Source: an optimization exercise on an open RTL-to-GDS flow (aim: small area, a short achievable clock period and few clock cycles per item). Production flows keep margins and buffers that such runs may drop.
In this exercise RTL edits were held to simulation tests only and were not proved equivalent to the original.
Some runs may be left out. An edit can pass the tests and still lose a function that they never use.
The clock cells of runs 10 to 12 come from the design's own scripts or RTL, not from TritonCTS.
The flow treats the clock pin as an ideal source. Dropping or thinning the clock tree relies on that and would not hold on a real chip.

### Pin placement, run 1

Pins as bars across the die edge, other pins in grey.
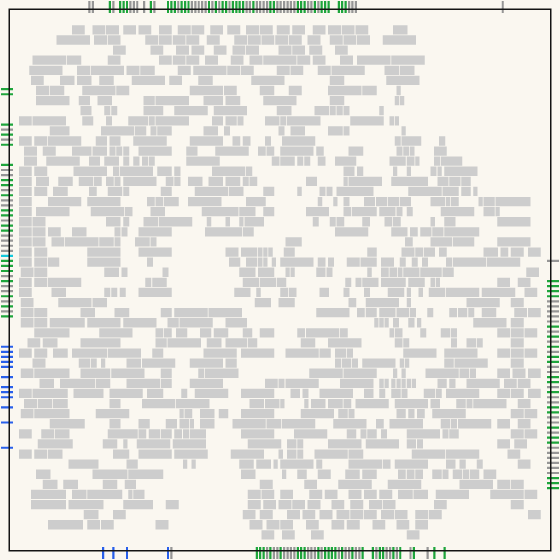
### Finished layout with every layer on, run 1

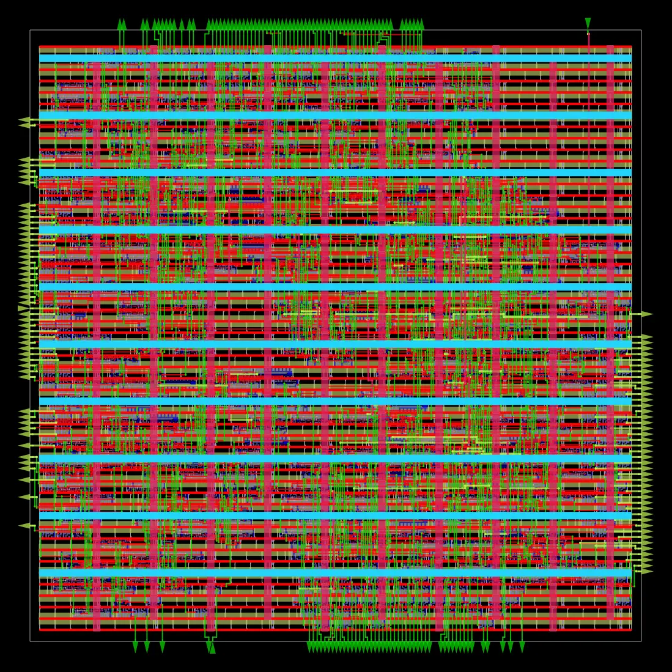
### Cell placement, run 1

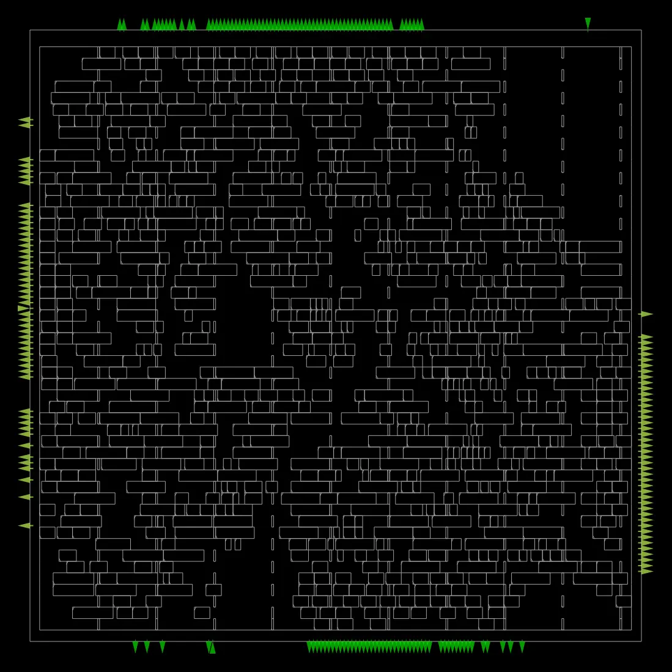
==> run.sh <==
#!/bin/bash
# synth_recipe.tcl (not shown) runs the flow's synth.tcl, then flattens the netlist and writes it again
# the make line also repeats each setting of config.mk as NAME=value (left out here)
make -C /OpenROAD-flow-scripts/flow DESIGN_CONFIG=/design/flow/config.mk WORK_HOME=/design/flow/orfs CLKGATE_MAP_FILE= SYNTH_SCRIPT=/design/flow/synth_recipe.tcl finish
==> config.mk <==
export PLATFORM = sky130hd
export DESIGN_NAME = main
export DESIGN_NICKNAME = main
export VERILOG_FILES = /design/flow/design.v
export SDC_FILE = /design/flow/constraint.sdc
export NUM_CORES = 4
export LEC_CHECK = 0
export CAP_MARGIN = 20
export CORE_MARGIN = 2
export CORE_UTILIZATION = 40
export SLEW_MARGIN = 20
==> constraint.sdc <==
create_clock -name core_clock -period 6.0 [get_ports {clock}]
set_input_delay 1.2000 -clock core_clock [delete_from_list [all_inputs] [get_ports {clock}]]
set_output_delay 1.2000 -clock core_clock [all_outputs]
set_load 0.01 [all_outputs]
==> design.v <==
module main(output [95:0] out,output reg [95:0]fec,output reg [15:0]crc,output reg status,input data,clock,start);
    wire [95:0]w_fec;wire fec_status;
    wire [15:0]w_crc;wire crc_status;
    reg b;           
    reg [6:0]c;      
    CRC A(w_crc,crc_status,data,clock,start);
    always @(posedge clock,posedge start) begin
        if(start==1) begin
            c<=0;
            status<=0;
            b<=0;
        end
        else begin
            if(c<32) begin
                b<=data;
                c<=c+1'b1;
            end
            else if(c<48) begin
                b<=crc[15-c+32];
                c<=c+1'b1;
            end
            if(fec_status==1) begin
                status<=1;
            end
        end
    end
    always @(w_crc,w_fec) begin 
         crc=w_crc;
         fec=w_fec;
    end
    FEC B(w_fec,fec_status,b,clock,start);
    interleaver C(fec[23:0],fec[47:24],fec[71:48],fec[95:72],out);
endmodule
module interleaver(
input [23:0] byte0,
input [23:0] byte1,
input [23:0] byte2,
input [23:0] byte3, 
output [95:0]OP
);
wire [23:0] out0,out1,out2,out3;
assign out0 ={byte3[5:0],byte2[5:0],byte1[5:0],byte0[5:0]};
assign out1 ={byte3[11:6],byte2[11:6],byte1[11:6],byte0[11:6]};
assign out2 ={byte3[17:12],byte2[17:12],byte1[17:12],byte0[17:12]};
assign out3 ={byte3[23:18],byte2[23:18],byte1[23:18],byte0[23:18]};
  assign OP[95:0] ={out0[23:0],out1[23:0],out2[23:0],out3[23:0]};
endmodule
module FEC(output reg [95:0]fec,output reg status,input data,clck,start);
    reg [5:0]c;          
    reg [3:0] b;         
    reg f;               
    reg p;               
    always@(posedge clck,posedge start) begin
        if(start==1) begin
            c<=48;
            b<=4'b0000;
            status<=0;
            fec<=0;
            f<=0;
            p<=0;
        end
        else if(c>0) begin
            if(f==1) begin
                fec[2*c-1]<=b[3]+b[1]+b[0];
                fec[2*c-2]<=b[3]+b[2]+b[1]+b[0];
                c<=c-1'b1;  
            end
          	if(p==1) begin       
            	b[3:0]<={data,b[3:1]};
            	f<=1;
          	end
            p<=1;
           if(c==2) status<=1;              
        end
    end
endmodule 
module CRC(output reg [15:0] R,output reg Status,input msb,clck,start);
    reg [5:0]c;
    always@(posedge clck,posedge start) begin
        if(start==1) begin
            R<=16'hFFFF;
            c<=0;
            Status<=0;
        end
        else if(c<32) begin
            R[0]<=R[15]+msb;
            R[1]<=R[0];
            R[2]<=R[1]+R[15]+msb;
            R[14:3]<=R[13:2];
            R[15]<=R[14]+R[15]+msb;
            c<=c+1'b1;
        end
        else Status<=1;
    end
endmodule 
==> qor.csv, run 1 <==
stage,metric,value,unit
hold_path,Min-Delay Path Class,reg -> reg,
synth,Syn Inst Count,713,
timing,worst-margin pin slew,1.13,ns
global_routing,GR Util met3,3.54,%
critical_path,reg-to-reg startpoint,B.c[0],
hold_path,hold_sp,status,
clocking,Root Driver,clkbuf_16,
floorplan,core area,19500,um^2
critical_path,CP Data Required Time,6.31,ns
status,outcome,finished clean,
timing,Final WS setup,0.747,ns
finish,layout net count,839,
finish,Logic inverters,11,
timing,Tcrit/Tclk final,87.6,%
finish,Data buffer area share,21.2,%
synth,fraction of registers with async set/reset,100,%
timing,final setup vio count,0,
critical_path,crit-path most repeated cell,ha_1,
synth,post-synthesis sequential area ratio,44.1,%
drt,Vias,5721,
drt,WL met2,9.83,mm
synth,adder-cell share of the synthesized area,2.66,%
global_routing,first-pass GRT wire length,32.5,mm
timing,Setup Skew,0.0162,ns
finish,multi-input gates,432,
timing,Final Max Slew Viols,0,
finish,"commonest non-fill, non-tap cells in the layout","clkdlybuf4s50_1 (211), dfrtp_1 (122), mux2_2 (73)",
finish,count of non-CTS buffers in the layout,217,
drt,routed wl met3,806,um
floorplan,Initial Util,41.0,%
clocking,H-tree Lvls,4,
placed_design,pre-CTS setup slack,0.794,ns
finish,Clock buffer cells,18,
drt,WL met1,9.24,mm
finish,fraction of area in multi-input gates,34.6,%
drt,Vias/cell,5.22,
clocking,clk buf depth,2,
drt,ANT nets after route,0,
global_routing,Total GRT Usage,19.2,%
clocking,setup bufs post-CTS,0,
timing,maximum clock frequency,0.190,GHz
synth,main combinational cell family by area after synthesis,multiplexers,
finish,Layout area overhead,27.2,%
critical_path,worst setup path startpoint,B.c[0],
critical_path,CP max stage delay,0.68,ns
timing,post-route minimum period,5.25,ns
synth,Syn Nets,733,
clocking,TritonCTS Buffers,17,
synth,Synth Area in Compound Gates,11.5,%
critical_path,Crit path max-delay family,simple AND/OR/NAND/NOR gates,
synth,"EDFF count, synth",0,
global_routing,antenna violations before repair,0,
critical_path,worst path buffer plus inverter count,1,
drt,1st-pass router iterations,6,
placed_design,Cells after DPL,1065,
placed_design,DP HPWL,14.5,mm
critical_path,Critical-path top delay cell,nor4_1,
drt,final wirelength,20.2,mm
Testbench counts for the RTL of run 1, summed over its fixed seeds: cycles 26,112, messages 512.
About 'Pin placement':
Key: cyan = start [pins 1, direction input, edge left]; green = fec [pins 96, direction output, edge 32 top, 24 bottom, 20 left, 20 right]; blue = crc [pins 16, direction output, edge 12 left, 4 bottom]
PortBufs: 211
Die Y: 145 um
die extent in x: 145 um

About 'Finished layout with every layer on':
row cnt: 51
die footprint: 21,200 um^2
Layout Cell Area excl Fill: 10,200 um^2

About 'Cell placement':
non-filler cells, final: 1,097
n_taps: 265
Util after Layout: 52.1%
seq_cells: 140
fill cell count: 1,729

[run 1: synth_stat cells, types with 6 or more instances]
library cell,instances
dfstp_2,18
xor2_1,6
a21oi_1,27
nor2_1,19
nand2_1,39
clkbuf_1,14
mux2_2,73
nand3_1,27
buf_4,100
xnor2_1,18
nor3_1,14
o31ai_1,26
nor2b_1,10
o21ai_0,33
nor2_2,7
mux2_1,10
a21oi_2,10
inv_1,9
buf_6,9
ha_1,17
nand4_1,11
dfrtp_1,122
[run 1: stage by stage]
step / hold WS [ns]
6_report: 0.465
2_1_floorplan: 0.430
3_3_place_gp: 0.455
3_5_place_dp: 0.453
4_1_cts: 0.471
5_1_grt: 0.485
[run 1: registers in the layout, summed over array words and instances (netlist names)]
register	cells
B.f	1
b	1
A.c	6
c	7
status	1
B.c	6
B.b	4
B.p	1
B.fec	96
A.R	16
B.status	1
### Cell density map, run 1

The die is cut into 15 by 15 equal tiles; dark purple is low, yellow is high, 0 to 100% covered.
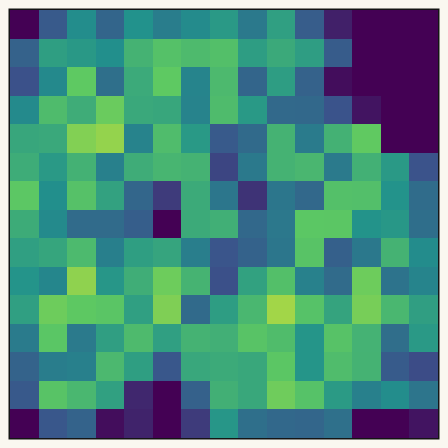

==> run 2, diff against run 1 <==
==> design.v (replaced) <==
module main(output [95:0] out,output reg [95:0]fec,output reg [15:0]crc,output reg status,input data,clock,start);
    reg [4:0]  c;        
    reg [31:0] m;        
    reg [15:0] R;        
    always @(posedge clock, posedge start) begin
        if (start) begin
            c      <= 5'd0;
            status <= 1'b0;
        end else begin
            c <= c + 1'b1;
            if (c == 5'd31) status <= 1'b1;
        end
    end
    always @(posedge clock) begin
        if (!status) m <= {data, m[31:1]};
    end
    wire fb = R[15] ^ data;
    always @(posedge clock, posedge start) begin
        if (start) R <= 16'hFFFF;
        else if (!status) R <= {R[14]^fb, R[13:2], R[1]^fb, R[0], fb};
    end
    wire [47:0] u = {R[0],R[1],R[2],R[3],R[4],R[5],R[6],R[7],
                     R[8],R[9],R[10],R[11],R[12],R[13],R[14],R[15], m};
    wire [47:0] p = u ^ {u[46:0], 1'b0};             
    wire [47:0] q = {p[45:0], 2'b00};                
    wire [47:0] hi = u ^ q;
    wire [47:0] lo = hi ^ {u[46:0], 1'b0};
    integer k;
    always @* begin
        crc = R;
        for (k = 0; k < 48; k = k + 1) begin
            fec[95-2*k] = hi[k];
            fec[94-2*k] = lo[k];
        end
    end
    interleaver C(fec[23:0],fec[47:24],fec[71:48],fec[95:72],out);
endmodule
module interleaver(
input [23:0] byte0,
input [23:0] byte1,
input [23:0] byte2,
input [23:0] byte3,
output [95:0]OP
);
wire [23:0] out0,out1,out2,out3;
assign out0 ={byte3[5:0],byte2[5:0],byte1[5:0],byte0[5:0]};
assign out1 ={byte3[11:6],byte2[11:6],byte1[11:6],byte0[11:6]};
assign out2 ={byte3[17:12],byte2[17:12],byte1[17:12],byte0[17:12]};
assign out3 ={byte3[23:18],byte2[23:18],byte1[23:18],byte0[23:18]};
assign OP[95:0] ={out0[23:0],out1[23:0],out2[23:0],out3[23:0]};
endmodule
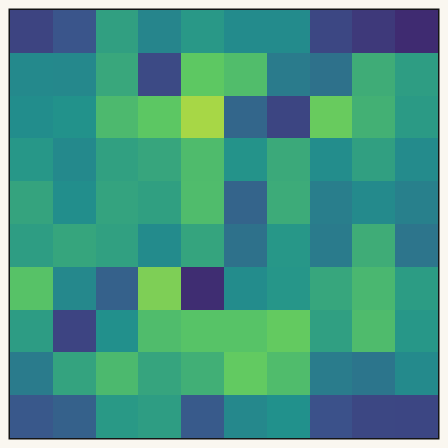
*Cell density map, run 2*
The die is cut into 10 by 10 equal tiles; dark purple is low, yellow is high, 0 to 100% covered.
The fullest tile reaches 87%. The mean over all tiles is 51%. 5.0% of the tiles are over 75% full.

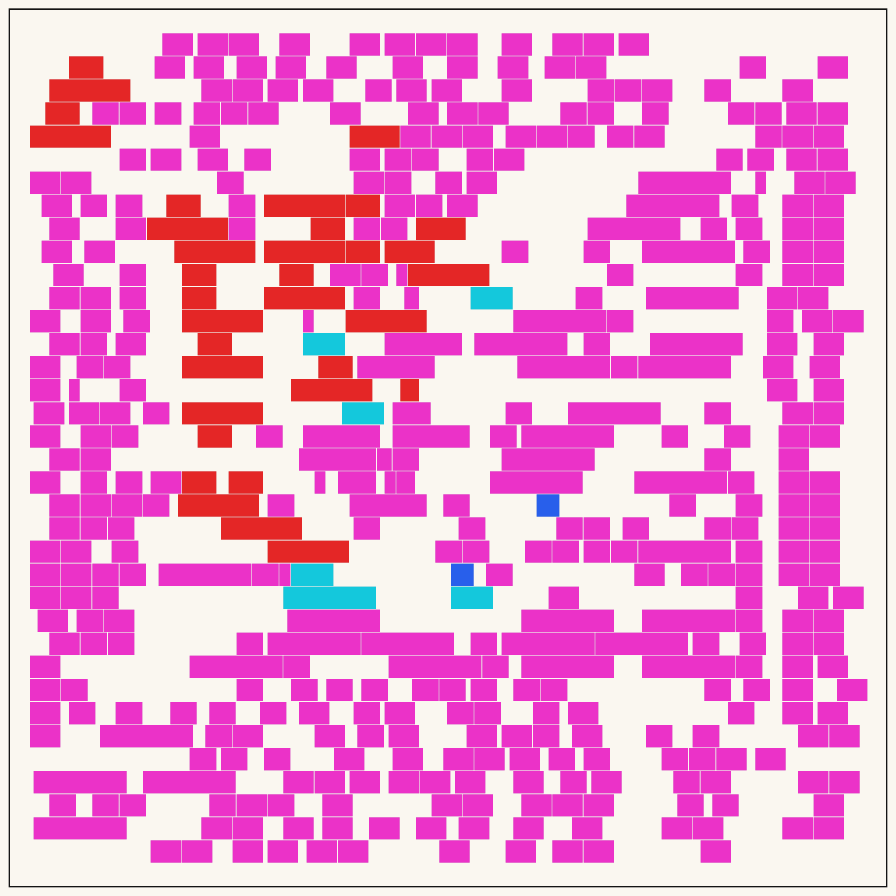
*Sizing map, run 2*
Key: blue = _3 and _4 cells [cells 2]; cyan = _6 and larger [cells 6]; red = _2 cells [cells 34]; magenta = _0 and _1 cells [cells 416]

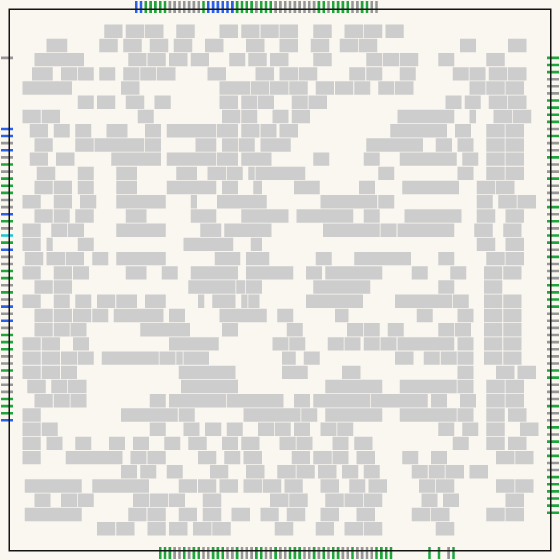
*Pin placement, run 2*
Pins as bars across the die edge, other pins in grey.
Key: green = fec [pins 96, direction output, edge 31 right, 28 bottom, 21 top, 16 left]; blue = crc [pins 16, direction output, edge 8 top, 8 left]; cyan = start [pins 1, direction input, edge left]

==> qor.csv, run 2 <==
stage,metric,value,unit
placed_design,PortBufs,211,
critical_path,CP Data Required Time,4.80,ns
drt,Vias/cell,4.30,
drt,final wirelength,8.35,mm
hold_path,hold_sp,c[0],
clocking,clk buf depth,2,
finish,biggest regs,"m x32, R x16, c x5",
floorplan,die footprint,10700,um^2
critical_path,Critical-path top delay cell,dfstp_2,
global_routing,Total GRT Usage,14.8,%
synth,main combinational cell family by area after synthesis,XOR/XNOR gates,
placed_design,DP HPWL,6.77,mm
synth,"EDFF count, synth",32,
timing,Setup Skew,0.00434,ns
clocking,setup bufs post-CTS,0,
synth,"top cells by count, synth","xnor2_1 (121), buf_4 (99), xor2_1 (34), edfxtp_1 (32), dfstp_2 (16)",
floorplan,row cnt,36,
clocking,TritonCTS Buffers,5,
timing,post-route minimum period,3.30,ns
clocking,Root Driver,clkbuf_8,
global_routing,antenna violations before repair,0,
placed_design,Cells after DPL,583,
drt,Vias,2543,
floorplan,Initial Util,40.8,%
timing,WHS,0.451,ns
critical_path,reg-to-reg startpoint,status,
finish,Layout Cell Area excl Fill,5560,um^2
status,outcome,finished clean,
synth,adder-cell share of the synthesized area,0.634,%
finish,"Most flops, register",m,
global_routing,first-pass GRT wire length,12.4,mm
finish,number of flip-flops in the largest register,32,
timing,maximum clock frequency,0.303,GHz
finish,Util after Layout,57.4,%
timing,worst-margin pin slew,0.842,ns
critical_path,CP max stage delay,0.62,ns
critical_path,worst path buffer plus inverter count,1,
finish,"non-filler cells, final",591,
finish,"commonest non-fill, non-tap cells in the layout","clkdlybuf4s50_1 (211), xnor2_1 (121), xor2_1 (34)",
floorplan,die extent in x,103,um
synth,Synth Area in Compound Gates,0.127,%
finish,layout net count,462,
Testbench counts for the RTL of run 2, summed over its fixed seeds: cycles 16,896, messages 512.
## run 2: cell count changes after synthesis, moves of 15 or more
cell	change
nor2_1	-19
xor2_1	+28
mux2_2	-59
dfrtp_1	-116
a21oi_1	-27
nand2_1	-37
xnor2_1	+103
nand3_1	-26
ha_1	-15
o21ai_0	-32
edfxtp_1	+32
o31ai_1	-26
## run 2: layout make-up
cell class / instances / area, um^2 / area share [%]
Clock buffer: 6 / 72.6 / 1.30
Timing Repair Buffer: 212 / 2120 / 38.1
Inverter: 4 / 15.0 / 0.270
Multi-Input combinational cell: 180 / 1620 / 29.1
Sequential cell: 54 / 1530 / 27.5
Clock inverter: 2 / 37.5 / 0.675
Tap cell: 133 / 166 / 2.99
## run 2: kinds of logic (layout without fill, tap and decap cells)
logic type,after synthesis,count (layout)
simple gates,5,5
fa+ha+maj,2,2
mux,14,14
flops,54,54
buf+inv,111,224
compound gates,1,1
xor+xnor,158,158
## run 2: layer usage
metal  GRT usage (%)  vias up  part of all wire, %
li1                -     1204                    -
met1            19.2     1217                   42
met2            25.8      115                   50
met3            2.82        7                  6.9
met4            3.34        0                 0.91
met5               0        -                    0
### Cell placement, run 2

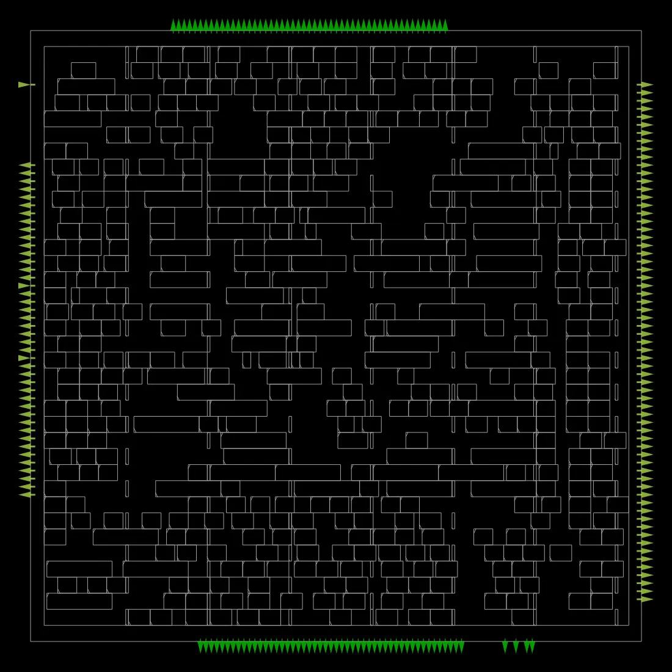

==> run 3, diff against run 2 <==
==> flow/run.sh (new file) <==
#!/bin/bash
# Standard ORFS layout (standard.sh, unchanged synthesis), with the
# port buffers made from the smallest plain buffer instead of a delay cell.
set -euo pipefail
bash standard.sh 'BUFFER_PORTS_ARGS=-buffer_cell sky130_fd_sc_hd__buf_1' finish > standard_flow.log 2>&1
==> standard.sh (new file) <==
#!/bin/bash
# synth_recipe.tcl (not shown) runs the flow's synth.tcl, then flattens the netlist and writes it again
# the make line also repeats each setting of config.mk as NAME=value (left out here)
make -C /OpenROAD-flow-scripts/flow DESIGN_CONFIG=/design/flow/config.mk WORK_HOME=/design/flow/orfs CLKGATE_MAP_FILE= SYNTH_SCRIPT=/design/flow/synth_recipe.tcl "${@:-finish}"
removed: run.sh
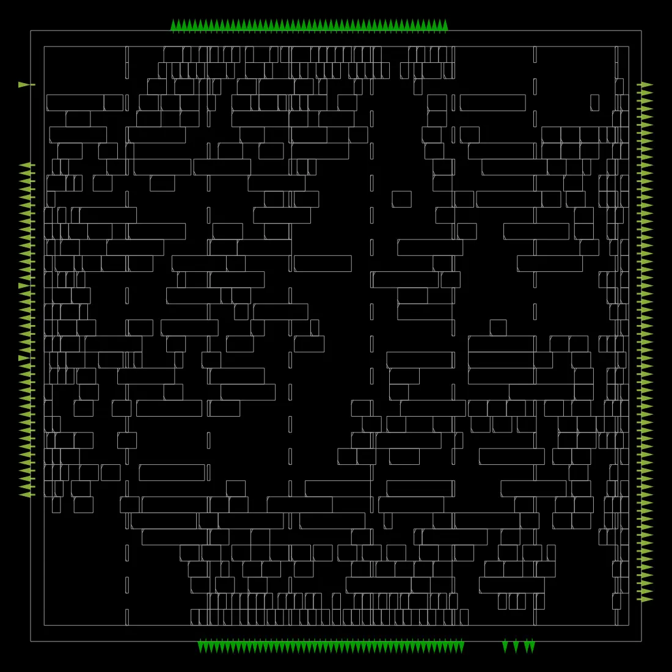
*Cell placement, run 3*
Seq/total area: 35.9%
fill cell count: 938
n_taps: 133
core area: 9680 um^2

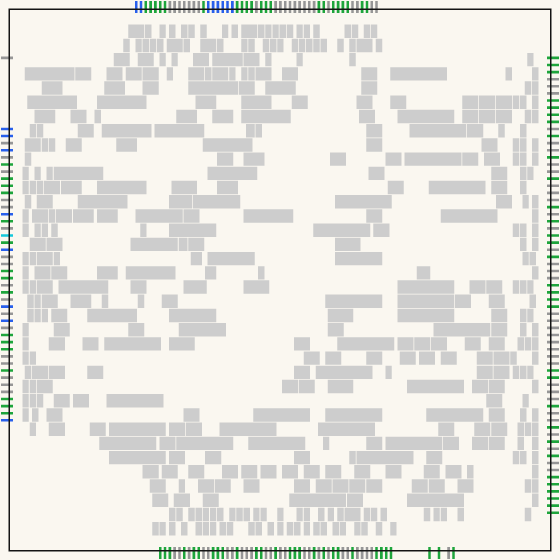
*Pin placement, run 3*
Pins as bars across the die edge, other pins in grey.
Key: cyan = start [pins 1, direction input, edge left]; blue = crc [pins 16, direction output, edge 8 top, 8 left]; green = fec [pins 96, direction output, edge 31 right, 28 bottom, 21 top, 16 left]

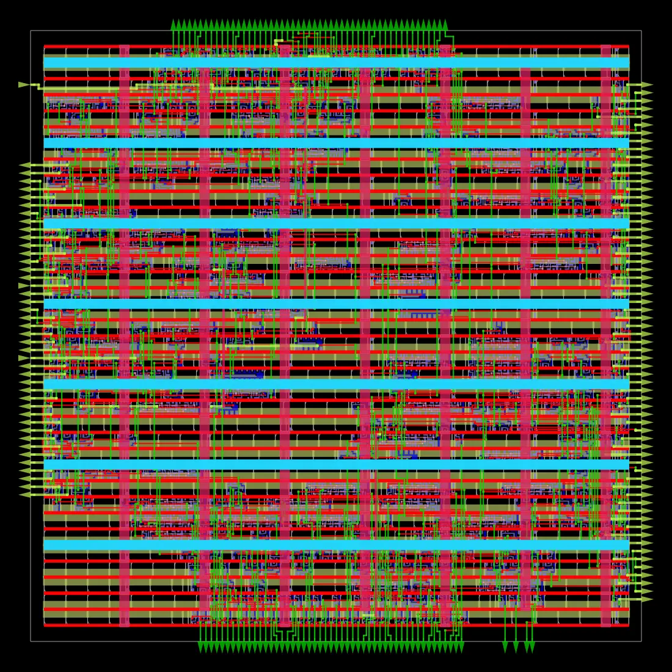
*Finished layout with every layer on, run 3*
die extent in x: 103 um
non-filler cells, final: 591

==> qor.csv, run 3 <==
stage,metric,value,unit
timing,post-route minimum period,2.88,ns
critical_path,worst setup path startpoint,R[3],
timing,final setup vio count,0,
floorplan,Initial Util,40.8,%
status,outcome,finished clean,
finish,number of flip-flops in the largest register,32,
timing,Setup Skew,0.00592,ns
timing,Tcrit/Tclk final,48.1,%
timing,WHS,0.462,ns
synth,fraction of registers with async set/reset,40.7,%
drt,Vias/cell,4.22,
finish,biggest regs,"m x32, R x16, c x5",
critical_path,reg-to-reg startpoint,status,
clocking,TritonCTS Buffers,5,
synth,"EDFF count, synth",32,
hold_path,Min-Delay Path Class,reg -> reg,
finish,Layout area overhead,8.02,%
timing,Final Max Slew Viols,0,
finish,layout net count,462,
global_routing,Total GRT Usage,12.4,%
placed_design,pre-CTS setup slack,3.45,ns
synth,post-synthesis sequential area ratio,38.8,%
finish,Layout Cell Area excl Fill,4260,um^2
clocking,setup bufs post-CTS,0,
synth,Syn Nets,350,
timing,worst-margin pin slew,0.840,ns
critical_path,CP Data Required Time,4.80,ns
timing,Final WS setup,3.12,ns
drt,Vias,2493,
finish,Util after Layout,44.0,%
clocking,Root Driver,clkbuf_8,
clocking,clk buf depth,2,
clocking,H-tree Lvls,2,
finish,"commonest non-fill, non-tap cells in the layout","buf_1 (211), xnor2_1 (121), xor2_1 (34)",
global_routing,antenna violations before repair,0,
floorplan,die footprint,10700,um^2
synth,most common cell in the synthesized netlist,xnor2_1,
global_routing,first-pass GRT wire length,10.4,mm
finish,"Most flops, register",m,
placed_design,PortBufs,211,
synth,Syn Inst Count,345,
drt,ANT nets after route,0,
## run 3: kinds of logic after synthesis
| kind of cell | after synthesis | share of synthesized area, % |
|---|---|---|
| AOI/OAI and AO/OA | 1 | 0.127 |
| xor gates and xnor gates | 158 | 35.6 |
| adders and majority gates | 2 | 0.634 |
| buffers and inverters | 111 | 20.2 |
| DFF | 54 | 38.8 |
| muxes | 14 | 3.99 |
| and+or+nand+nor | 5 | 0.634 |
## run 3: metal layers
layer  vias to the layer above  GRT usage [%]  part of all wire, %  wire length [um]
met5                         -              0                    0                 0
met4                         0           4.15                  1.3                92
met3                         7           2.49                  6.4               457
met2                       120           20.7                   50              3600
met1                      1156           16.2                   42              3040
li1                       1210              -                    -                 -
## run 3: cell type report
| class | instances | area, um^2 | share of cell area, % |
|---|---|---|---|
| clock buffer | 8 | 133 | 3.11 |
| inverter | 4 | 15.0 | 0.352 |
| multi-input combinational | 180 | 1620 | 38.0 |
| sequential | 54 | 1530 | 35.9 |
| tap | 133 | 166 | 3.90 |
| timing repair buffer | 212 | 800 | 18.8 |
## run 3: worst max-delay path: stages (launching register included)
cell	delay [ns]
dfstp_2	0.62
xnor2_1	0.22
xnor2_2	0.17
xor2_1	0.20
buf_1	0.17
### Sizing map, run 3

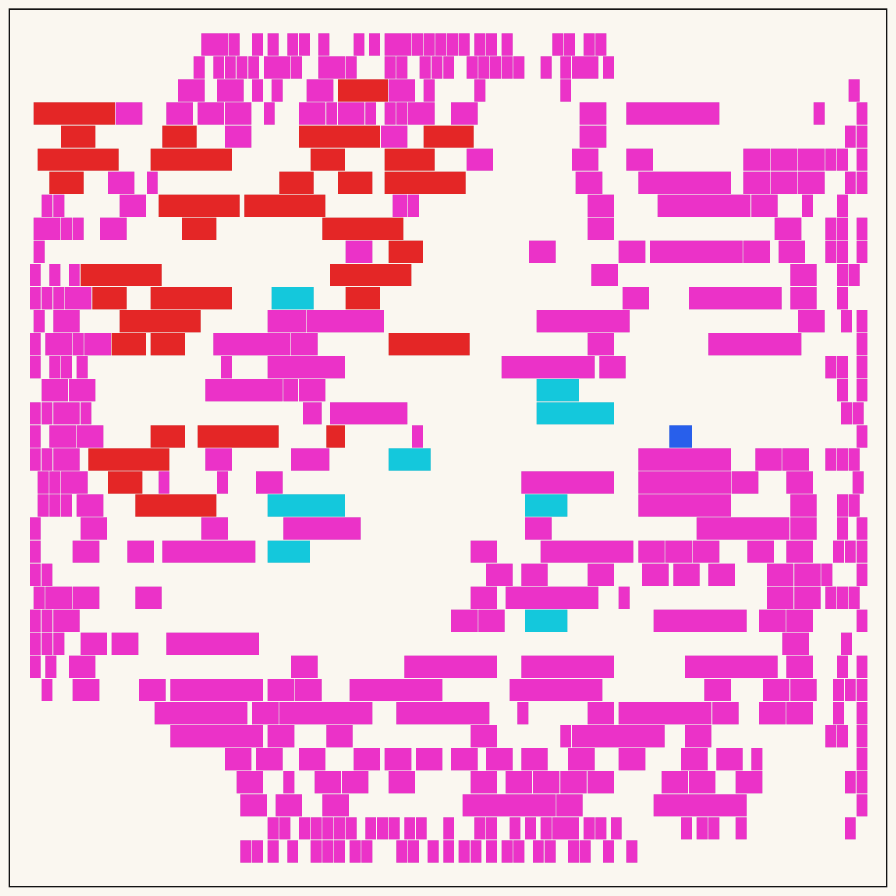

==> run 4, diff against run 3 <==
--- a/design.v
+++ b/design.v
@@ -15,25 +15,39 @@
         if (!status) m <= {data, m[31:1]};
     end
     wire fb = R[15] ^ data;
-    always @(posedge clock, posedge start) begin
+    always @(posedge clock) begin
         if (start) R <= 16'hFFFF;
         else if (!status) R <= {R[14]^fb, R[13:2], R[1]^fb, R[0], fb};
     end
     wire [47:0] u = {R[0],R[1],R[2],R[3],R[4],R[5],R[6],R[7],
                      R[8],R[9],R[10],R[11],R[12],R[13],R[14],R[15], m};
-    wire [47:0] p = u ^ {u[46:0], 1'b0};             
-    wire [47:0] q = {p[45:0], 2'b00};                
-    wire [47:0] hi = u ^ q;
-    wire [47:0] lo = hi ^ {u[46:0], 1'b0};
-    integer k;
+    wire [47:0] p, hi, lo;
+    assign p[0] = u[0];
+    assign hi[1:0] = u[1:0];
+    assign lo[0] = u[0];
+    assign lo[1] = p[1];
+    genvar k;
+    generate
+        for (k = 1; k < 48; k = k + 1) begin : gp
+            xor2 xp(p[k], u[k], u[k-1]);
+        end
+        for (k = 2; k < 48; k = k + 1) begin : gc
+            xor2 xh(hi[k], u[k], p[k-2]);
+            xor2 xl(lo[k], p[k], p[k-2]);
+        end
+    endgenerate
+    integer i;
     always @* begin
         crc = R;
-        for (k = 0; k < 48; k = k + 1) begin
-            fec[95-2*k] = hi[k];
-            fec[94-2*k] = lo[k];
+        for (i = 0; i < 48; i = i + 1) begin
+            fec[95-2*i] = hi[i];
+            fec[94-2*i] = lo[i];
         end
     end
     interleaver C(fec[23:0],fec[47:24],fec[71:48],fec[95:72],out);
+endmodule
+module xor2(output y, input a, b);
+    assign y = a ^ b;
 endmodule
 module interleaver(
 input [23:0] byte0,
--- a/config.mk
+++ b/config.mk
@@ -8,4 +8,7 @@
 export CAP_MARGIN = 20
 export CORE_MARGIN = 2
 export CORE_UTILIZATION = 40
+export SETUP_SLACK_MARGIN = 3.25
 export SLEW_MARGIN = 20
+export SYNTH_HIERARCHICAL = 1
+export SYNTH_MINIMUM_KEEP_SIZE = 0
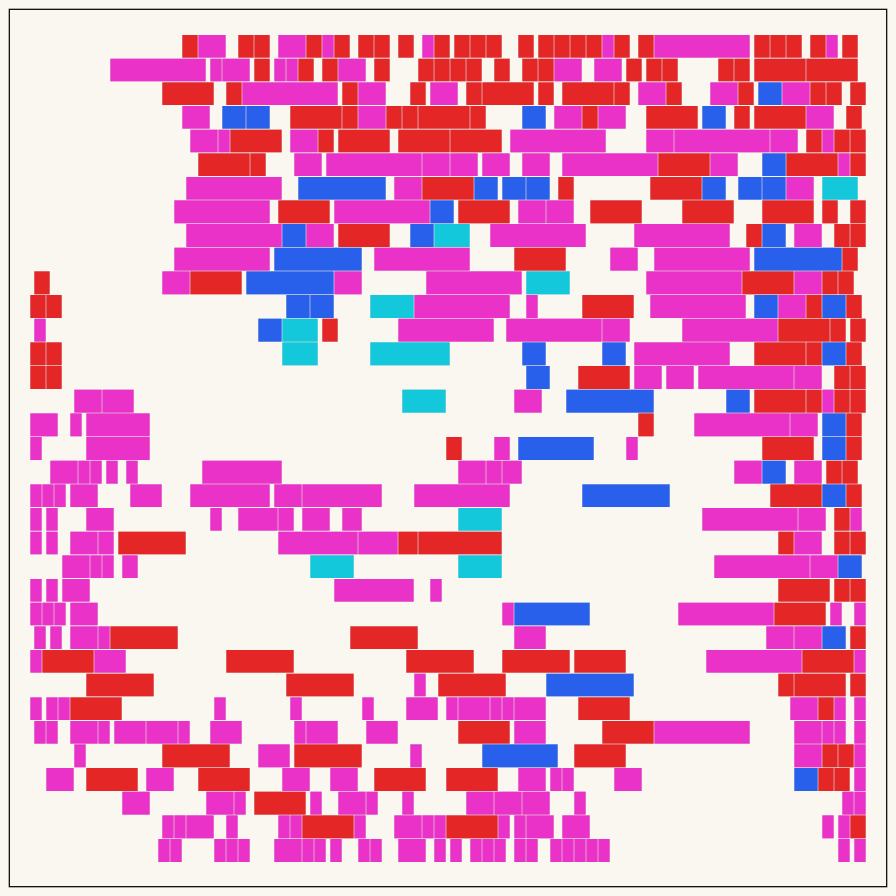
*Sizing map, run 4*
count of non-CTS buffers in the layout: 247
Layout Cell Area excl Fill: 4990 um^2
Layout area overhead: 33.2%
Final WS setup: 3.21 ns

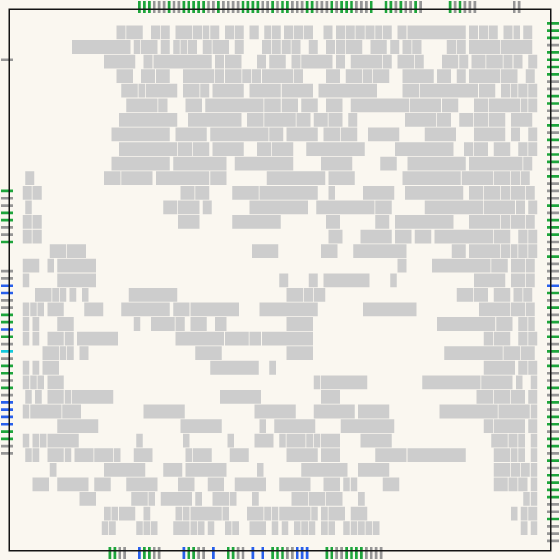
*Pin placement, run 4*
Pins as bars across the die edge, other pins in grey.
Key: cyan = start [pins 1, direction input, edge left]; green = fec [pins 96, direction output, edge 37 right, 30 top, 17 bottom, 12 left]; blue = crc [pins 16, direction output, edge 8 bottom, 7 left, 1 right]
Die Y: 101 um
die extent in x: 101 um

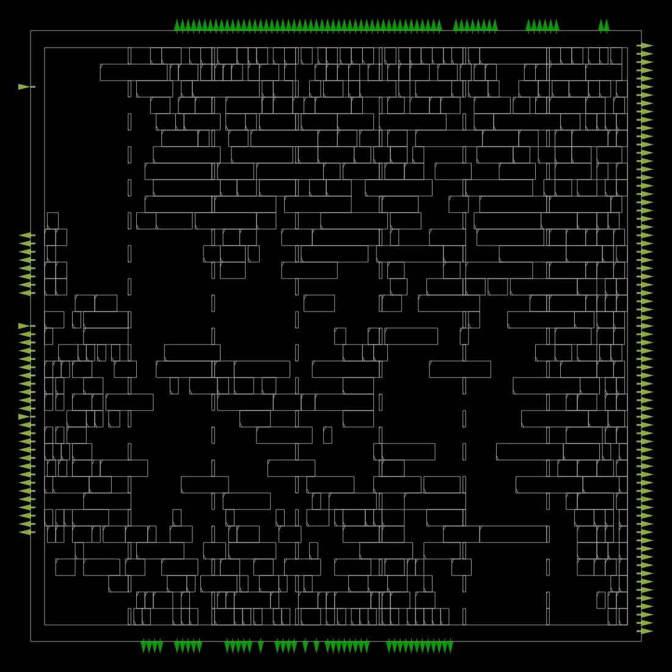
*Cell placement, run 4*
Seq/total area: 29.2%
fill cell count: 785
seq_cells: 54
non-filler cells, final: 605
row cnt: 35

==> qor.csv, run 4 <==
stage,metric,value,unit
finish,Util after Layout,54.5,%
timing,Setup Skew,0.0119,ns
global_routing,GRT Max-Usage Layer,met2,
critical_path,worst path buffer plus inverter count,1,
finish,layout net count,498,
synth,"EDFF count, synth",32,
timing,Final Max Slew Viols,0,
drt,WL met2,4.30,mm
finish,"Most flops, register",m,
critical_path,CP max stage delay,0.51,ns
finish,"commonest non-fill, non-tap cells in the layout","buf_2 (102), buf_1 (96), xor2_1 (82)",
hold_path,Min-Delay Path Class,reg -> reg,
clocking,H-tree Lvls,2,
hold_path,hold_sp,c[0],
drt,Vias,2607,
drt,Vias/cell,4.31,
floorplan,die footprint,10100,um^2
clocking,Root Driver,clkbuf_8,
status,outcome,finished clean,
critical_path,CP Data Required Time,4.80,ns
floorplan,core area,9150,um^2
synth,Syn Inst Count,342,
global_routing,antenna violations before repair,0,
finish,number of flip-flops in the largest register,32,
timing,final setup vio count,0,
drt,WL met1,3.40,mm
global_routing,Total GRT Usage,13.5,%
finish,register area,1460,um^2
Testbench counts for the RTL of run 4, summed over its fixed seeds: cycles 16,896, messages 512.
[run 4: changes by cell type after synthesis, moves of 12 or more]
| cell | delta |
|---|---|
| xor2_1 | +107 |
| dfxtp_1 | +16 |
| xnor2_1 | -118 |
| mux2_2 | -14 |
| mux2i_1 | +14 |
| nand2_1 | +12 |
| dfstp_2 | -16 |
[run 4: cell families (layout without fill, tap and decap cells)]
group                      count (synthesis)  count (layout)  synth area share (%)
and+or+nand+nor                           19              19                  2.17
adders and majority gates                  2               2                 0.668
AOI/OAI and AO/OA                          3               3                 0.401
xor gates and xnor gates                 144             144                  33.7
buffers and inverters                    106             258                  21.1
DFF                                       54              54                  38.2
muxes                                     14              14                  3.74
[run 4: through the flow]
stage               hold WS, ns  cells  worst slack (ns)
finish                    0.455    605              3.21
global route              0.483    605              3.13
CTS                       0.464    578              3.19
detailed placement        0.450    562              3.35
global placement          0.438    562              3.37
floorplan                 0.423    342              3.51
[run 4: final cells by class]
cell class                      count  area share (%)
Clock buffer                        8            2.23
Sequential cell                    54            29.2
Timing Repair Buffer              247            24.5
Tap cell                          111            2.78
Multi-Input combinational cell    182            41.0
Inverter                            3           0.226
### Cell density map, run 4

The die is cut into 10 by 10 equal tiles; dark purple is low, yellow is high, 0 to 100% covered.
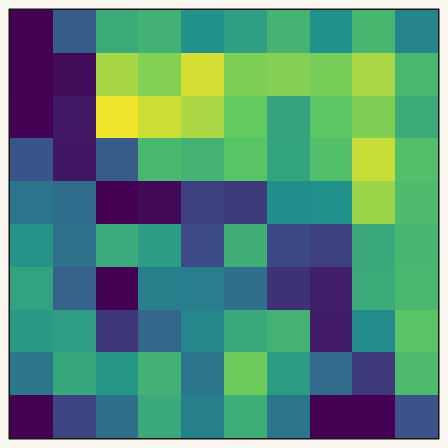

==> run 5, diff against run 4 <==
--- a/config.mk
+++ b/config.mk
@@ -8,7 +8,7 @@
 export CAP_MARGIN = 20
 export CORE_MARGIN = 2
 export CORE_UTILIZATION = 40
-export SETUP_SLACK_MARGIN = 3.25
+export SETUP_SLACK_MARGIN = 3.1
 export SLEW_MARGIN = 20
 export SYNTH_HIERARCHICAL = 1
 export SYNTH_MINIMUM_KEEP_SIZE = 0
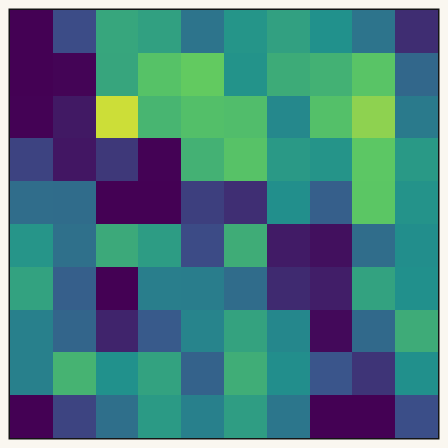
*Cell density map, run 5*
The die is cut into 10 by 10 equal tiles; dark purple is low, yellow is high, 0 to 100% covered.
The fullest tile reaches 92%. 11% of the tiles are nearly empty. The densest ninth of the die: top middle. The mean over all tiles is 40%.
core area: 9150 um^2
Util after Layout: 45.4%
Initial Util: 40.9%

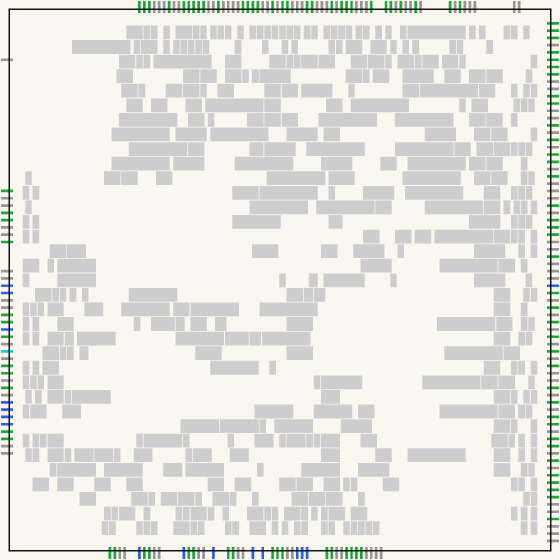
*Pin placement, run 5*
Pins as bars across the die edge, other pins in grey.

==> qor.csv, run 5 <==
stage,metric,value,unit
floorplan,Die Y,101,um
drt,Vias/cell,4.28,
synth,most common cell in the synthesized netlist,xor2_1,
timing,post-route minimum period,2.83,ns
global_routing,GRT Max-Usage Layer,met2,
status,outcome,finished clean,
drt,ANT nets after route,0,
clocking,setup bufs post-CTS,0,
global_routing,Total GRT Usage,12.9,%
global_routing,first-pass GRT wire length,10.3,mm
floorplan,die footprint,10100,um^2
finish,"commonest non-fill, non-tap cells in the layout","buf_1 (211), xor2_1 (124), edfxtp_1 (32)",
clocking,TritonCTS Buffers,5,
synth,Syn Inst Count,342,
floorplan,die extent in x,101,um
floorplan,row cnt,35,
drt,routed wl met3,419,um
finish,fill cell count,877,
synth,fraction of registers with async set/reset,11.1,%
timing,final setup vio count,0,
timing,Final Max Slew Viols,0,
global_routing,GR Util met3,2.08,%
timing,WHS,0.455,ns
finish,layout net count,464,
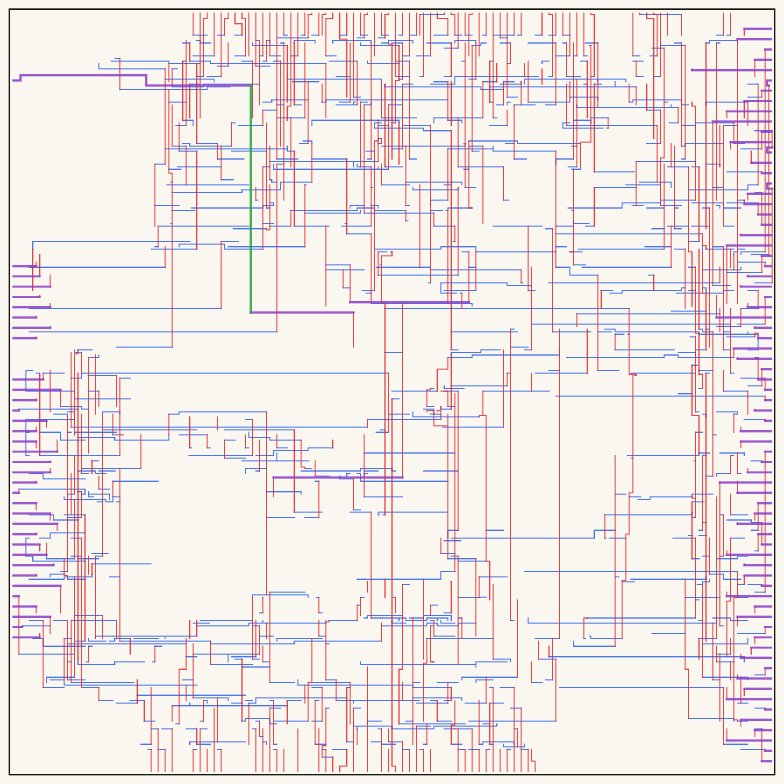
*Wiring by layer, run 5*
Key: blue = metal 1 [wire length 3,080 um]; red = metal 2 [wire length 3,640 um]; green = metal 4 [wire length 29.9 um]; purple = metal 3 [wire length 420 um]

-- run 5: cell families after synthesis --
group                    count (synthesis)  share of synthesized area (%)
buffers and inverters                  106                           21.1
flip-flops                              54                           38.2
AND/OR/NAND/NOR                         19                           2.17
multiplexers                            14                           3.74
AO/OA/AOI/OAI                            3                          0.401
adder cells (fa/ha/maj)                  2                          0.668
XOR/XNOR                               144                           33.7
-- run 5: worst max-delay path by stage --
| stage | start | endpoint | slack, ns | cells past startpoint |
|---|---|---|---|---|
| after floorplan | m[0] | out[46] | 3.51 | 3 |
| after global routing | m[31] | fec[27] | 3.06 | 3 |
| final | m[29] | fec[30] | 3.17 | 3 |
| after CTS | R[15] | out[78] | 3.00 | 3 |
| after detailed placement | R[15] | out[78] | 3.35 | 3 |
| after global placement | R[15] | fec[27] | 3.37 | 3 |
-- run 5: critical path, cell delays in order (launching register included) --
cell and delay, ns:
edfxtp_1 0.52, xor2_2 0.33, xor2_1 0.28, buf_1 0.22
-- run 5: cell type report --
type,count,share of cell area [%]
clock buffer,8,2.68
inverter,3,0.271
multi-input combinational,182,39.7
sequential,54,34.5
tap,111,3.34
timing repair buffer,213,19.4
### Finished layout with every layer on, run 5

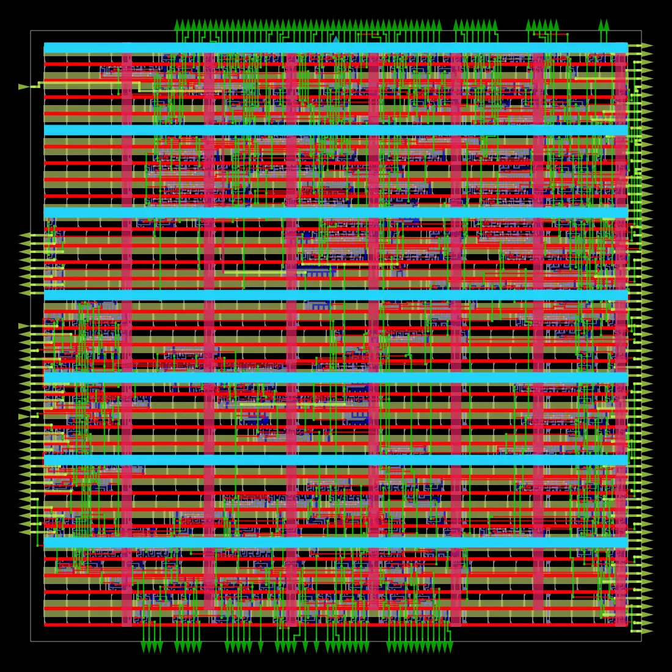

==> run 6, diff against run 5 <==
--- a/config.mk
+++ b/config.mk
@@ -8,7 +8,6 @@
 export CAP_MARGIN = 20
 export CORE_MARGIN = 2
 export CORE_UTILIZATION = 40
-export SETUP_SLACK_MARGIN = 3.1
 export SLEW_MARGIN = 20
 export SYNTH_HIERARCHICAL = 1
 export SYNTH_MINIMUM_KEEP_SIZE = 0
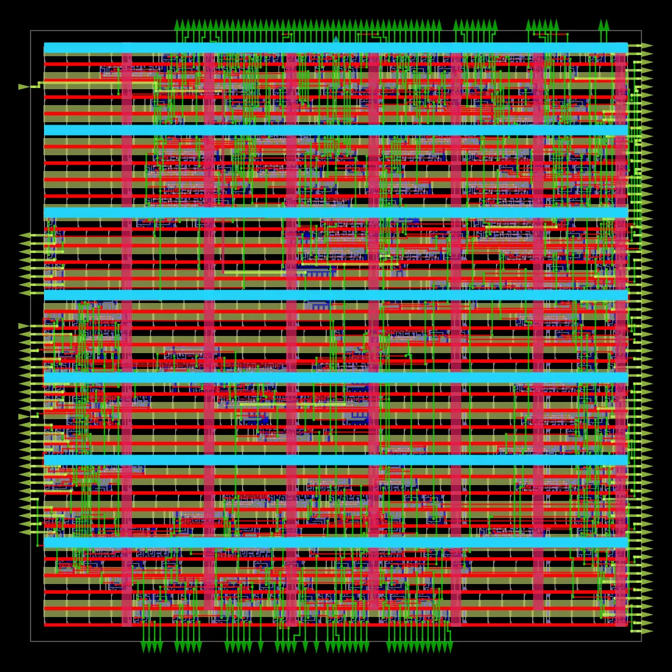
*Finished layout with every layer on, run 6*
non-filler cells, final: 570
Util after Layout: 43.9%
die footprint: 10,100 um^2

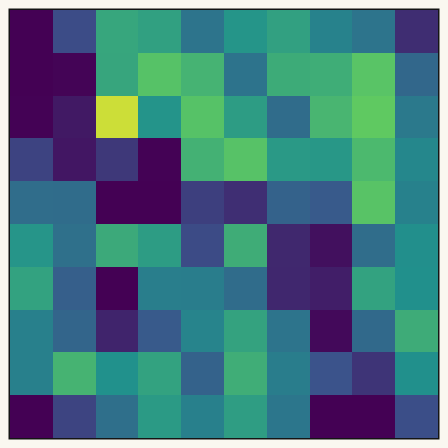
*Cell density map, run 6*
The die is cut into 10 by 10 equal tiles; dark purple is low, yellow is high, 0 to 100% covered.

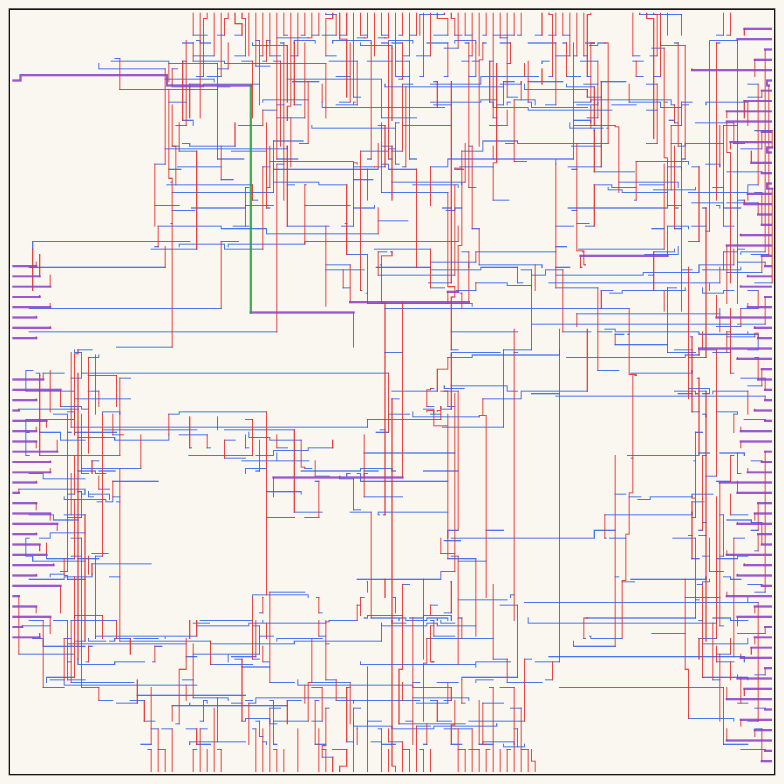
*Wiring by layer, run 6*
Key: green = metal 4 [wire length 29.9 um]; blue = metal 1 [wire length 3,080 um]; purple = metal 3 [wire length 436 um]; red = metal 2 [wire length 3,550 um]

==> qor.csv, run 6 <==
stage,metric,value,unit
clocking,Root Driver,clkbuf_8,
synth,Syn Inst Count,342,
timing,worst-margin pin slew,0.869,ns
synth,"EDFF count, synth",32,
synth,adder-cell share of the synthesized area,0.668,%
placed_design,Cells after DPL,562,
placed_design,PortBufs,211,
timing,Final WS setup,3.07,ns
clocking,H-tree Lvls,2,
synth,simple-gate share of the synthesized area,2.17,%
drt,final wirelength,7.10,mm
clocking,TritonCTS Buffers,5,
status,outcome,finished clean,
floorplan,row cnt,35,
drt,Vias,2439,
global_routing,first-pass GRT wire length,10.3,mm
critical_path,CP max stage delay,0.56,ns
critical_path,Critical-path top delay cell,dfxtp_1,
synth,mux cell area share after synthesis,3.74,%
finish,register area,1430,um^2
timing,final setup vio count,0,
critical_path,reg-to-reg startpoint,status,
critical_path,Crit path max-delay family,XOR/XNOR gates,
drt,ANT nets after route,0,
critical_path,worst path buffer plus inverter count,1,
finish,Layout area overhead,7.25,%
timing,Tcrit/Tclk final,48.8,%
finish,area of the multi-input gates,1520,um^2
global_routing,antenna violations before repair,0,
clocking,clk buf depth,2,
timing,post-route minimum period,2.93,ns
floorplan,core area,9150,um^2
synth,Syn Nets,347,
placed_design,pre-CTS setup slack,3.35,ns
critical_path,CP cell instances,xor2_1 -> xor2_1 -> buf_1,
drt,Vias/cell,4.28,
run 6: cell counts after synthesis:
Identical to the previous run, type by type.
run 6: area by class of cell:
| type | instances | share of cell area [%] |
|---|---|---|
| multi-input combinational | 182 | 37.9 |
| sequential | 54 | 35.6 |
| timing repair buffer | 212 | 19.9 |
| tap | 111 | 3.46 |
| clock buffer | 8 | 2.77 |
| inverter | 3 | 0.280 |
run 6: logic make-up (layout without fill, tap and decap cells):
kind of cell,count (synthesis),after routing
buffers and inverters,106,223
xor gates and xnor gates,144,144
adders and majority gates,2,2
AOI/OAI and AO/OA,3,3
and+or+nand+nor,19,19
muxes,14,14
DFF,54,54
run 6: how the worst min path moves through the flow:
stage	start	slack, ns	to	cells past startpoint
after CTS	c[0]	0.46	c[0]	1
after global placement	c[0]	0.44	c[0]	1
after floorplan	c[0]	0.42	c[0]	1
final	c[0]	0.46	c[0]	1
after detailed placement	c[0]	0.45	c[0]	1
after global routing	c[0]	0.48	c[0]	1
run 6: per-layer routing:
metal	GRT usage [%]	vias to the layer above	wire length, um
li1	-	1215	-
met1	16.7	1106	3080
met2	22.5	116	3550
met3	2.08	2	436
met4	2.85	0	29
met5	0	-	0
### Sizing map, run 6

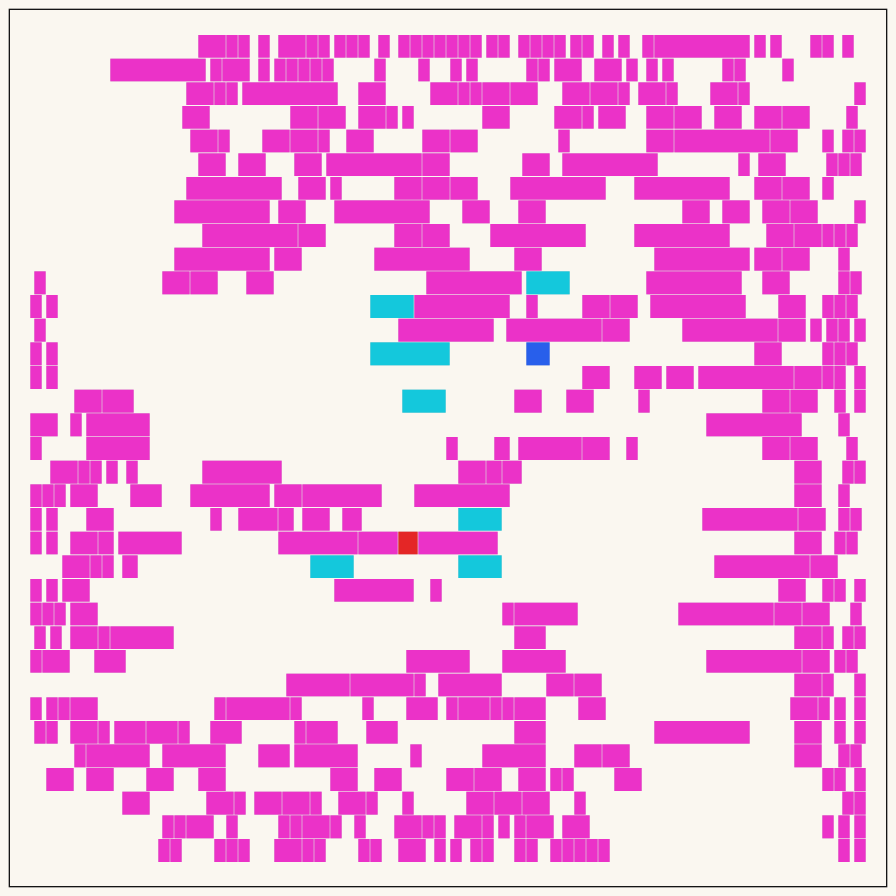

==> run 7, diff against run 6 <==
--- a/config.mk
+++ b/config.mk
@@ -8,6 +8,7 @@
 export CAP_MARGIN = 20
 export CORE_MARGIN = 2
 export CORE_UTILIZATION = 40
+export SETUP_SLACK_MARGIN = 3.8
 export SLEW_MARGIN = 20
 export SYNTH_HIERARCHICAL = 1
 export SYNTH_MINIMUM_KEEP_SIZE = 0
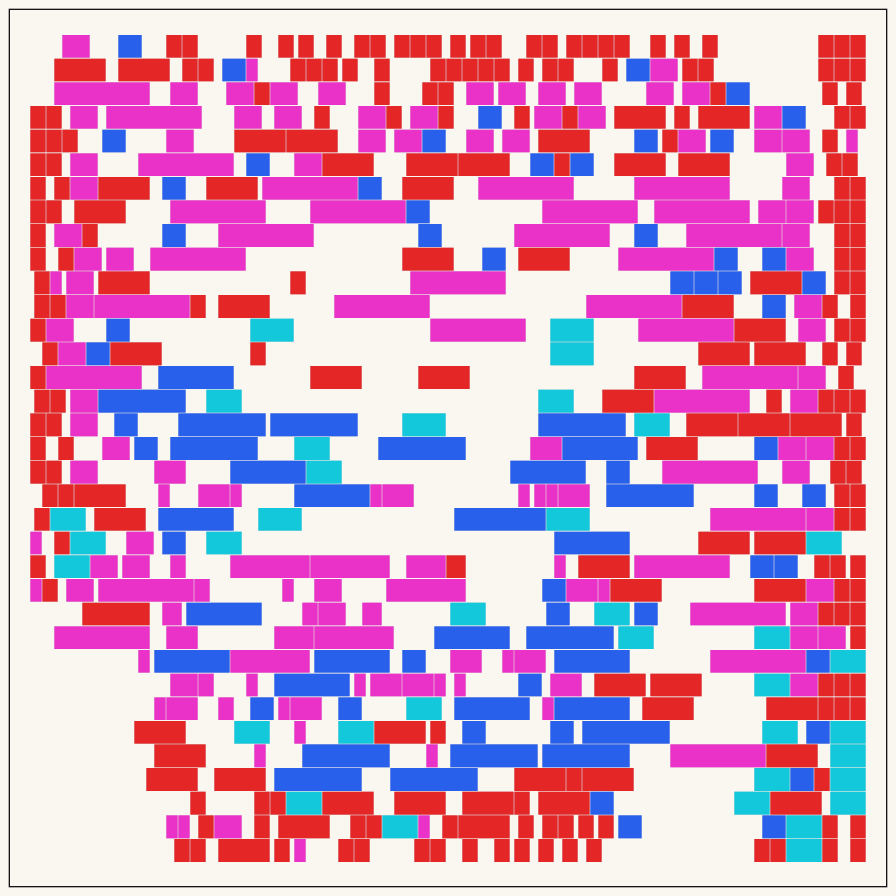
*Sizing map, run 7*
Layout area overhead: 52.0%
Layout Cell Area excl Fill: 5690 um^2
count of non-CTS buffers in the layout: 281
Final WS setup: 3.27 ns

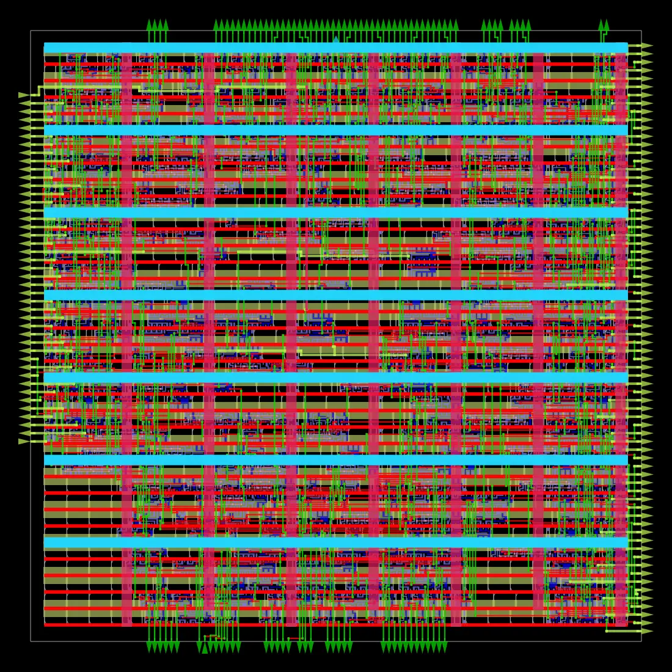
*Finished layout with every layer on, run 7*
final wirelength: 8.34 mm
non-filler cells, final: 639
IO Pins: 212
Util after Layout: 62.2%

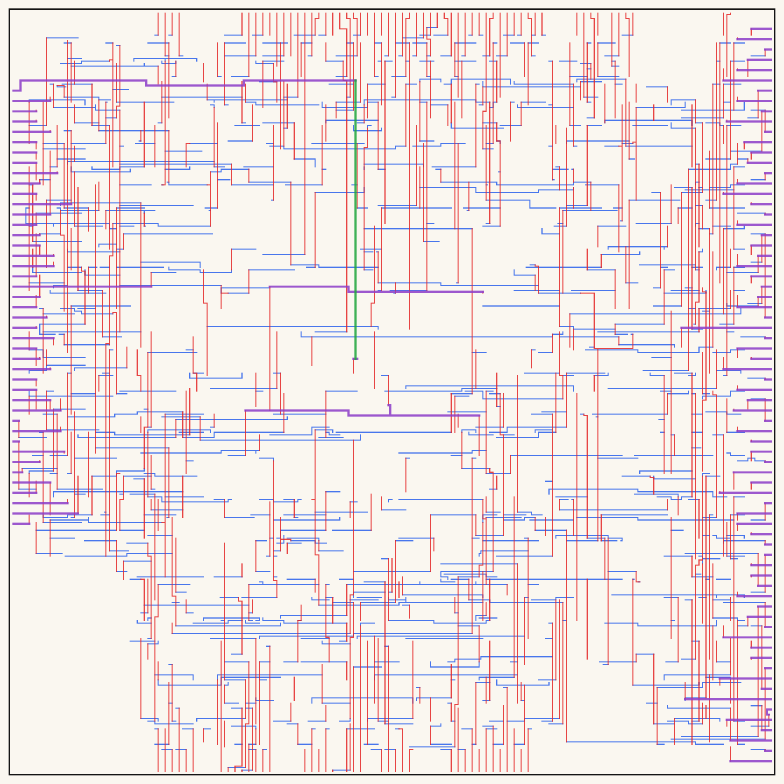
*Wiring by layer, run 7*
Key: green = metal 4 [wire length 36.7 um]; red = metal 2 [wire length 4,410 um]; blue = metal 1 [wire length 3,370 um]; purple = metal 3 [wire length 523 um]

==> qor.csv, run 7 <==
stage,metric,value,unit
synth,Syn Inst Count,342,
placed_design,DP HPWL,5.82,mm
drt,Vias,2745,
critical_path,worst setup path startpoint,m[6],
floorplan,Die Y,101,um
critical_path,CP max stage delay,0.49,ns
floorplan,Initial Util,40.9,%
timing,Setup Skew,0.00300,ns
finish,layout net count,532,
drt,WL met2,4.41,mm
critical_path,Crit path max-delay family,XOR/XNOR gates,
global_routing,antenna violations before repair,0,
synth,post-synthesis sequential area ratio,38.2,%
synth,"top cells by count, synth","xor2_1 (141), buf_4 (100), edfxtp_1 (32), dfxtp_1 (16)",
critical_path,stages on the worst setup path,3,
critical_path,reg-to-reg startpoint,status,
synth,Syn Nets,347,
global_routing,GR Util met3,3.47,%
critical_path,Critical-path top delay cell,edfxtp_1,
synth,fraction of registers with async set/reset,11.1,%
status,outcome,finished clean,
finish,"commonest non-fill, non-tap cells in the layout","buf_2 (180), xor2_1 (66), xor2_2 (61)",
synth,most common cell in the synthesized netlist,xor2_1,
## run 7: through the flow
| step | cells | setup slack (ns) | cell area [um^2] |
|---|---|---|---|
| 2_1_floorplan | 342 | 3.57 | 4490 |
| 3_3_place_gp | 562 | 3.56 | 4650 |
| 3_5_place_dp | 562 | 3.53 | 4650 |
| 4_1_cts | 630 | 3.22 | 5480 |
| 5_1_grt | 639 | 3.14 | 5690 |
| 6_report | 639 | 3.27 | 5690 |
## run 7: area by class of cell
type                    count  area (um^2)  area share (%)
clock buffers               7         86.3            1.52
clock inverters             1         5.00          0.0880
inverters                   3         11.3           0.198
repair buffers            281         1710            30.1
well taps                 111          139            2.44
multi-input cells         182         2240            39.4
flip-flops and latches     54         1490            26.2
## run 7: logic make-up after synthesis
| kind of cell | count (synthesis) | synth area share (%) |
|---|---|---|
| flip-flops | 54 | 38.2 |
| buffers and inverters | 106 | 21.1 |
| AO/OA/AOI/OAI | 3 | 0.401 |
| multiplexers | 14 | 3.74 |
| AND/OR/NAND/NOR | 19 | 2.17 |
| adder cells (fa/ha/maj) | 2 | 0.668 |
| XOR/XNOR | 144 | 33.7 |
### Pin placement, run 7

Pins as bars across the die edge, other pins in grey.
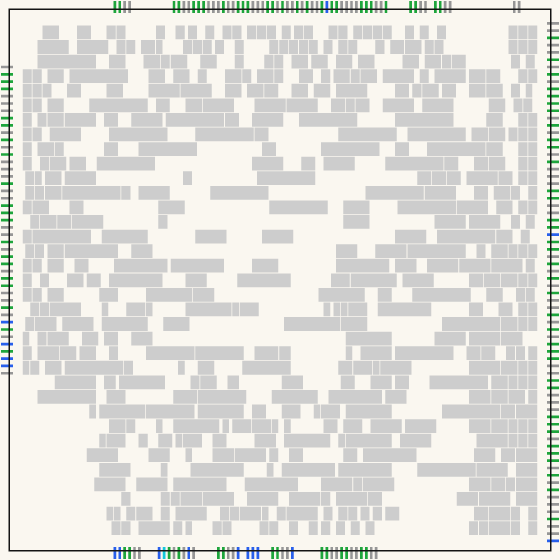

==> run 8, diff against run 7 <==
--- a/config.mk
+++ b/config.mk
@@ -8,7 +8,9 @@
 export CAP_MARGIN = 20
 export CORE_MARGIN = 2
 export CORE_UTILIZATION = 40
-export SETUP_SLACK_MARGIN = 3.8
+export CTS_BUF_LIST = sky130_fd_sc_hd__clkbuf_16
+export CTS_CLUSTER_DIAMETER = 500
+export CTS_CLUSTER_SIZE = 100
 export SLEW_MARGIN = 20
 export SYNTH_HIERARCHICAL = 1
 export SYNTH_MINIMUM_KEEP_SIZE = 0
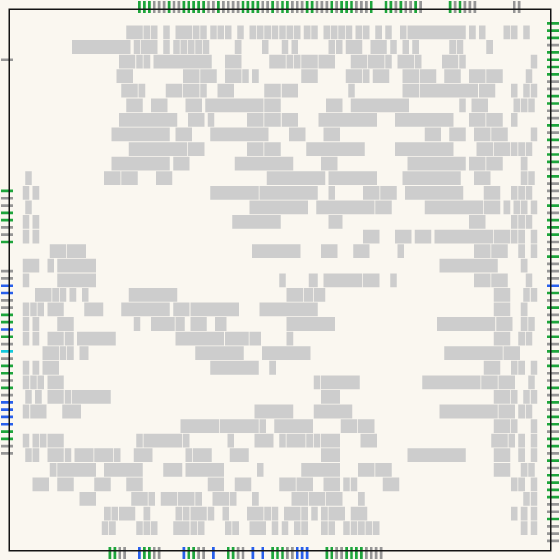
*Pin placement, run 8*
Pins as bars across the die edge, other pins in grey.

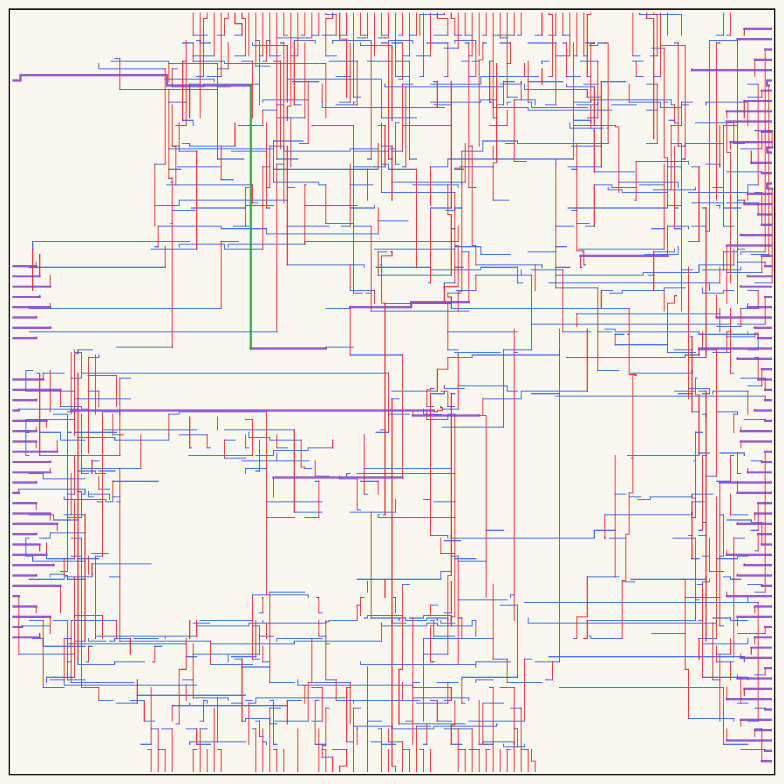
*Wiring by layer, run 8*
Key: red = metal 2 [wire length 3,540 um]; purple = metal 3 [wire length 489 um]; blue = metal 1 [wire length 3,030 um]; green = metal 4 [wire length 34.7 um]
Total GRT Usage: 12.8%
Vias: 2,440
drt wl/cell: 12.4 um
final wirelength: 7.09 mm

==> qor.csv, run 8 <==
stage,metric,value,unit
timing,Final Max Slew Viols,0,
hold_path,hold depth,1,
floorplan,Die Y,101,um
global_routing,M2 GR Usage,22.5,%
timing,Setup Skew,0.00574,ns
synth,fraction of registers with async set/reset,11.1,%
synth,main combinational cell family by area after synthesis,XOR/XNOR gates,
critical_path,worst setup path startpoint,m[29],
global_routing,antenna violations before repair,0,
finish,"commonest non-fill, non-tap cells in the layout","buf_1 (211), xor2_1 (141), edfxtp_1 (32)",
floorplan,row cnt,35,
drt,Vias/cell,4.28,
finish,register area,1430,um^2
drt,WL met1,3.03,mm
critical_path,Critical-path top delay cell,edfxtp_1,
synth,post-synthesis xor/xnor area fraction,33.7,%
synth,mux cell area share after synthesis,3.74,%
clocking,clk buf depth,2,
hold_path,Min-Delay Path Class,reg -> reg,
floorplan,die footprint,10100,um^2
synth,Synth Area in Compound Gates,0.401,%
critical_path,CP endpoint,fec[30],
hold_path,hold_sp,c[0],
global_routing,GR Util met3,2.08,%
synth,most common cell in the synthesized netlist,xor2_1,
clocking,H-tree Lvls,2,
drt,routed wl met3,488,um
synth,Syn Inst Count,342,
synth,"EDFF count, synth",32,
timing,final setup vio count,0,
timing,maximum clock frequency,0.346,GHz
critical_path,CP max stage delay,0.47,ns
critical_path,crit-path most repeated cell,xor2_1,
floorplan,core area,9150,um^2
finish,Layout area overhead,8.49,%
hold_path,WHS Endpoint,c[0],
timing,worst-margin pin slew,0.880,ns
global_routing,GRT Max-Usage Layer,met2,
status,outcome,finished clean,
global_routing,first-pass GRT wire length,10.3,mm
finish,number of flip-flops in the largest register,32,
synth,post-synthesis sequential area ratio,38.2,%
finish,biggest regs,"m x32, R x16, c x5",
floorplan,IO Pins,212,
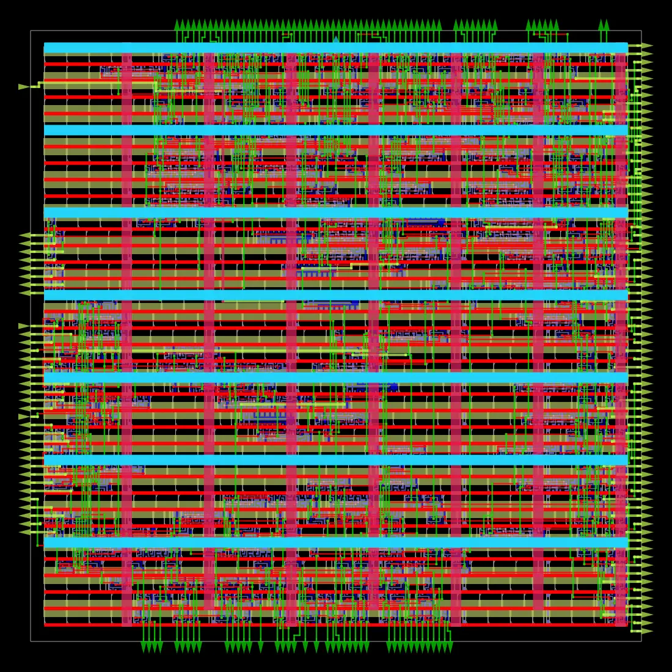
*Finished layout with every layer on, run 8*
Layout Cell Area excl Fill: 4060 um^2
Util after Layout: 44.4%
non-filler cells, final: 570

[run 8: cell counts after synthesis]
Identical to the previous run, type by type.
[run 8: Yosys stat by module (local to each module, per instance)]
module,flip-flops and latches,cells inside
interleaver,0,96
xor2,0,1
main,54,107
[run 8: area by class of cell]
type                            count  share of cell area (%)
Multi-Input combinational cell    182                    37.5
Sequential cell                    54                    35.2
Tap cell                          111                    3.42
Inverter                            3                   0.277
Clock buffer                        6                    3.70
Timing Repair Buffer              212                    19.7
Clock inverter                      2                   0.185
[run 8: through the flow]
stage	cell area [um^2]	util, %	hold WS, ns	cells	worst slack [ns]
5_1_grt	4060	44.4	0.478	570	2.94
3_5_place_dp	3900	42.7	0.450	562	3.35
2_1_floorplan	3740	-	0.423	342	3.51
4_1_cts	4060	44.4	0.460	570	3.04
3_3_place_gp	3900	42.7	0.438	562	3.37
6_report	4060	44.4	0.451	570	3.11
[run 8: worst max-delay path: cells and delay by family (launching register included)]
kind | cells | cell delay [ns]
XOR/XNOR | 2 | 0.73
flip-flops | 1 | 0.47
buffers and inverters | 1 | 0.22
### Cell placement, run 8

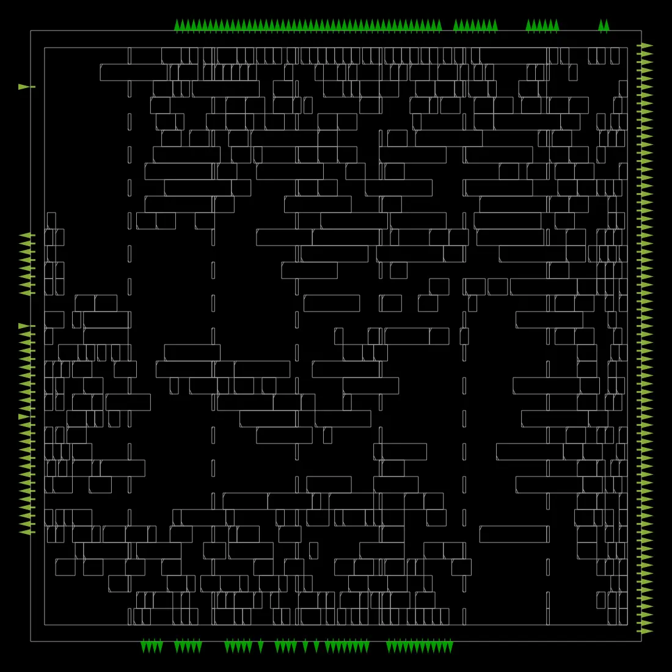

==> run 9, diff against run 8 <==
--- a/config.mk
+++ b/config.mk
@@ -8,9 +8,9 @@
 export CAP_MARGIN = 20
 export CORE_MARGIN = 2
 export CORE_UTILIZATION = 40
-export CTS_BUF_LIST = sky130_fd_sc_hd__clkbuf_16
-export CTS_CLUSTER_DIAMETER = 500
-export CTS_CLUSTER_SIZE = 100
+export CTS_BUF_LIST = sky130_fd_sc_hd__clkbuf_8
+export CTS_CLUSTER_DIAMETER = 200
+export CTS_CLUSTER_SIZE = 30
 export SLEW_MARGIN = 20
 export SYNTH_HIERARCHICAL = 1
 export SYNTH_MINIMUM_KEEP_SIZE = 0
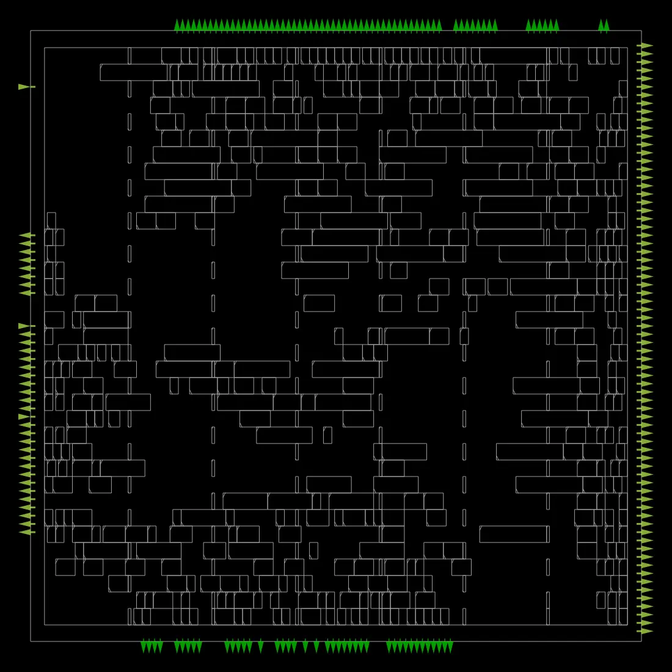
*Cell placement, run 9*
Util after Layout: 43.9%
Seq/total area: 35.6%
n_taps: 111
fill cell count: 886

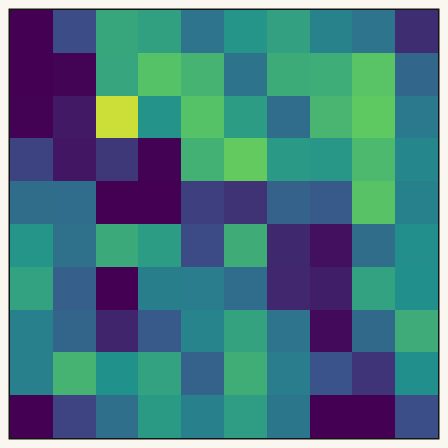
*Cell density map, run 9*
The die is cut into 10 by 10 equal tiles; dark purple is low, yellow is high, 0 to 100% covered.

==> qor.csv, run 9 <==
stage,metric,value,unit
critical_path,reg-to-reg startpoint,status,
timing,Final Max Slew Viols,0,
floorplan,Die Y,101,um
drt,1st-pass router iterations,4,
critical_path,Critical-path top delay cell,dfxtp_1,
drt,WL met2,3.55,mm
timing,Tcrit/Tclk final,48.8,%
critical_path,CP Data Required Time,4.80,ns
synth,"top cells by count, synth","xor2_1 (141), buf_4 (100), edfxtp_1 (32), dfxtp_1 (16)",
finish,register area,1430,um^2
synth,most common cell in the synthesized netlist,xor2_1,
finish,area of the multi-input gates,1520,um^2
synth,fraction of registers with async set/reset,11.1,%
synth,Syn Inst Count,342,
timing,maximum clock frequency,0.341,GHz
timing,WHS,0.455,ns
finish,Logic inverters,3,
drt,drt wl/cell,12.4,um
drt,WL met1,3.08,mm
critical_path,worst path buffer plus inverter count,1,
drt,routed wl met3,435,um
critical_path,CP endpoint,fec[30],
hold_path,Min-Delay Path Class,reg -> reg,
finish,"non-filler cells, final",570,
status,outcome,finished clean,
global_routing,GR Util met3,2.08,%
drt,Vias,2437,
timing,Final WS setup,3.07,ns
timing,worst-margin pin slew,0.869,ns
critical_path,CP max stage delay,0.56,ns
floorplan,IO Pins,212,
clocking,Root Driver,clkbuf_8,
global_routing,M2 GR Usage,22.5,%
critical_path,stages on the worst setup path,3,
critical_path,CP cell instances,xor2_1 -> xor2_1 -> buf_1,
finish,biggest regs,"m x32, R x16, c x5",
clocking,TritonCTS Buffers,5,
floorplan,die footprint,10100,um^2
timing,Setup Skew,0.00792,ns
placed_design,Cells after DPL,562,
finish,multi-input gates,182,
finish,Max-area cell class,multi-input combinational cells,
floorplan,die extent in x,101,um
drt,highest metal used,met4,
timing,post-route minimum period,2.93,ns
clocking,setup bufs post-CTS,0,
finish,Data buffer area share,19.9,%
global_routing,antenna violations before repair,0,
global_routing,GRT Max-Usage Layer,met2,
critical_path,Crit path max-delay family,XOR/XNOR gates,
drt,ANT nets after route,0,
finish,ClkCell Share,2.89,%
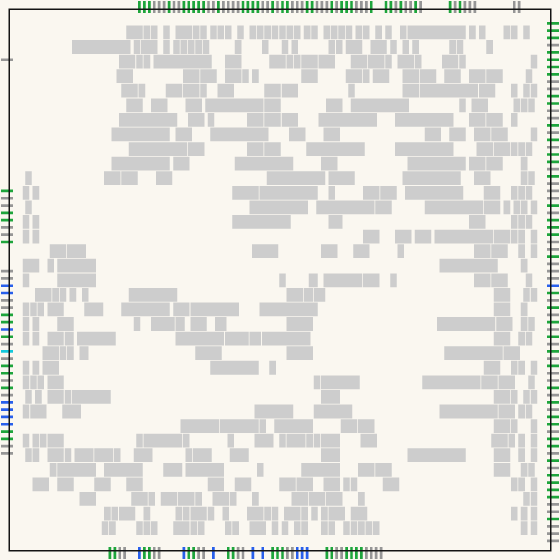
*Pin placement, run 9*
Pins as bars across the die edge, other pins in grey.
Key: green = fec [pins 96, direction output, edge 37 right, 30 top, 17 bottom, 12 left]; cyan = start [pins 1, direction input, edge left]; blue = crc [pins 16, direction output, edge 8 bottom, 7 left, 1 right]
All pins by edge: 72 right, 64 top, 41 bottom, 35 left.

-- run 9: changes by cell type in the layout (fill, tap and decap cells not counted), sizes merged --
cell and delta:
bufinv +1, clkinv -1
-- run 9: worst reg2reg max path: cells and delay by family (launching register included) --
kind          cells  cell delay, ns
flops             1            0.92
buf+inv           2            0.86
mux               1            0.19
simple gates      1            0.06
-- run 9: cells by family after synthesis --
| kind of cell | count (synthesis) | share of synthesized area, % |
|---|---|---|
| AND/OR/NAND/NOR | 19 | 2.17 |
| AO/OA/AOI/OAI | 3 | 0.401 |
| multiplexers | 14 | 3.74 |
| adder cells (fa/ha/maj) | 2 | 0.668 |
| buffers and inverters | 106 | 21.1 |
| XOR/XNOR | 144 | 33.7 |
| flip-flops | 54 | 38.2 |
-- run 9: worst min path at each step --
stage / start / end / slack, ns / cells after the start
4_1_cts: c[0] / c[0] / 0.46 / 1
5_1_grt: c[0] / c[0] / 0.48 / 1
2_1_floorplan: c[0] / c[0] / 0.42 / 1
6_report: c[0] / c[0] / 0.46 / 1
3_3_place_gp: c[0] / c[0] / 0.44 / 1
3_5_place_dp: c[0] / c[0] / 0.45 / 1
### Wiring by layer, run 9

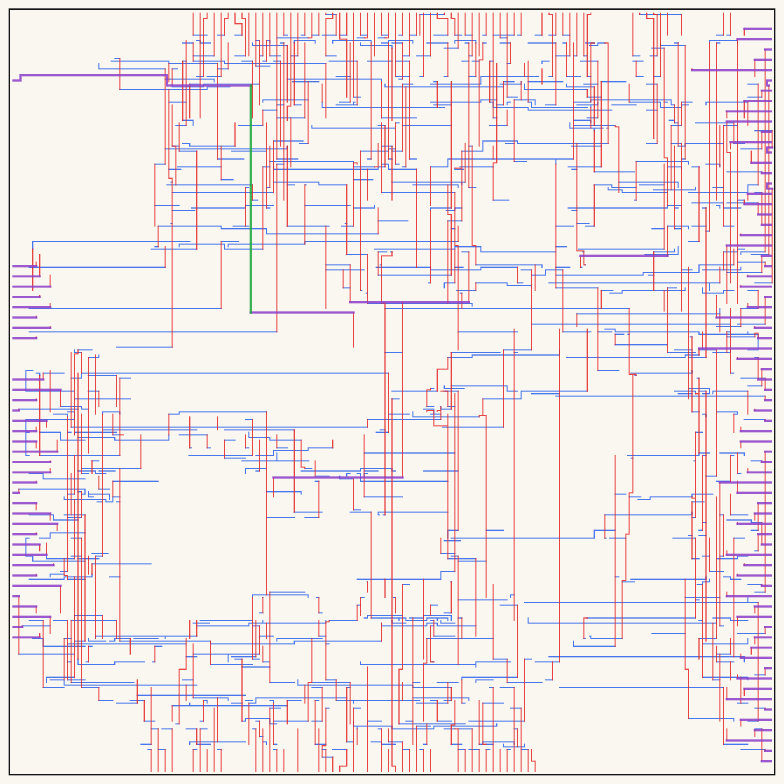

==> run 10, diff against run 9 <==
==> flow/run.sh (replaced) <==
#!/bin/bash
# Standard ORFS layout (standard.sh, unchanged synthesis), with the
# port buffers made from the smallest plain buffer instead of a delay cell,
# and a flat one-level clock distribution (flow/clk.tcl) instead of an H-tree.
set -euo pipefail
bash standard.sh 'BUFFER_PORTS_ARGS=-buffer_cell sky130_fd_sc_hd__buf_1' \
  "PRE_CTS_TCL=$PWD/flow/clk.tcl" finish > standard_flow.log 2>&1
==> flow/clk.tcl (new file) <==
# Manual clock distribution, sourced before CTS in place of clock_tree_synthesis:
# the clock port drives NBUF clock buffers, each feeding the flip-flops of one
# vertical slice of the placement (every register sees the same one-buffer path).
set nbuf [expr {[info exists ::env(CLK_NBUF)] ? $::env(CLK_NBUF) : 2}]
set bufcell [expr {[info exists ::env(CLK_BUF)] ? $::env(CLK_BUF) : "sky130_fd_sc_hd__clkbuf_16"}]
set block [ord::get_db_block]
set clknet [$block findNet clock]
set sinks {}
foreach it [$clknet getITerms] {
  set inst [$it getInst]
  set b [$inst getBBox]
  lappend sinks [list $it [expr {([$b xMin] + [$b xMax]) / 2}] [expr {([$b yMin] + [$b yMax]) / 2}]]
}
set sinks [lsort -integer -index 1 $sinks]
set n [llength $sinks]
set master [[ord::get_db] findMaster $bufcell]
for {set g 0} {$g < $nbuf} {incr g} {
  set lo [expr {$g * $n / $nbuf}]
  set hi [expr {($g + 1) * $n / $nbuf - 1}]
  set grp [lrange $sinks $lo $hi]
  set sx 0; set sy 0
  foreach s $grp { incr sx [lindex $s 1]; incr sy [lindex $s 2] }
  set cx [expr {$sx / [llength $grp]}]
  set cy [expr {$sy / [llength $grp]}]
  set buf [odb::dbInst_create $block $master clkbuf_man_$g]
  set net [odb::dbNet_create $block clknet_man_$g]
  $net setSigType CLOCK
  [$buf findITerm A] connect $clknet
  [$buf findITerm X] connect $net
  foreach s $grp { set it [lindex $s 0]; $it disconnect; $it connect $net }
  $buf setLocation $cx $cy
  $buf setPlacementStatus PLACED
  puts "clock buffer $g: [llength $grp] sinks at $cx $cy"
}
set_propagated_clock [all_clocks]
proc clock_tree_synthesis {args} { puts "clock_tree_synthesis skipped: manual clock buffers" }
--- a/config.mk
+++ b/config.mk
@@ -8,9 +8,6 @@
 export CAP_MARGIN = 20
 export CORE_MARGIN = 2
 export CORE_UTILIZATION = 40
-export CTS_BUF_LIST = sky130_fd_sc_hd__clkbuf_8
-export CTS_CLUSTER_DIAMETER = 200
-export CTS_CLUSTER_SIZE = 30
 export SLEW_MARGIN = 20
 export SYNTH_HIERARCHICAL = 1
 export SYNTH_MINIMUM_KEEP_SIZE = 0
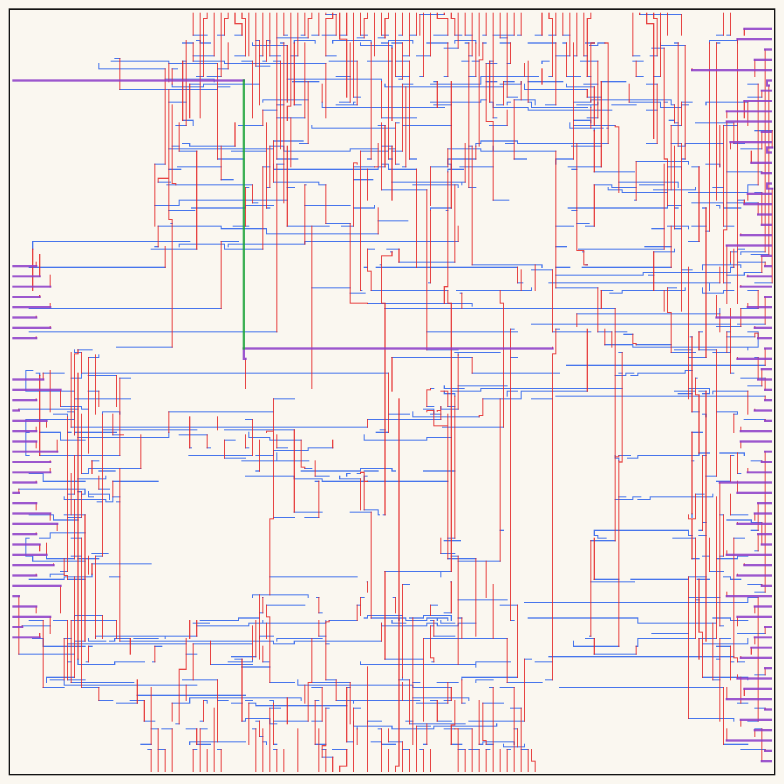
*Wiring by layer, run 10*
Key: purple = metal 3 [wire length 408 um]; green = metal 4 [wire length 35.4 um]; red = metal 2 [wire length 3,560 um]; blue = metal 1 [wire length 3,100 um]

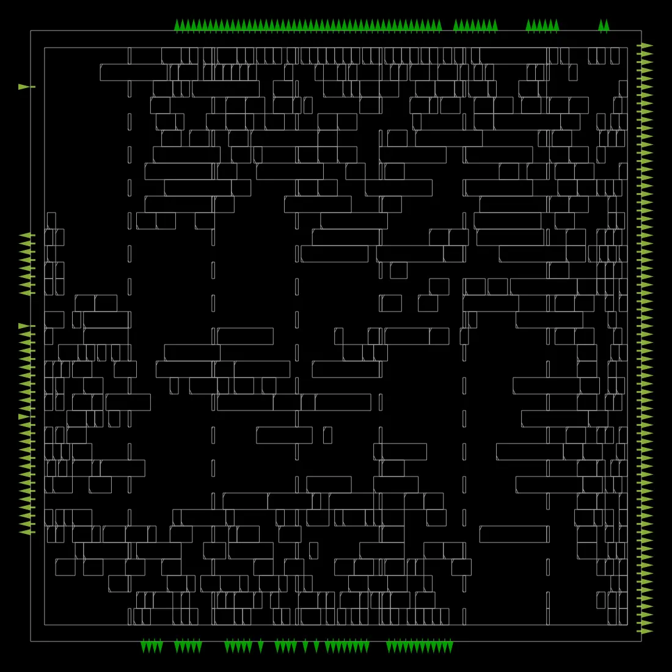
*Cell placement, run 10*
Util after Layout: 43.2%
Seq/total area: 36.2%
fill cell count: 895
non-filler cells, final: 564

==> qor.csv, run 10 <==
stage,metric,value,unit
status,outcome,finished clean,
floorplan,n_taps,111,
placed_design,PortBufs,211,
critical_path,CP Data Required Time,4.80,ns
timing,Setup Skew,0.00196,ns
synth,Syn Nets,347,
critical_path,worst setup path startpoint,R[15],
floorplan,IO Pins,212,
timing,Final WS setup,3.20,ns
drt,final wirelength,7.10,mm
timing,worst-margin pin slew,0.875,ns
floorplan,Initial Util,40.9,%
floorplan,core area,9150,um^2
finish,"commonest non-fill, non-tap cells in the layout","buf_1 (211), xor2_1 (141), edfxtp_1 (32)",
finish,register area,1430,um^2
floorplan,row cnt,35,
finish,biggest regs,"m x32, R x16, c x5",
synth,post-synthesis sequential area ratio,38.2,%
finish,seq_cells,54,
global_routing,first-pass GRT wire length,10.2,mm
floorplan,Die Y,101,um
placed_design,DP Area,3900,um^2
timing,post-route minimum period,2.80,ns
hold_path,Min-Delay Path Class,reg -> reg,
finish,layout net count,460,
drt,1st-pass router iterations,4,
finish,Layout Cell Area excl Fill,3950,um^2
timing,Final Max Slew Viols,0,
hold_path,hold depth,1,
synth,"top cells by count, synth","xor2_1 (141), buf_4 (100), edfxtp_1 (32), dfxtp_1 (16)",
global_routing,Total GRT Usage,12.3,%
timing,final setup vio count,0,
timing,WHS,0.457,ns
hold_path,hold_sp,c[0],
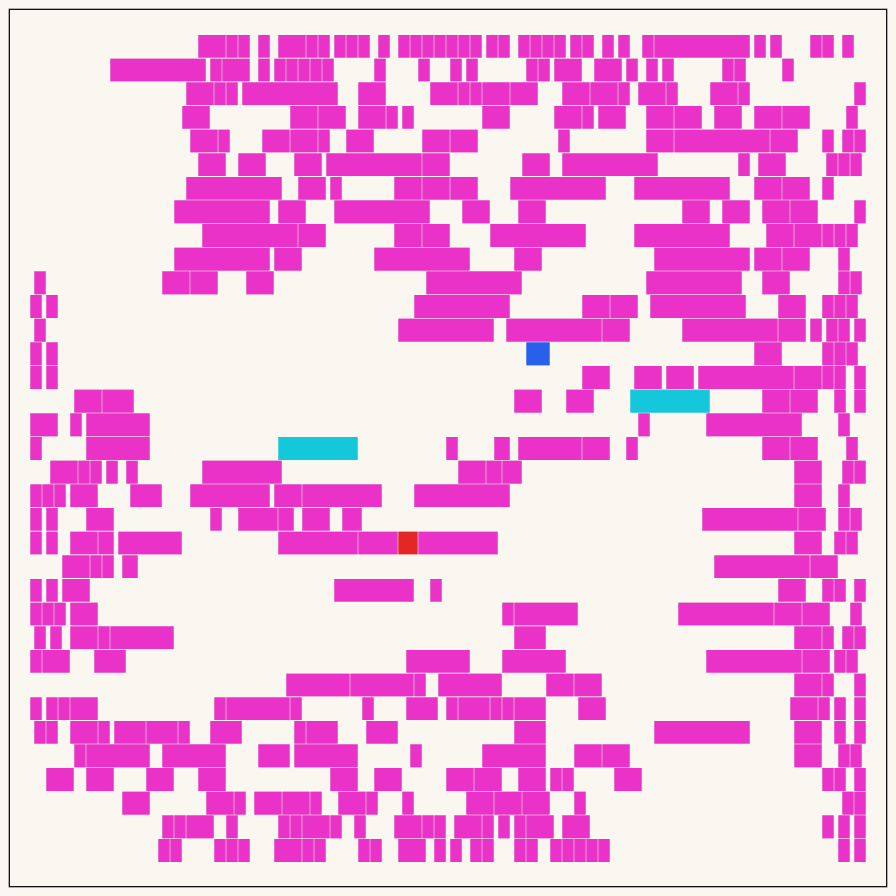
*Sizing map, run 10*
Key: magenta = _0 and _1 cells [cells 449]; red = _2 cells [cells 1]; cyan = _6 and larger [cells 2]; blue = _3 and _4 cells [cells 1]

[run 10: modules after synthesis, one instance, submodules excluded]
| module | cells inside | cell area, um^2 |
|---|---|---|
| interleaver | 96 | 721 |
| xor2 | 1 | 8.76 |
| main | 107 | 1810 |
[run 10: metal layers]
metal | GRT usage, % | vias up | share of wire, %
li1 | - | 1210 | -
met1 | 16.4 | 1104 | 44
met2 | 22.8 | 108 | 50
met3 | 0.693 | 2 | 5.7
met4 | 0.632 | 0 | 0.49
met5 | 0 | - | 0
[run 10: logic make-up after synthesis]
logic type	Yosys count	synth area share [%]
compound gates	3	0.401
flops	54	38.2
fa+ha+maj	2	0.668
simple gates	19	2.17
mux	14	3.74
xor+xnor	144	33.7
buf+inv	106	21.1
[run 10: worst max-delay path, cell delays in order, from the launching register on]
cell and delay, ns:
dfxtp_1 0.56, xor2_1 0.38, xor2_1 0.28, buf_1 0.22
### Pin placement, run 10

Pins as bars across the die edge, other pins in grey.
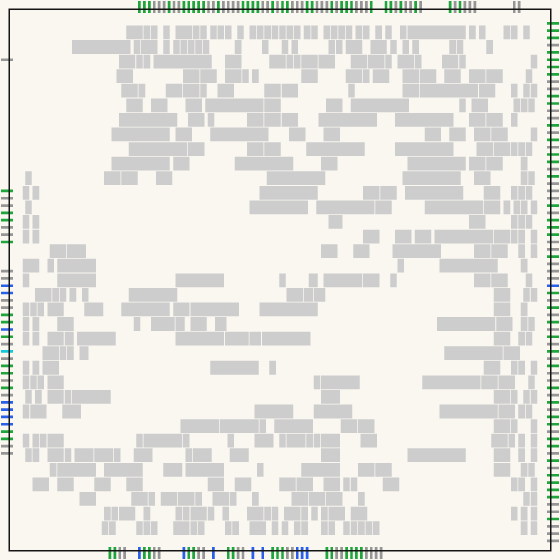

==> run 11, diff against run 10 <==
--- a/config.mk
+++ b/config.mk
@@ -7,7 +7,7 @@
 export LEC_CHECK = 0
 export CAP_MARGIN = 20
 export CORE_MARGIN = 2
-export CORE_UTILIZATION = 40
+export CORE_UTILIZATION = 65
 export SLEW_MARGIN = 20
 export SYNTH_HIERARCHICAL = 1
 export SYNTH_MINIMUM_KEEP_SIZE = 0
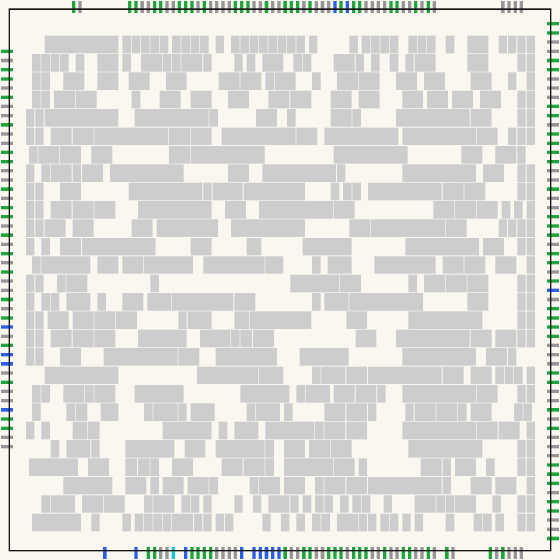
*Pin placement, run 11*
Pins as bars across the die edge, other pins in grey.
Key: blue = crc [pins 16, direction output, edge 9 bottom, 4 left, 2 top, 1 right]; cyan = start [pins 1, direction input, edge bottom]; green = fec [pins 96, direction output, edge 31 right, 24 top, 22 bottom, 19 left]
All pins by edge: 57 right, 56 top, 55 bottom, 44 left.

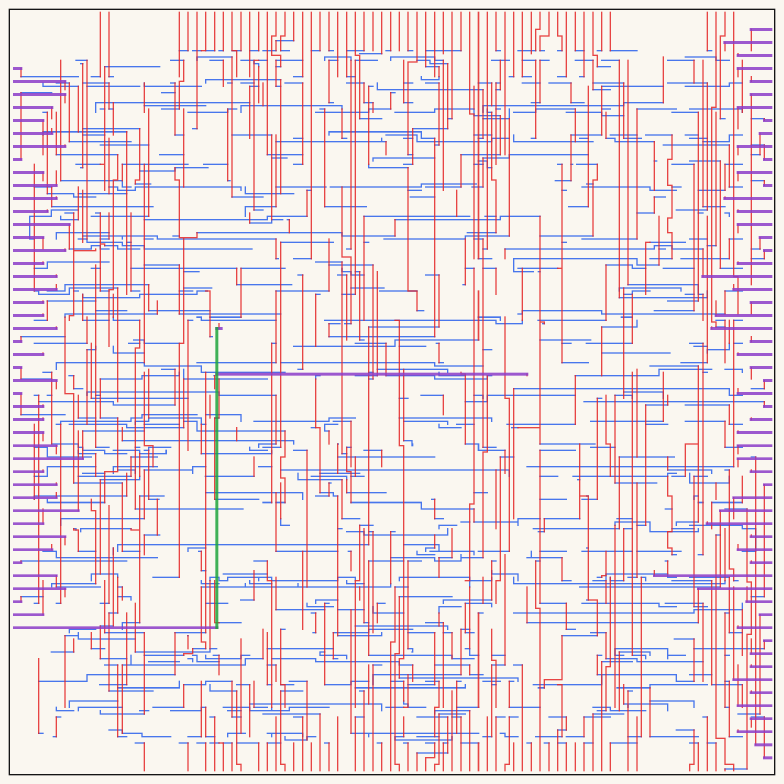
*Wiring by layer, run 11*
Key: purple = metal 3 [wire length 381 um]; green = metal 4 [wire length 31.3 um]; blue = metal 1 [wire length 2,980 um]; red = metal 2 [wire length 3,690 um]
Vias: 2,459
drt wl/cell: 13.5 um
final wirelength: 7.08 mm
Total GRT Usage: 20.3%

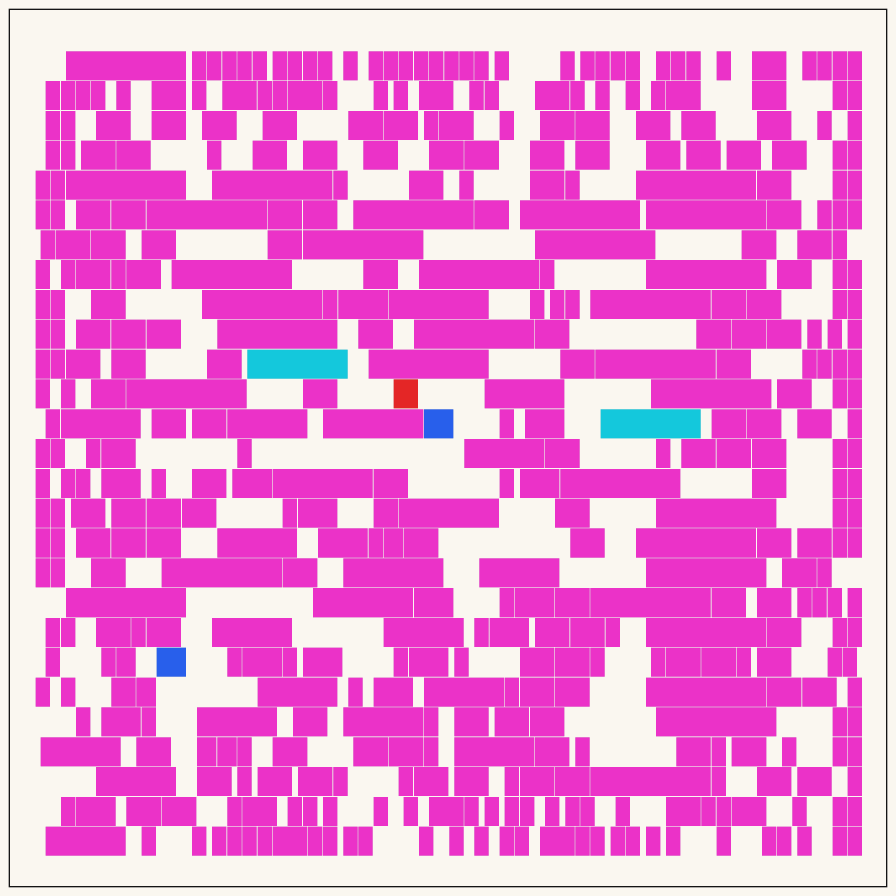
*Sizing map, run 11*
Key: magenta = _0 and _1 cells [cells 449]; red = _2 cells [cells 1]; blue = _3 and _4 cells [cells 2]; cyan = _6 and larger [cells 2]
Layout Cell Area excl Fill: 3910 um^2
Final WS setup: 3.24 ns
Layout area overhead: 4.51%

==> qor.csv, run 11 <==
stage,metric,value,unit
critical_path,Critical-path top delay cell,dfxtp_1,
synth,adder-cell share of the synthesized area,0.668,%
finish,biggest regs,"m x32, R x16, c x5",
drt,routed wl met3,381,um
critical_path,CP cell instances,xor2_1 -> xor2_1 -> buf_1,
synth,post-synthesis sequential area ratio,38.2,%
critical_path,CP Data Required Time,4.80,ns
finish,area of the multi-input gates,1520,um^2
timing,worst-margin pin slew,0.674,ns
hold_path,WHS Endpoint,c[0],
synth,Syn Inst Count,342,
placed_design,Cells after DPL,524,
synth,Syn Nets,347,
synth,"top cells by count, synth","xor2_1 (141), buf_4 (100), edfxtp_1 (32), dfxtp_1 (16)",
synth,post-synthesis xor/xnor area fraction,33.7,%
timing,final setup vio count,0,
finish,"commonest non-fill, non-tap cells in the layout","buf_1 (211), xor2_1 (141), edfxtp_1 (32)",
drt,highest metal used,met4,
floorplan,Die Y,79.9,um
finish,"Most flops, register",m,
finish,Max-area cell class,multi-input combinational cells,
status,outcome,finished clean,
floorplan,n_taps,72,
critical_path,worst setup path startpoint,R[13],
global_routing,GR Util met3,1.13,%
timing,Tcrit/Tclk final,45.9,%
synth,"EDFF count, synth",32,
drt,Vias/cell,4.67,
timing,Final Max Slew Viols,0,
synth,fraction of registers with async set/reset,11.1,%
drt,WL met1,2.98,mm
synth,mux cell area share after synthesis,3.74,%
drt,ANT nets after route,0,
timing,Setup Skew,0.00582,ns
critical_path,CP max stage delay,0.49,ns
hold_path,hold depth,1,
global_routing,antenna violations before repair,0,
critical_path,reg-to-reg startpoint,status,
finish,layout net count,461,
critical_path,stages on the worst setup path,3,
finish,multi-input gates,182,
floorplan,die extent in x,79.9,um
finish,register area,1430,um^2
placed_design,pre-CTS setup slack,3.44,ns
hold_path,hold_sp,c[0],
global_routing,GRT Max-Usage Layer,met2,
critical_path,Crit path max-delay family,XOR/XNOR gates,
hold_path,Min-Delay Path Class,reg -> reg,
clocking,setup bufs post-CTS,0,
placed_design,PortBufs,211,
synth,simple-gate share of the synthesized area,2.17,%
==> run 11: stage by stage <==
step	utilization, %	hold slack [ns]	cell area (um^2)
3_5_place_dp	69.7	0.442	3860
4_1_cts	70.6	0.458	3910
2_1_floorplan	-	0.423	3740
5_1_grt	70.6	0.471	3910
6_report	70.6	0.457	3910
3_3_place_gp	69.7	0.441	3860
==> run 11: worst max-delay path by stage <==
stage	slack, ns	to
after CTS	3.24	fec[21]
after floorplan	3.51	out[46]
after global placement	3.45	fec[18]
final	3.24	fec[20]
after detailed placement	3.44	fec[21]
after global routing	3.13	fec[18]
==> run 11: worst reg2reg max path, cell delays in order, from the launching register on <==
cell and delay (ns):
dfrtp_1 0.43, buf_4 0.24, inv_1 0.18, buf_4 0.38
### Finished layout with every layer on, run 11

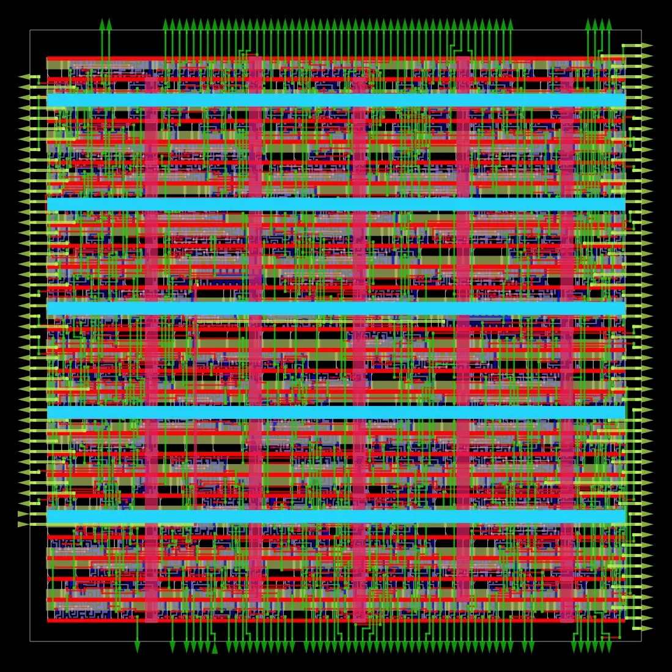

==> run 12, diff against run 11 <==
--- a/flow/clk.tcl
+++ b/flow/clk.tcl
@@ -34,3 +34,4 @@
 }
 set_propagated_clock [all_clocks]
 proc clock_tree_synthesis {args} { puts "clock_tree_synthesis skipped: manual clock buffers" }
+source [file join [file dirname [info script]] size.tcl]
==> flow/size.tcl (new file) <==
if {![info exists ::sz_keep_parasitics]} { estimate_parasitics -placement }
proc sz_area {} {
  set a 0
  foreach i [get_cells *] {
    set lc [get_lib_cells -quiet [get_property $i ref_name]]
    if {$lc ne ""} { set a [expr {$a + [get_property $lc area]}] }
  }
  return $a
}
proc sz_family {ref} {
  if {![regexp {^(sky130_fd_sc_hd__\w+?)_(\d+)$} $ref -> base sz]} { return {} }
  set out {}
  foreach lc [get_lib_cells -quiet ${base}_*] {
    set n [get_name $lc]
    if {[lsearch $::env(DONT_USE_CELLS) $n] >= 0} continue
    if {[regexp "^${base}_(\\d+)\$" $n -> s2] && $s2 > $sz} { lappend out [list $n $s2] }
  }
  return [lsort -integer -index 1 $out]
}
proc sz_carea {ref} { return [get_property [get_lib_cells $ref] area] }
set sz_period [expr {[info exists ::env(FLOW_PERIOD_NS)] ? $::env(FLOW_PERIOD_NS) : 6.0}]
set sz_A [sz_area]
set sz_best [expr {($sz_period - [worst_slack -max]) * $sz_A}]
set sz_bestn 0
set sz_done {}
puts "size: start period [expr {$sz_period - [worst_slack -max]}] area $sz_A"
for {set it 0} {$it < 200} {incr it} {
  set pe [lindex [find_timing_paths -path_delay max -group_path_count 1 -sort_by_slack] 0]
  set ep [get_property $pe endpoint]
  set s0 [get_property $ep slack_max]
  set cands {}
  foreach pt [get_property $pe points] {
    set pin [get_property $pt pin]
    if {[string first / [get_full_name $pin]] < 0} continue
    lappend cands [get_full_name [get_cells -of_objects $pin]]
  }
  set pick {}; set rate 0
  foreach c [lsort -unique $cands] {
    set cell [get_cells $c]
    set ref [get_property $cell ref_name]
    foreach f [sz_family $ref] {
      set n [lindex $f 0]
      replace_cell $cell $n
      set g [expr {[get_property $ep slack_max] - $s0}]
      set da [expr {[sz_carea $n] - [sz_carea $ref]}]
      replace_cell $cell $ref
      if {$da > 0 && $g > 0 && $g / $da > $rate} { set rate [expr {$g / $da}]; set pick [list $c $ref $n $da] }
    }
  }
  if {$pick eq ""} break
  replace_cell [get_cells [lindex $pick 0]] [lindex $pick 2]
  set sz_A [expr {$sz_A + [lindex $pick 3]}]
  lappend sz_done $pick
  set sc [expr {($sz_period - [worst_slack -max]) * $sz_A}]
  if {$sc < $sz_best} { set sz_best $sc; set sz_bestn [llength $sz_done] }
}
# undo the moves after the best state
for {set i [expr {[llength $sz_done] - 1}]} {$i >= $sz_bestn} {incr i -1} {
  set d [lindex $sz_done $i]
  replace_cell [get_cells [lindex $d 0]] [lindex $d 1]
}
foreach d [lrange $sz_done 0 [expr {$sz_bestn - 1}]] { puts "size: [lindex $d 0] [lindex $d 1] -> [lindex $d 2]" }
puts "size: kept $sz_bestn of [llength $sz_done] moves; period [expr {$sz_period - [worst_slack -max]}] area [sz_area]"
--- a/config.mk
+++ b/config.mk
@@ -7,7 +7,7 @@
 export LEC_CHECK = 0
 export CAP_MARGIN = 20
 export CORE_MARGIN = 2
-export CORE_UTILIZATION = 65
+export CORE_UTILIZATION = 40
 export SLEW_MARGIN = 20
 export SYNTH_HIERARCHICAL = 1
 export SYNTH_MINIMUM_KEEP_SIZE = 0
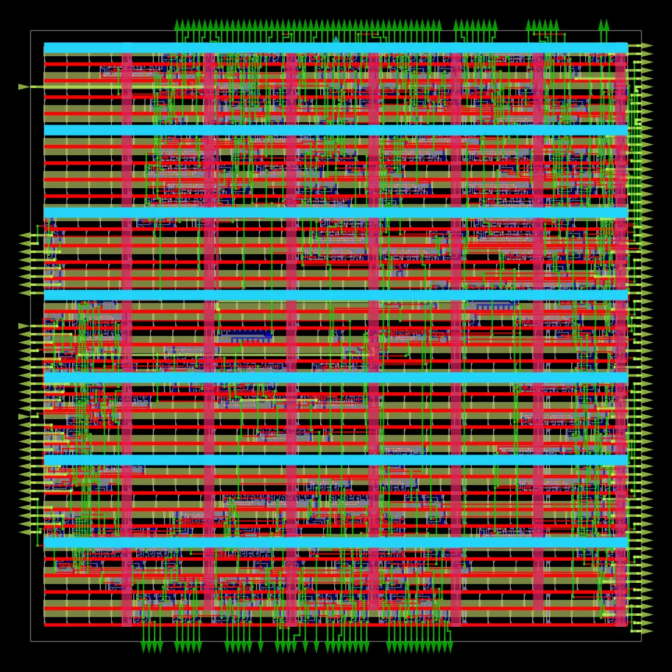
*Finished layout with every layer on, run 12*
Layout Cell Area excl Fill: 4030 um^2
Util after Layout: 44.1%
final wirelength: 7.14 mm

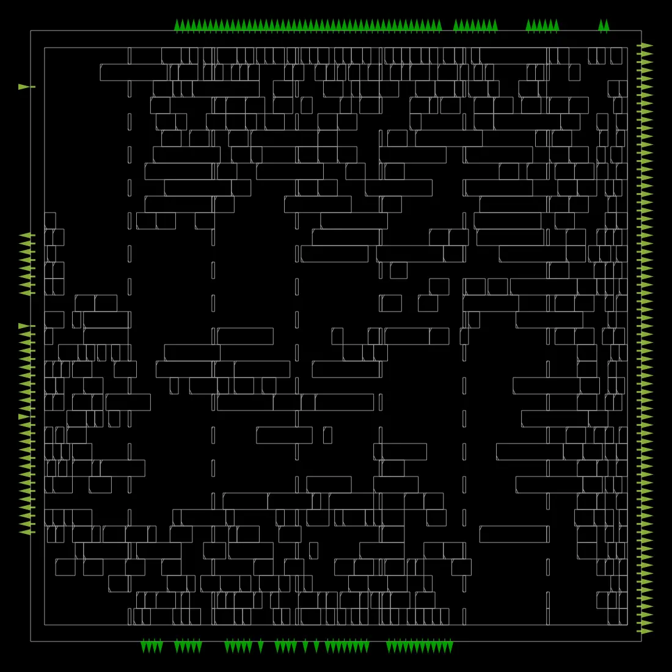
*Cell placement, run 12*
Seq/total area: 35.5%
fill cell count: 893

==> qor.csv, run 12 <==
stage,metric,value,unit
status,outcome,finished clean,
finish,"commonest non-fill, non-tap cells in the layout","buf_1 (149), xor2_1 (141), buf_2 (62)",
finish,"non-filler cells, final",564,
floorplan,die extent in x,101,um
synth,"EDFF count, synth",32,
drt,ANT nets after route,0,
hold_path,hold_sp,c[0],
drt,routed wl met3,460,um
placed_design,pre-CTS setup slack,3.35,ns
drt,Vias/cell,4.31,
drt,WL met1,3.06,mm
global_routing,antenna violations before repair,0,
clocking,setup bufs post-CTS,0,
placed_design,DP Area,3900,um^2
timing,post-route minimum period,2.76,ns
floorplan,core area,9150,um^2
timing,Tcrit/Tclk final,46.0,%
finish,Layout area overhead,7.72,%
drt,WL met2,3.58,mm
critical_path,reg-to-reg startpoint,status,
placed_design,PortBufs,211,
floorplan,row cnt,35,
timing,Setup Skew,0.00302,ns
synth,fraction of registers with async set/reset,11.1,%
global_routing,first-pass GRT wire length,10.3,mm
placed_design,DP HPWL,5.80,mm
finish,"Most flops, register",m,
floorplan,die footprint,10100,um^2
global_routing,M1 GR Usage,16.4,%
hold_path,WHS Endpoint,c[0],
synth,post-synthesis sequential area ratio,38.2,%
finish,number of flip-flops in the largest register,32,
hold_path,Min-Delay Path Class,reg -> reg,
global_routing,Total GRT Usage,12.3,%
timing,worst-margin pin slew,0.662,ns
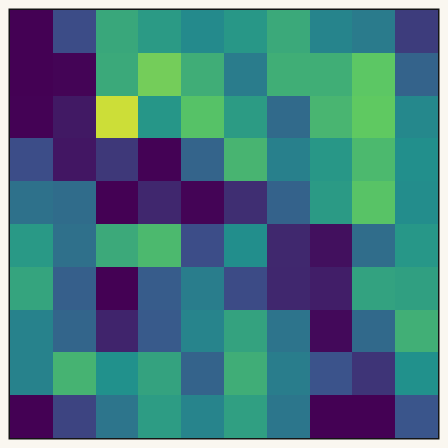
*Cell density map, run 12*
The die is cut into 10 by 10 equal tiles; dark purple is low, yellow is high, 0 to 100% covered.
3.0% of the tiles are over 75% full. The mean over all tiles is 38%. 11% of the tiles are nearly empty. The fullest tile reaches 92%.

## run 12: cell counts after synthesis
No cell type changed its count.
## run 12: logic make-up after synthesis
group,share of synthesized area (%)
AND/OR/NAND/NOR,2.17
adder cells (fa/ha/maj),0.668
buffers and inverters,21.1
XOR/XNOR,33.7
multiplexers,3.74
flip-flops,38.2
AO/OA/AOI/OAI,0.401
## run 12: worst max-delay path, stage by stage, from the launching register on
cell and delay [ns]:
dfxtp_1 0.53, xor2_1 0.38, xor2_1 0.28, buf_2 0.20
## run 12: cell type report
cell class	count	area [um^2]
sequential	54	1430
buffer	2	50.0
fill	893	5120
timing repair buffer	212	877
inverter	3	11.3
tap	111	139
multi-input combinational	182	1520
## run 12: modules after synthesis (local to each module, per instance)
module       flip-flops and latches  area [um^2]  cells inside  times used
main                             54         1810           107           1
interleaver                       0          721            96           1
xor2                              0         8.76             1         139

==> notes/layouts.md <==
Pictures saved along the way, in no particular order.

Cell placement.
(a)
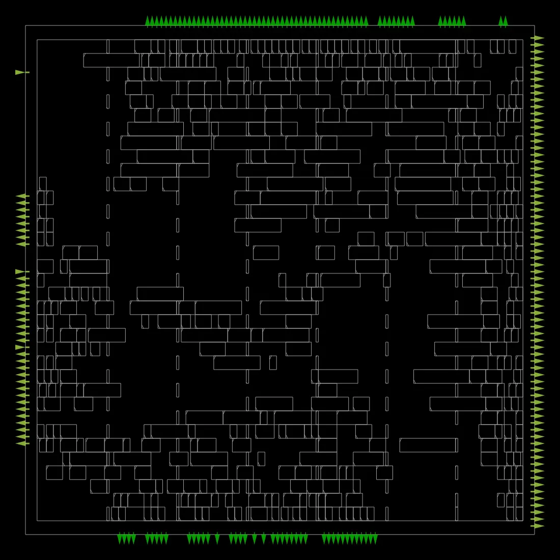
(b)
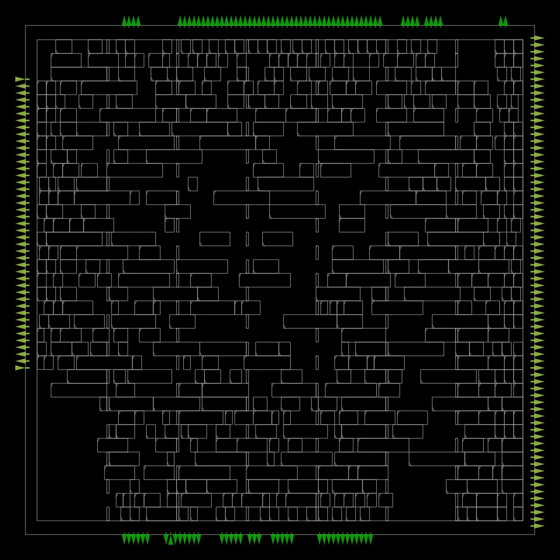
(c)
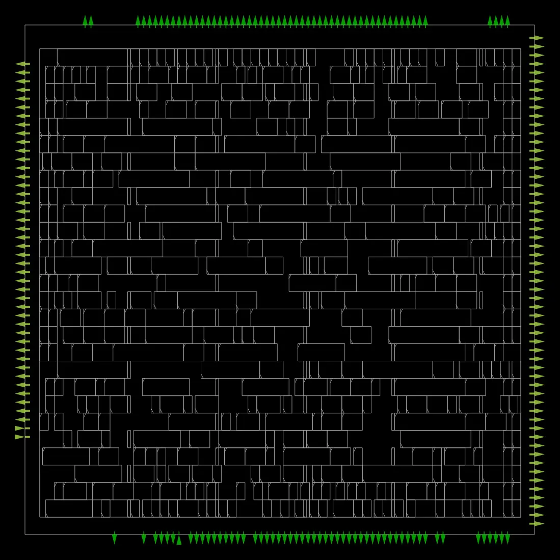
The one with the lowest utilization is (a).
For run 7, see (b).
For run 5, see (a).
For run 11, see (c).


==> screenshots <==
Wiring by layer.
shot_01.png
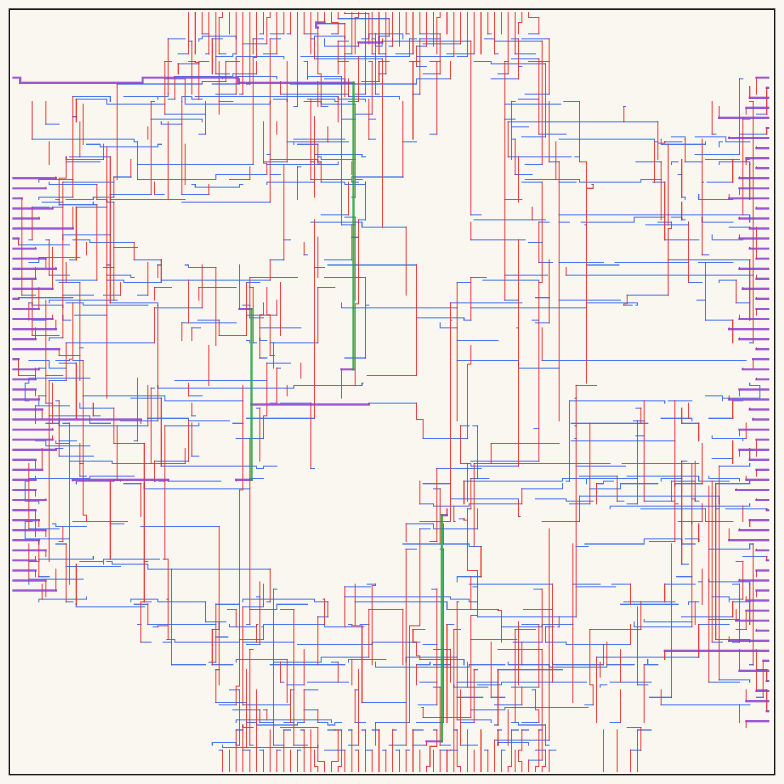
shot_02.png
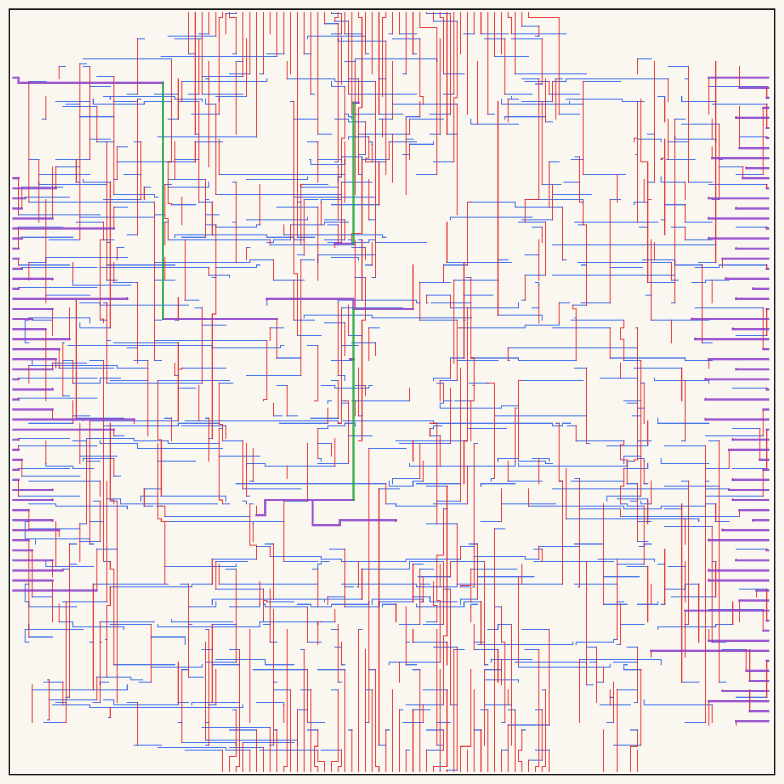
shot_03.png
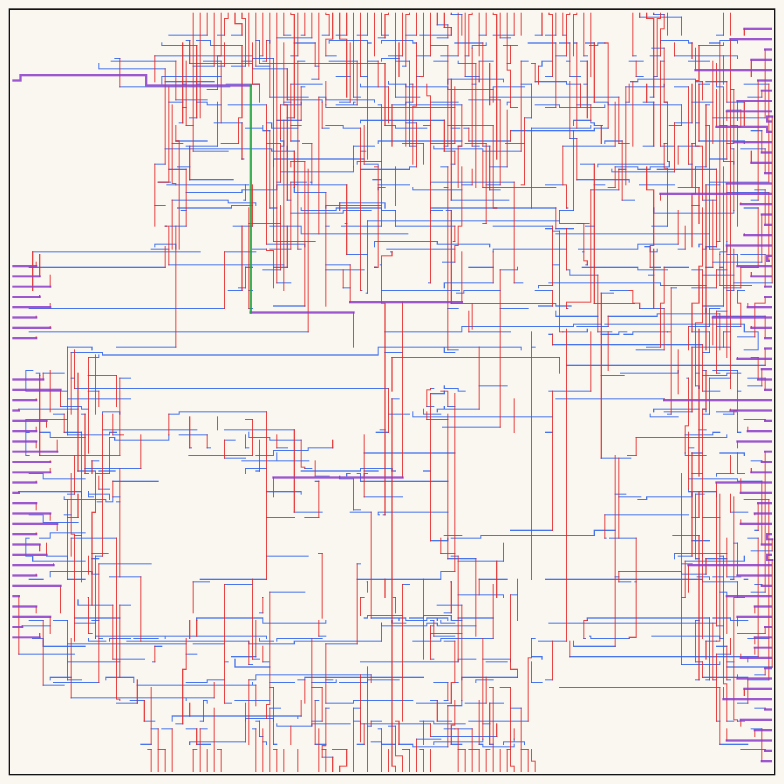
shot_04.png
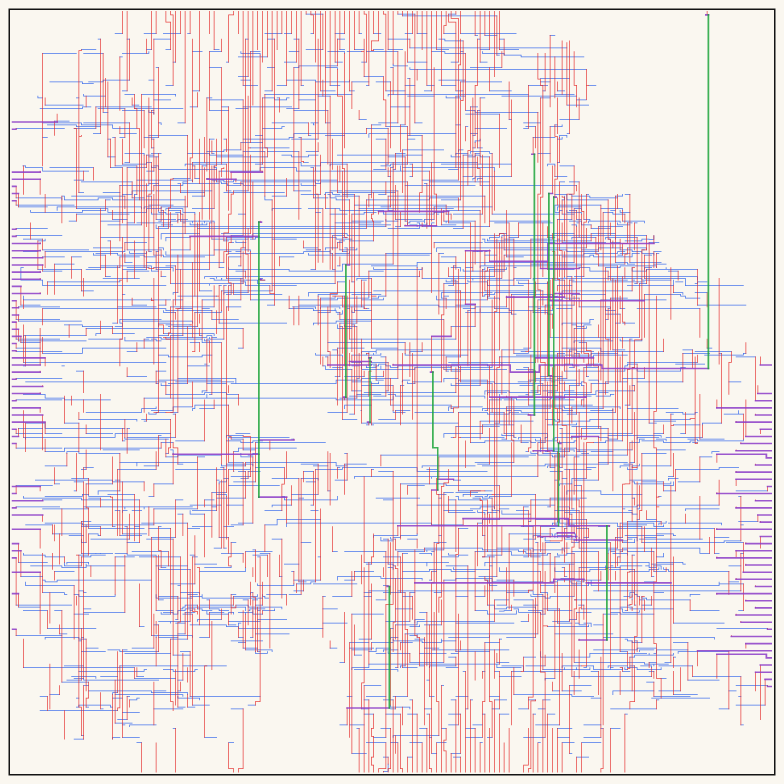
shot_02.png comes from run 2.
shot_01.png comes from run 3.
shot_03.png comes from run 4.
shot_04.png comes from run 1.
Of these, most wire: shot_04.png

[static timing again, ports no longer ideal]
The results above use ideal ports. As a check the final layouts listed here were re-extracted and re-timed, cells and wires unchanged. Step 1 assumes that a clkbuf_16 drives the clock port and a buf_2 every other input. Step 2 adds t to the input delays and takes it off the output delays; t is the mean of the earliest and latest rising clock arrival at the registers after step 1. Input paths then give back, and output paths get back, about the clock's delay inside the block. Three values: no drivers, after step 1, after step 2; two values: the first two.
run	t (ns)	setup slack, ns	hold slack, ns	latest minus earliest clock arrival (ns)	worst data-port slew with drivers (ns)
run 1	0.466	0.747 / 0.747 / 0.747	0.465 / 0.465 / 0.465	0.016 / 0.016	0.03
run 2	0.328	2.696 / 2.667 / 2.995	0.451 / 0.451 / 0.451	0.004 / 0.005	0.04
run 3	0.334	3.115 / 3.083 / 3.416	0.462 / 0.462 / 0.462	0.007 / 0.007	0.04
run 4	0.325	3.212 / 3.181 / 3.506	0.455 / 0.455 / 0.455	0.012 / 0.012	0.03
run 5	0.325	3.167 / 3.137 / 3.461	0.455 / 0.455 / 0.455	0.012 / 0.011	0.03
run 6	0.325	3.070 / 3.040 / 3.365	0.455 / 0.455 / 0.455	0.011 / 0.012	0.03
run 7	0.332	3.270 / 3.238 / 3.570	0.455 / 0.455 / 0.455	0.004 / 0.004	0.04
run 8	0.317	3.108 / 3.073 / 3.390	0.451 / 0.451 / 0.451	0.007 / 0.007	0.03
run 9	0.324	3.071 / 3.041 / 3.365	0.455 / 0.455 / 0.455	0.012 / 0.012	0.03
run 10	0.214	3.196 / 3.145 / 3.359	0.457 / 0.457 / 0.457	0.003 / 0.004	0.03
run 11	0.207	3.245 / 3.198 / 3.405	0.457 / 0.457 / 0.457	0.010 / 0.009	0.03
run 12	0.214	3.238 / 3.186 / 3.400	0.456 / 0.456 / 0.456	0.005 / 0.004	0.03
After both steps setup and hold are still met in every run listed.
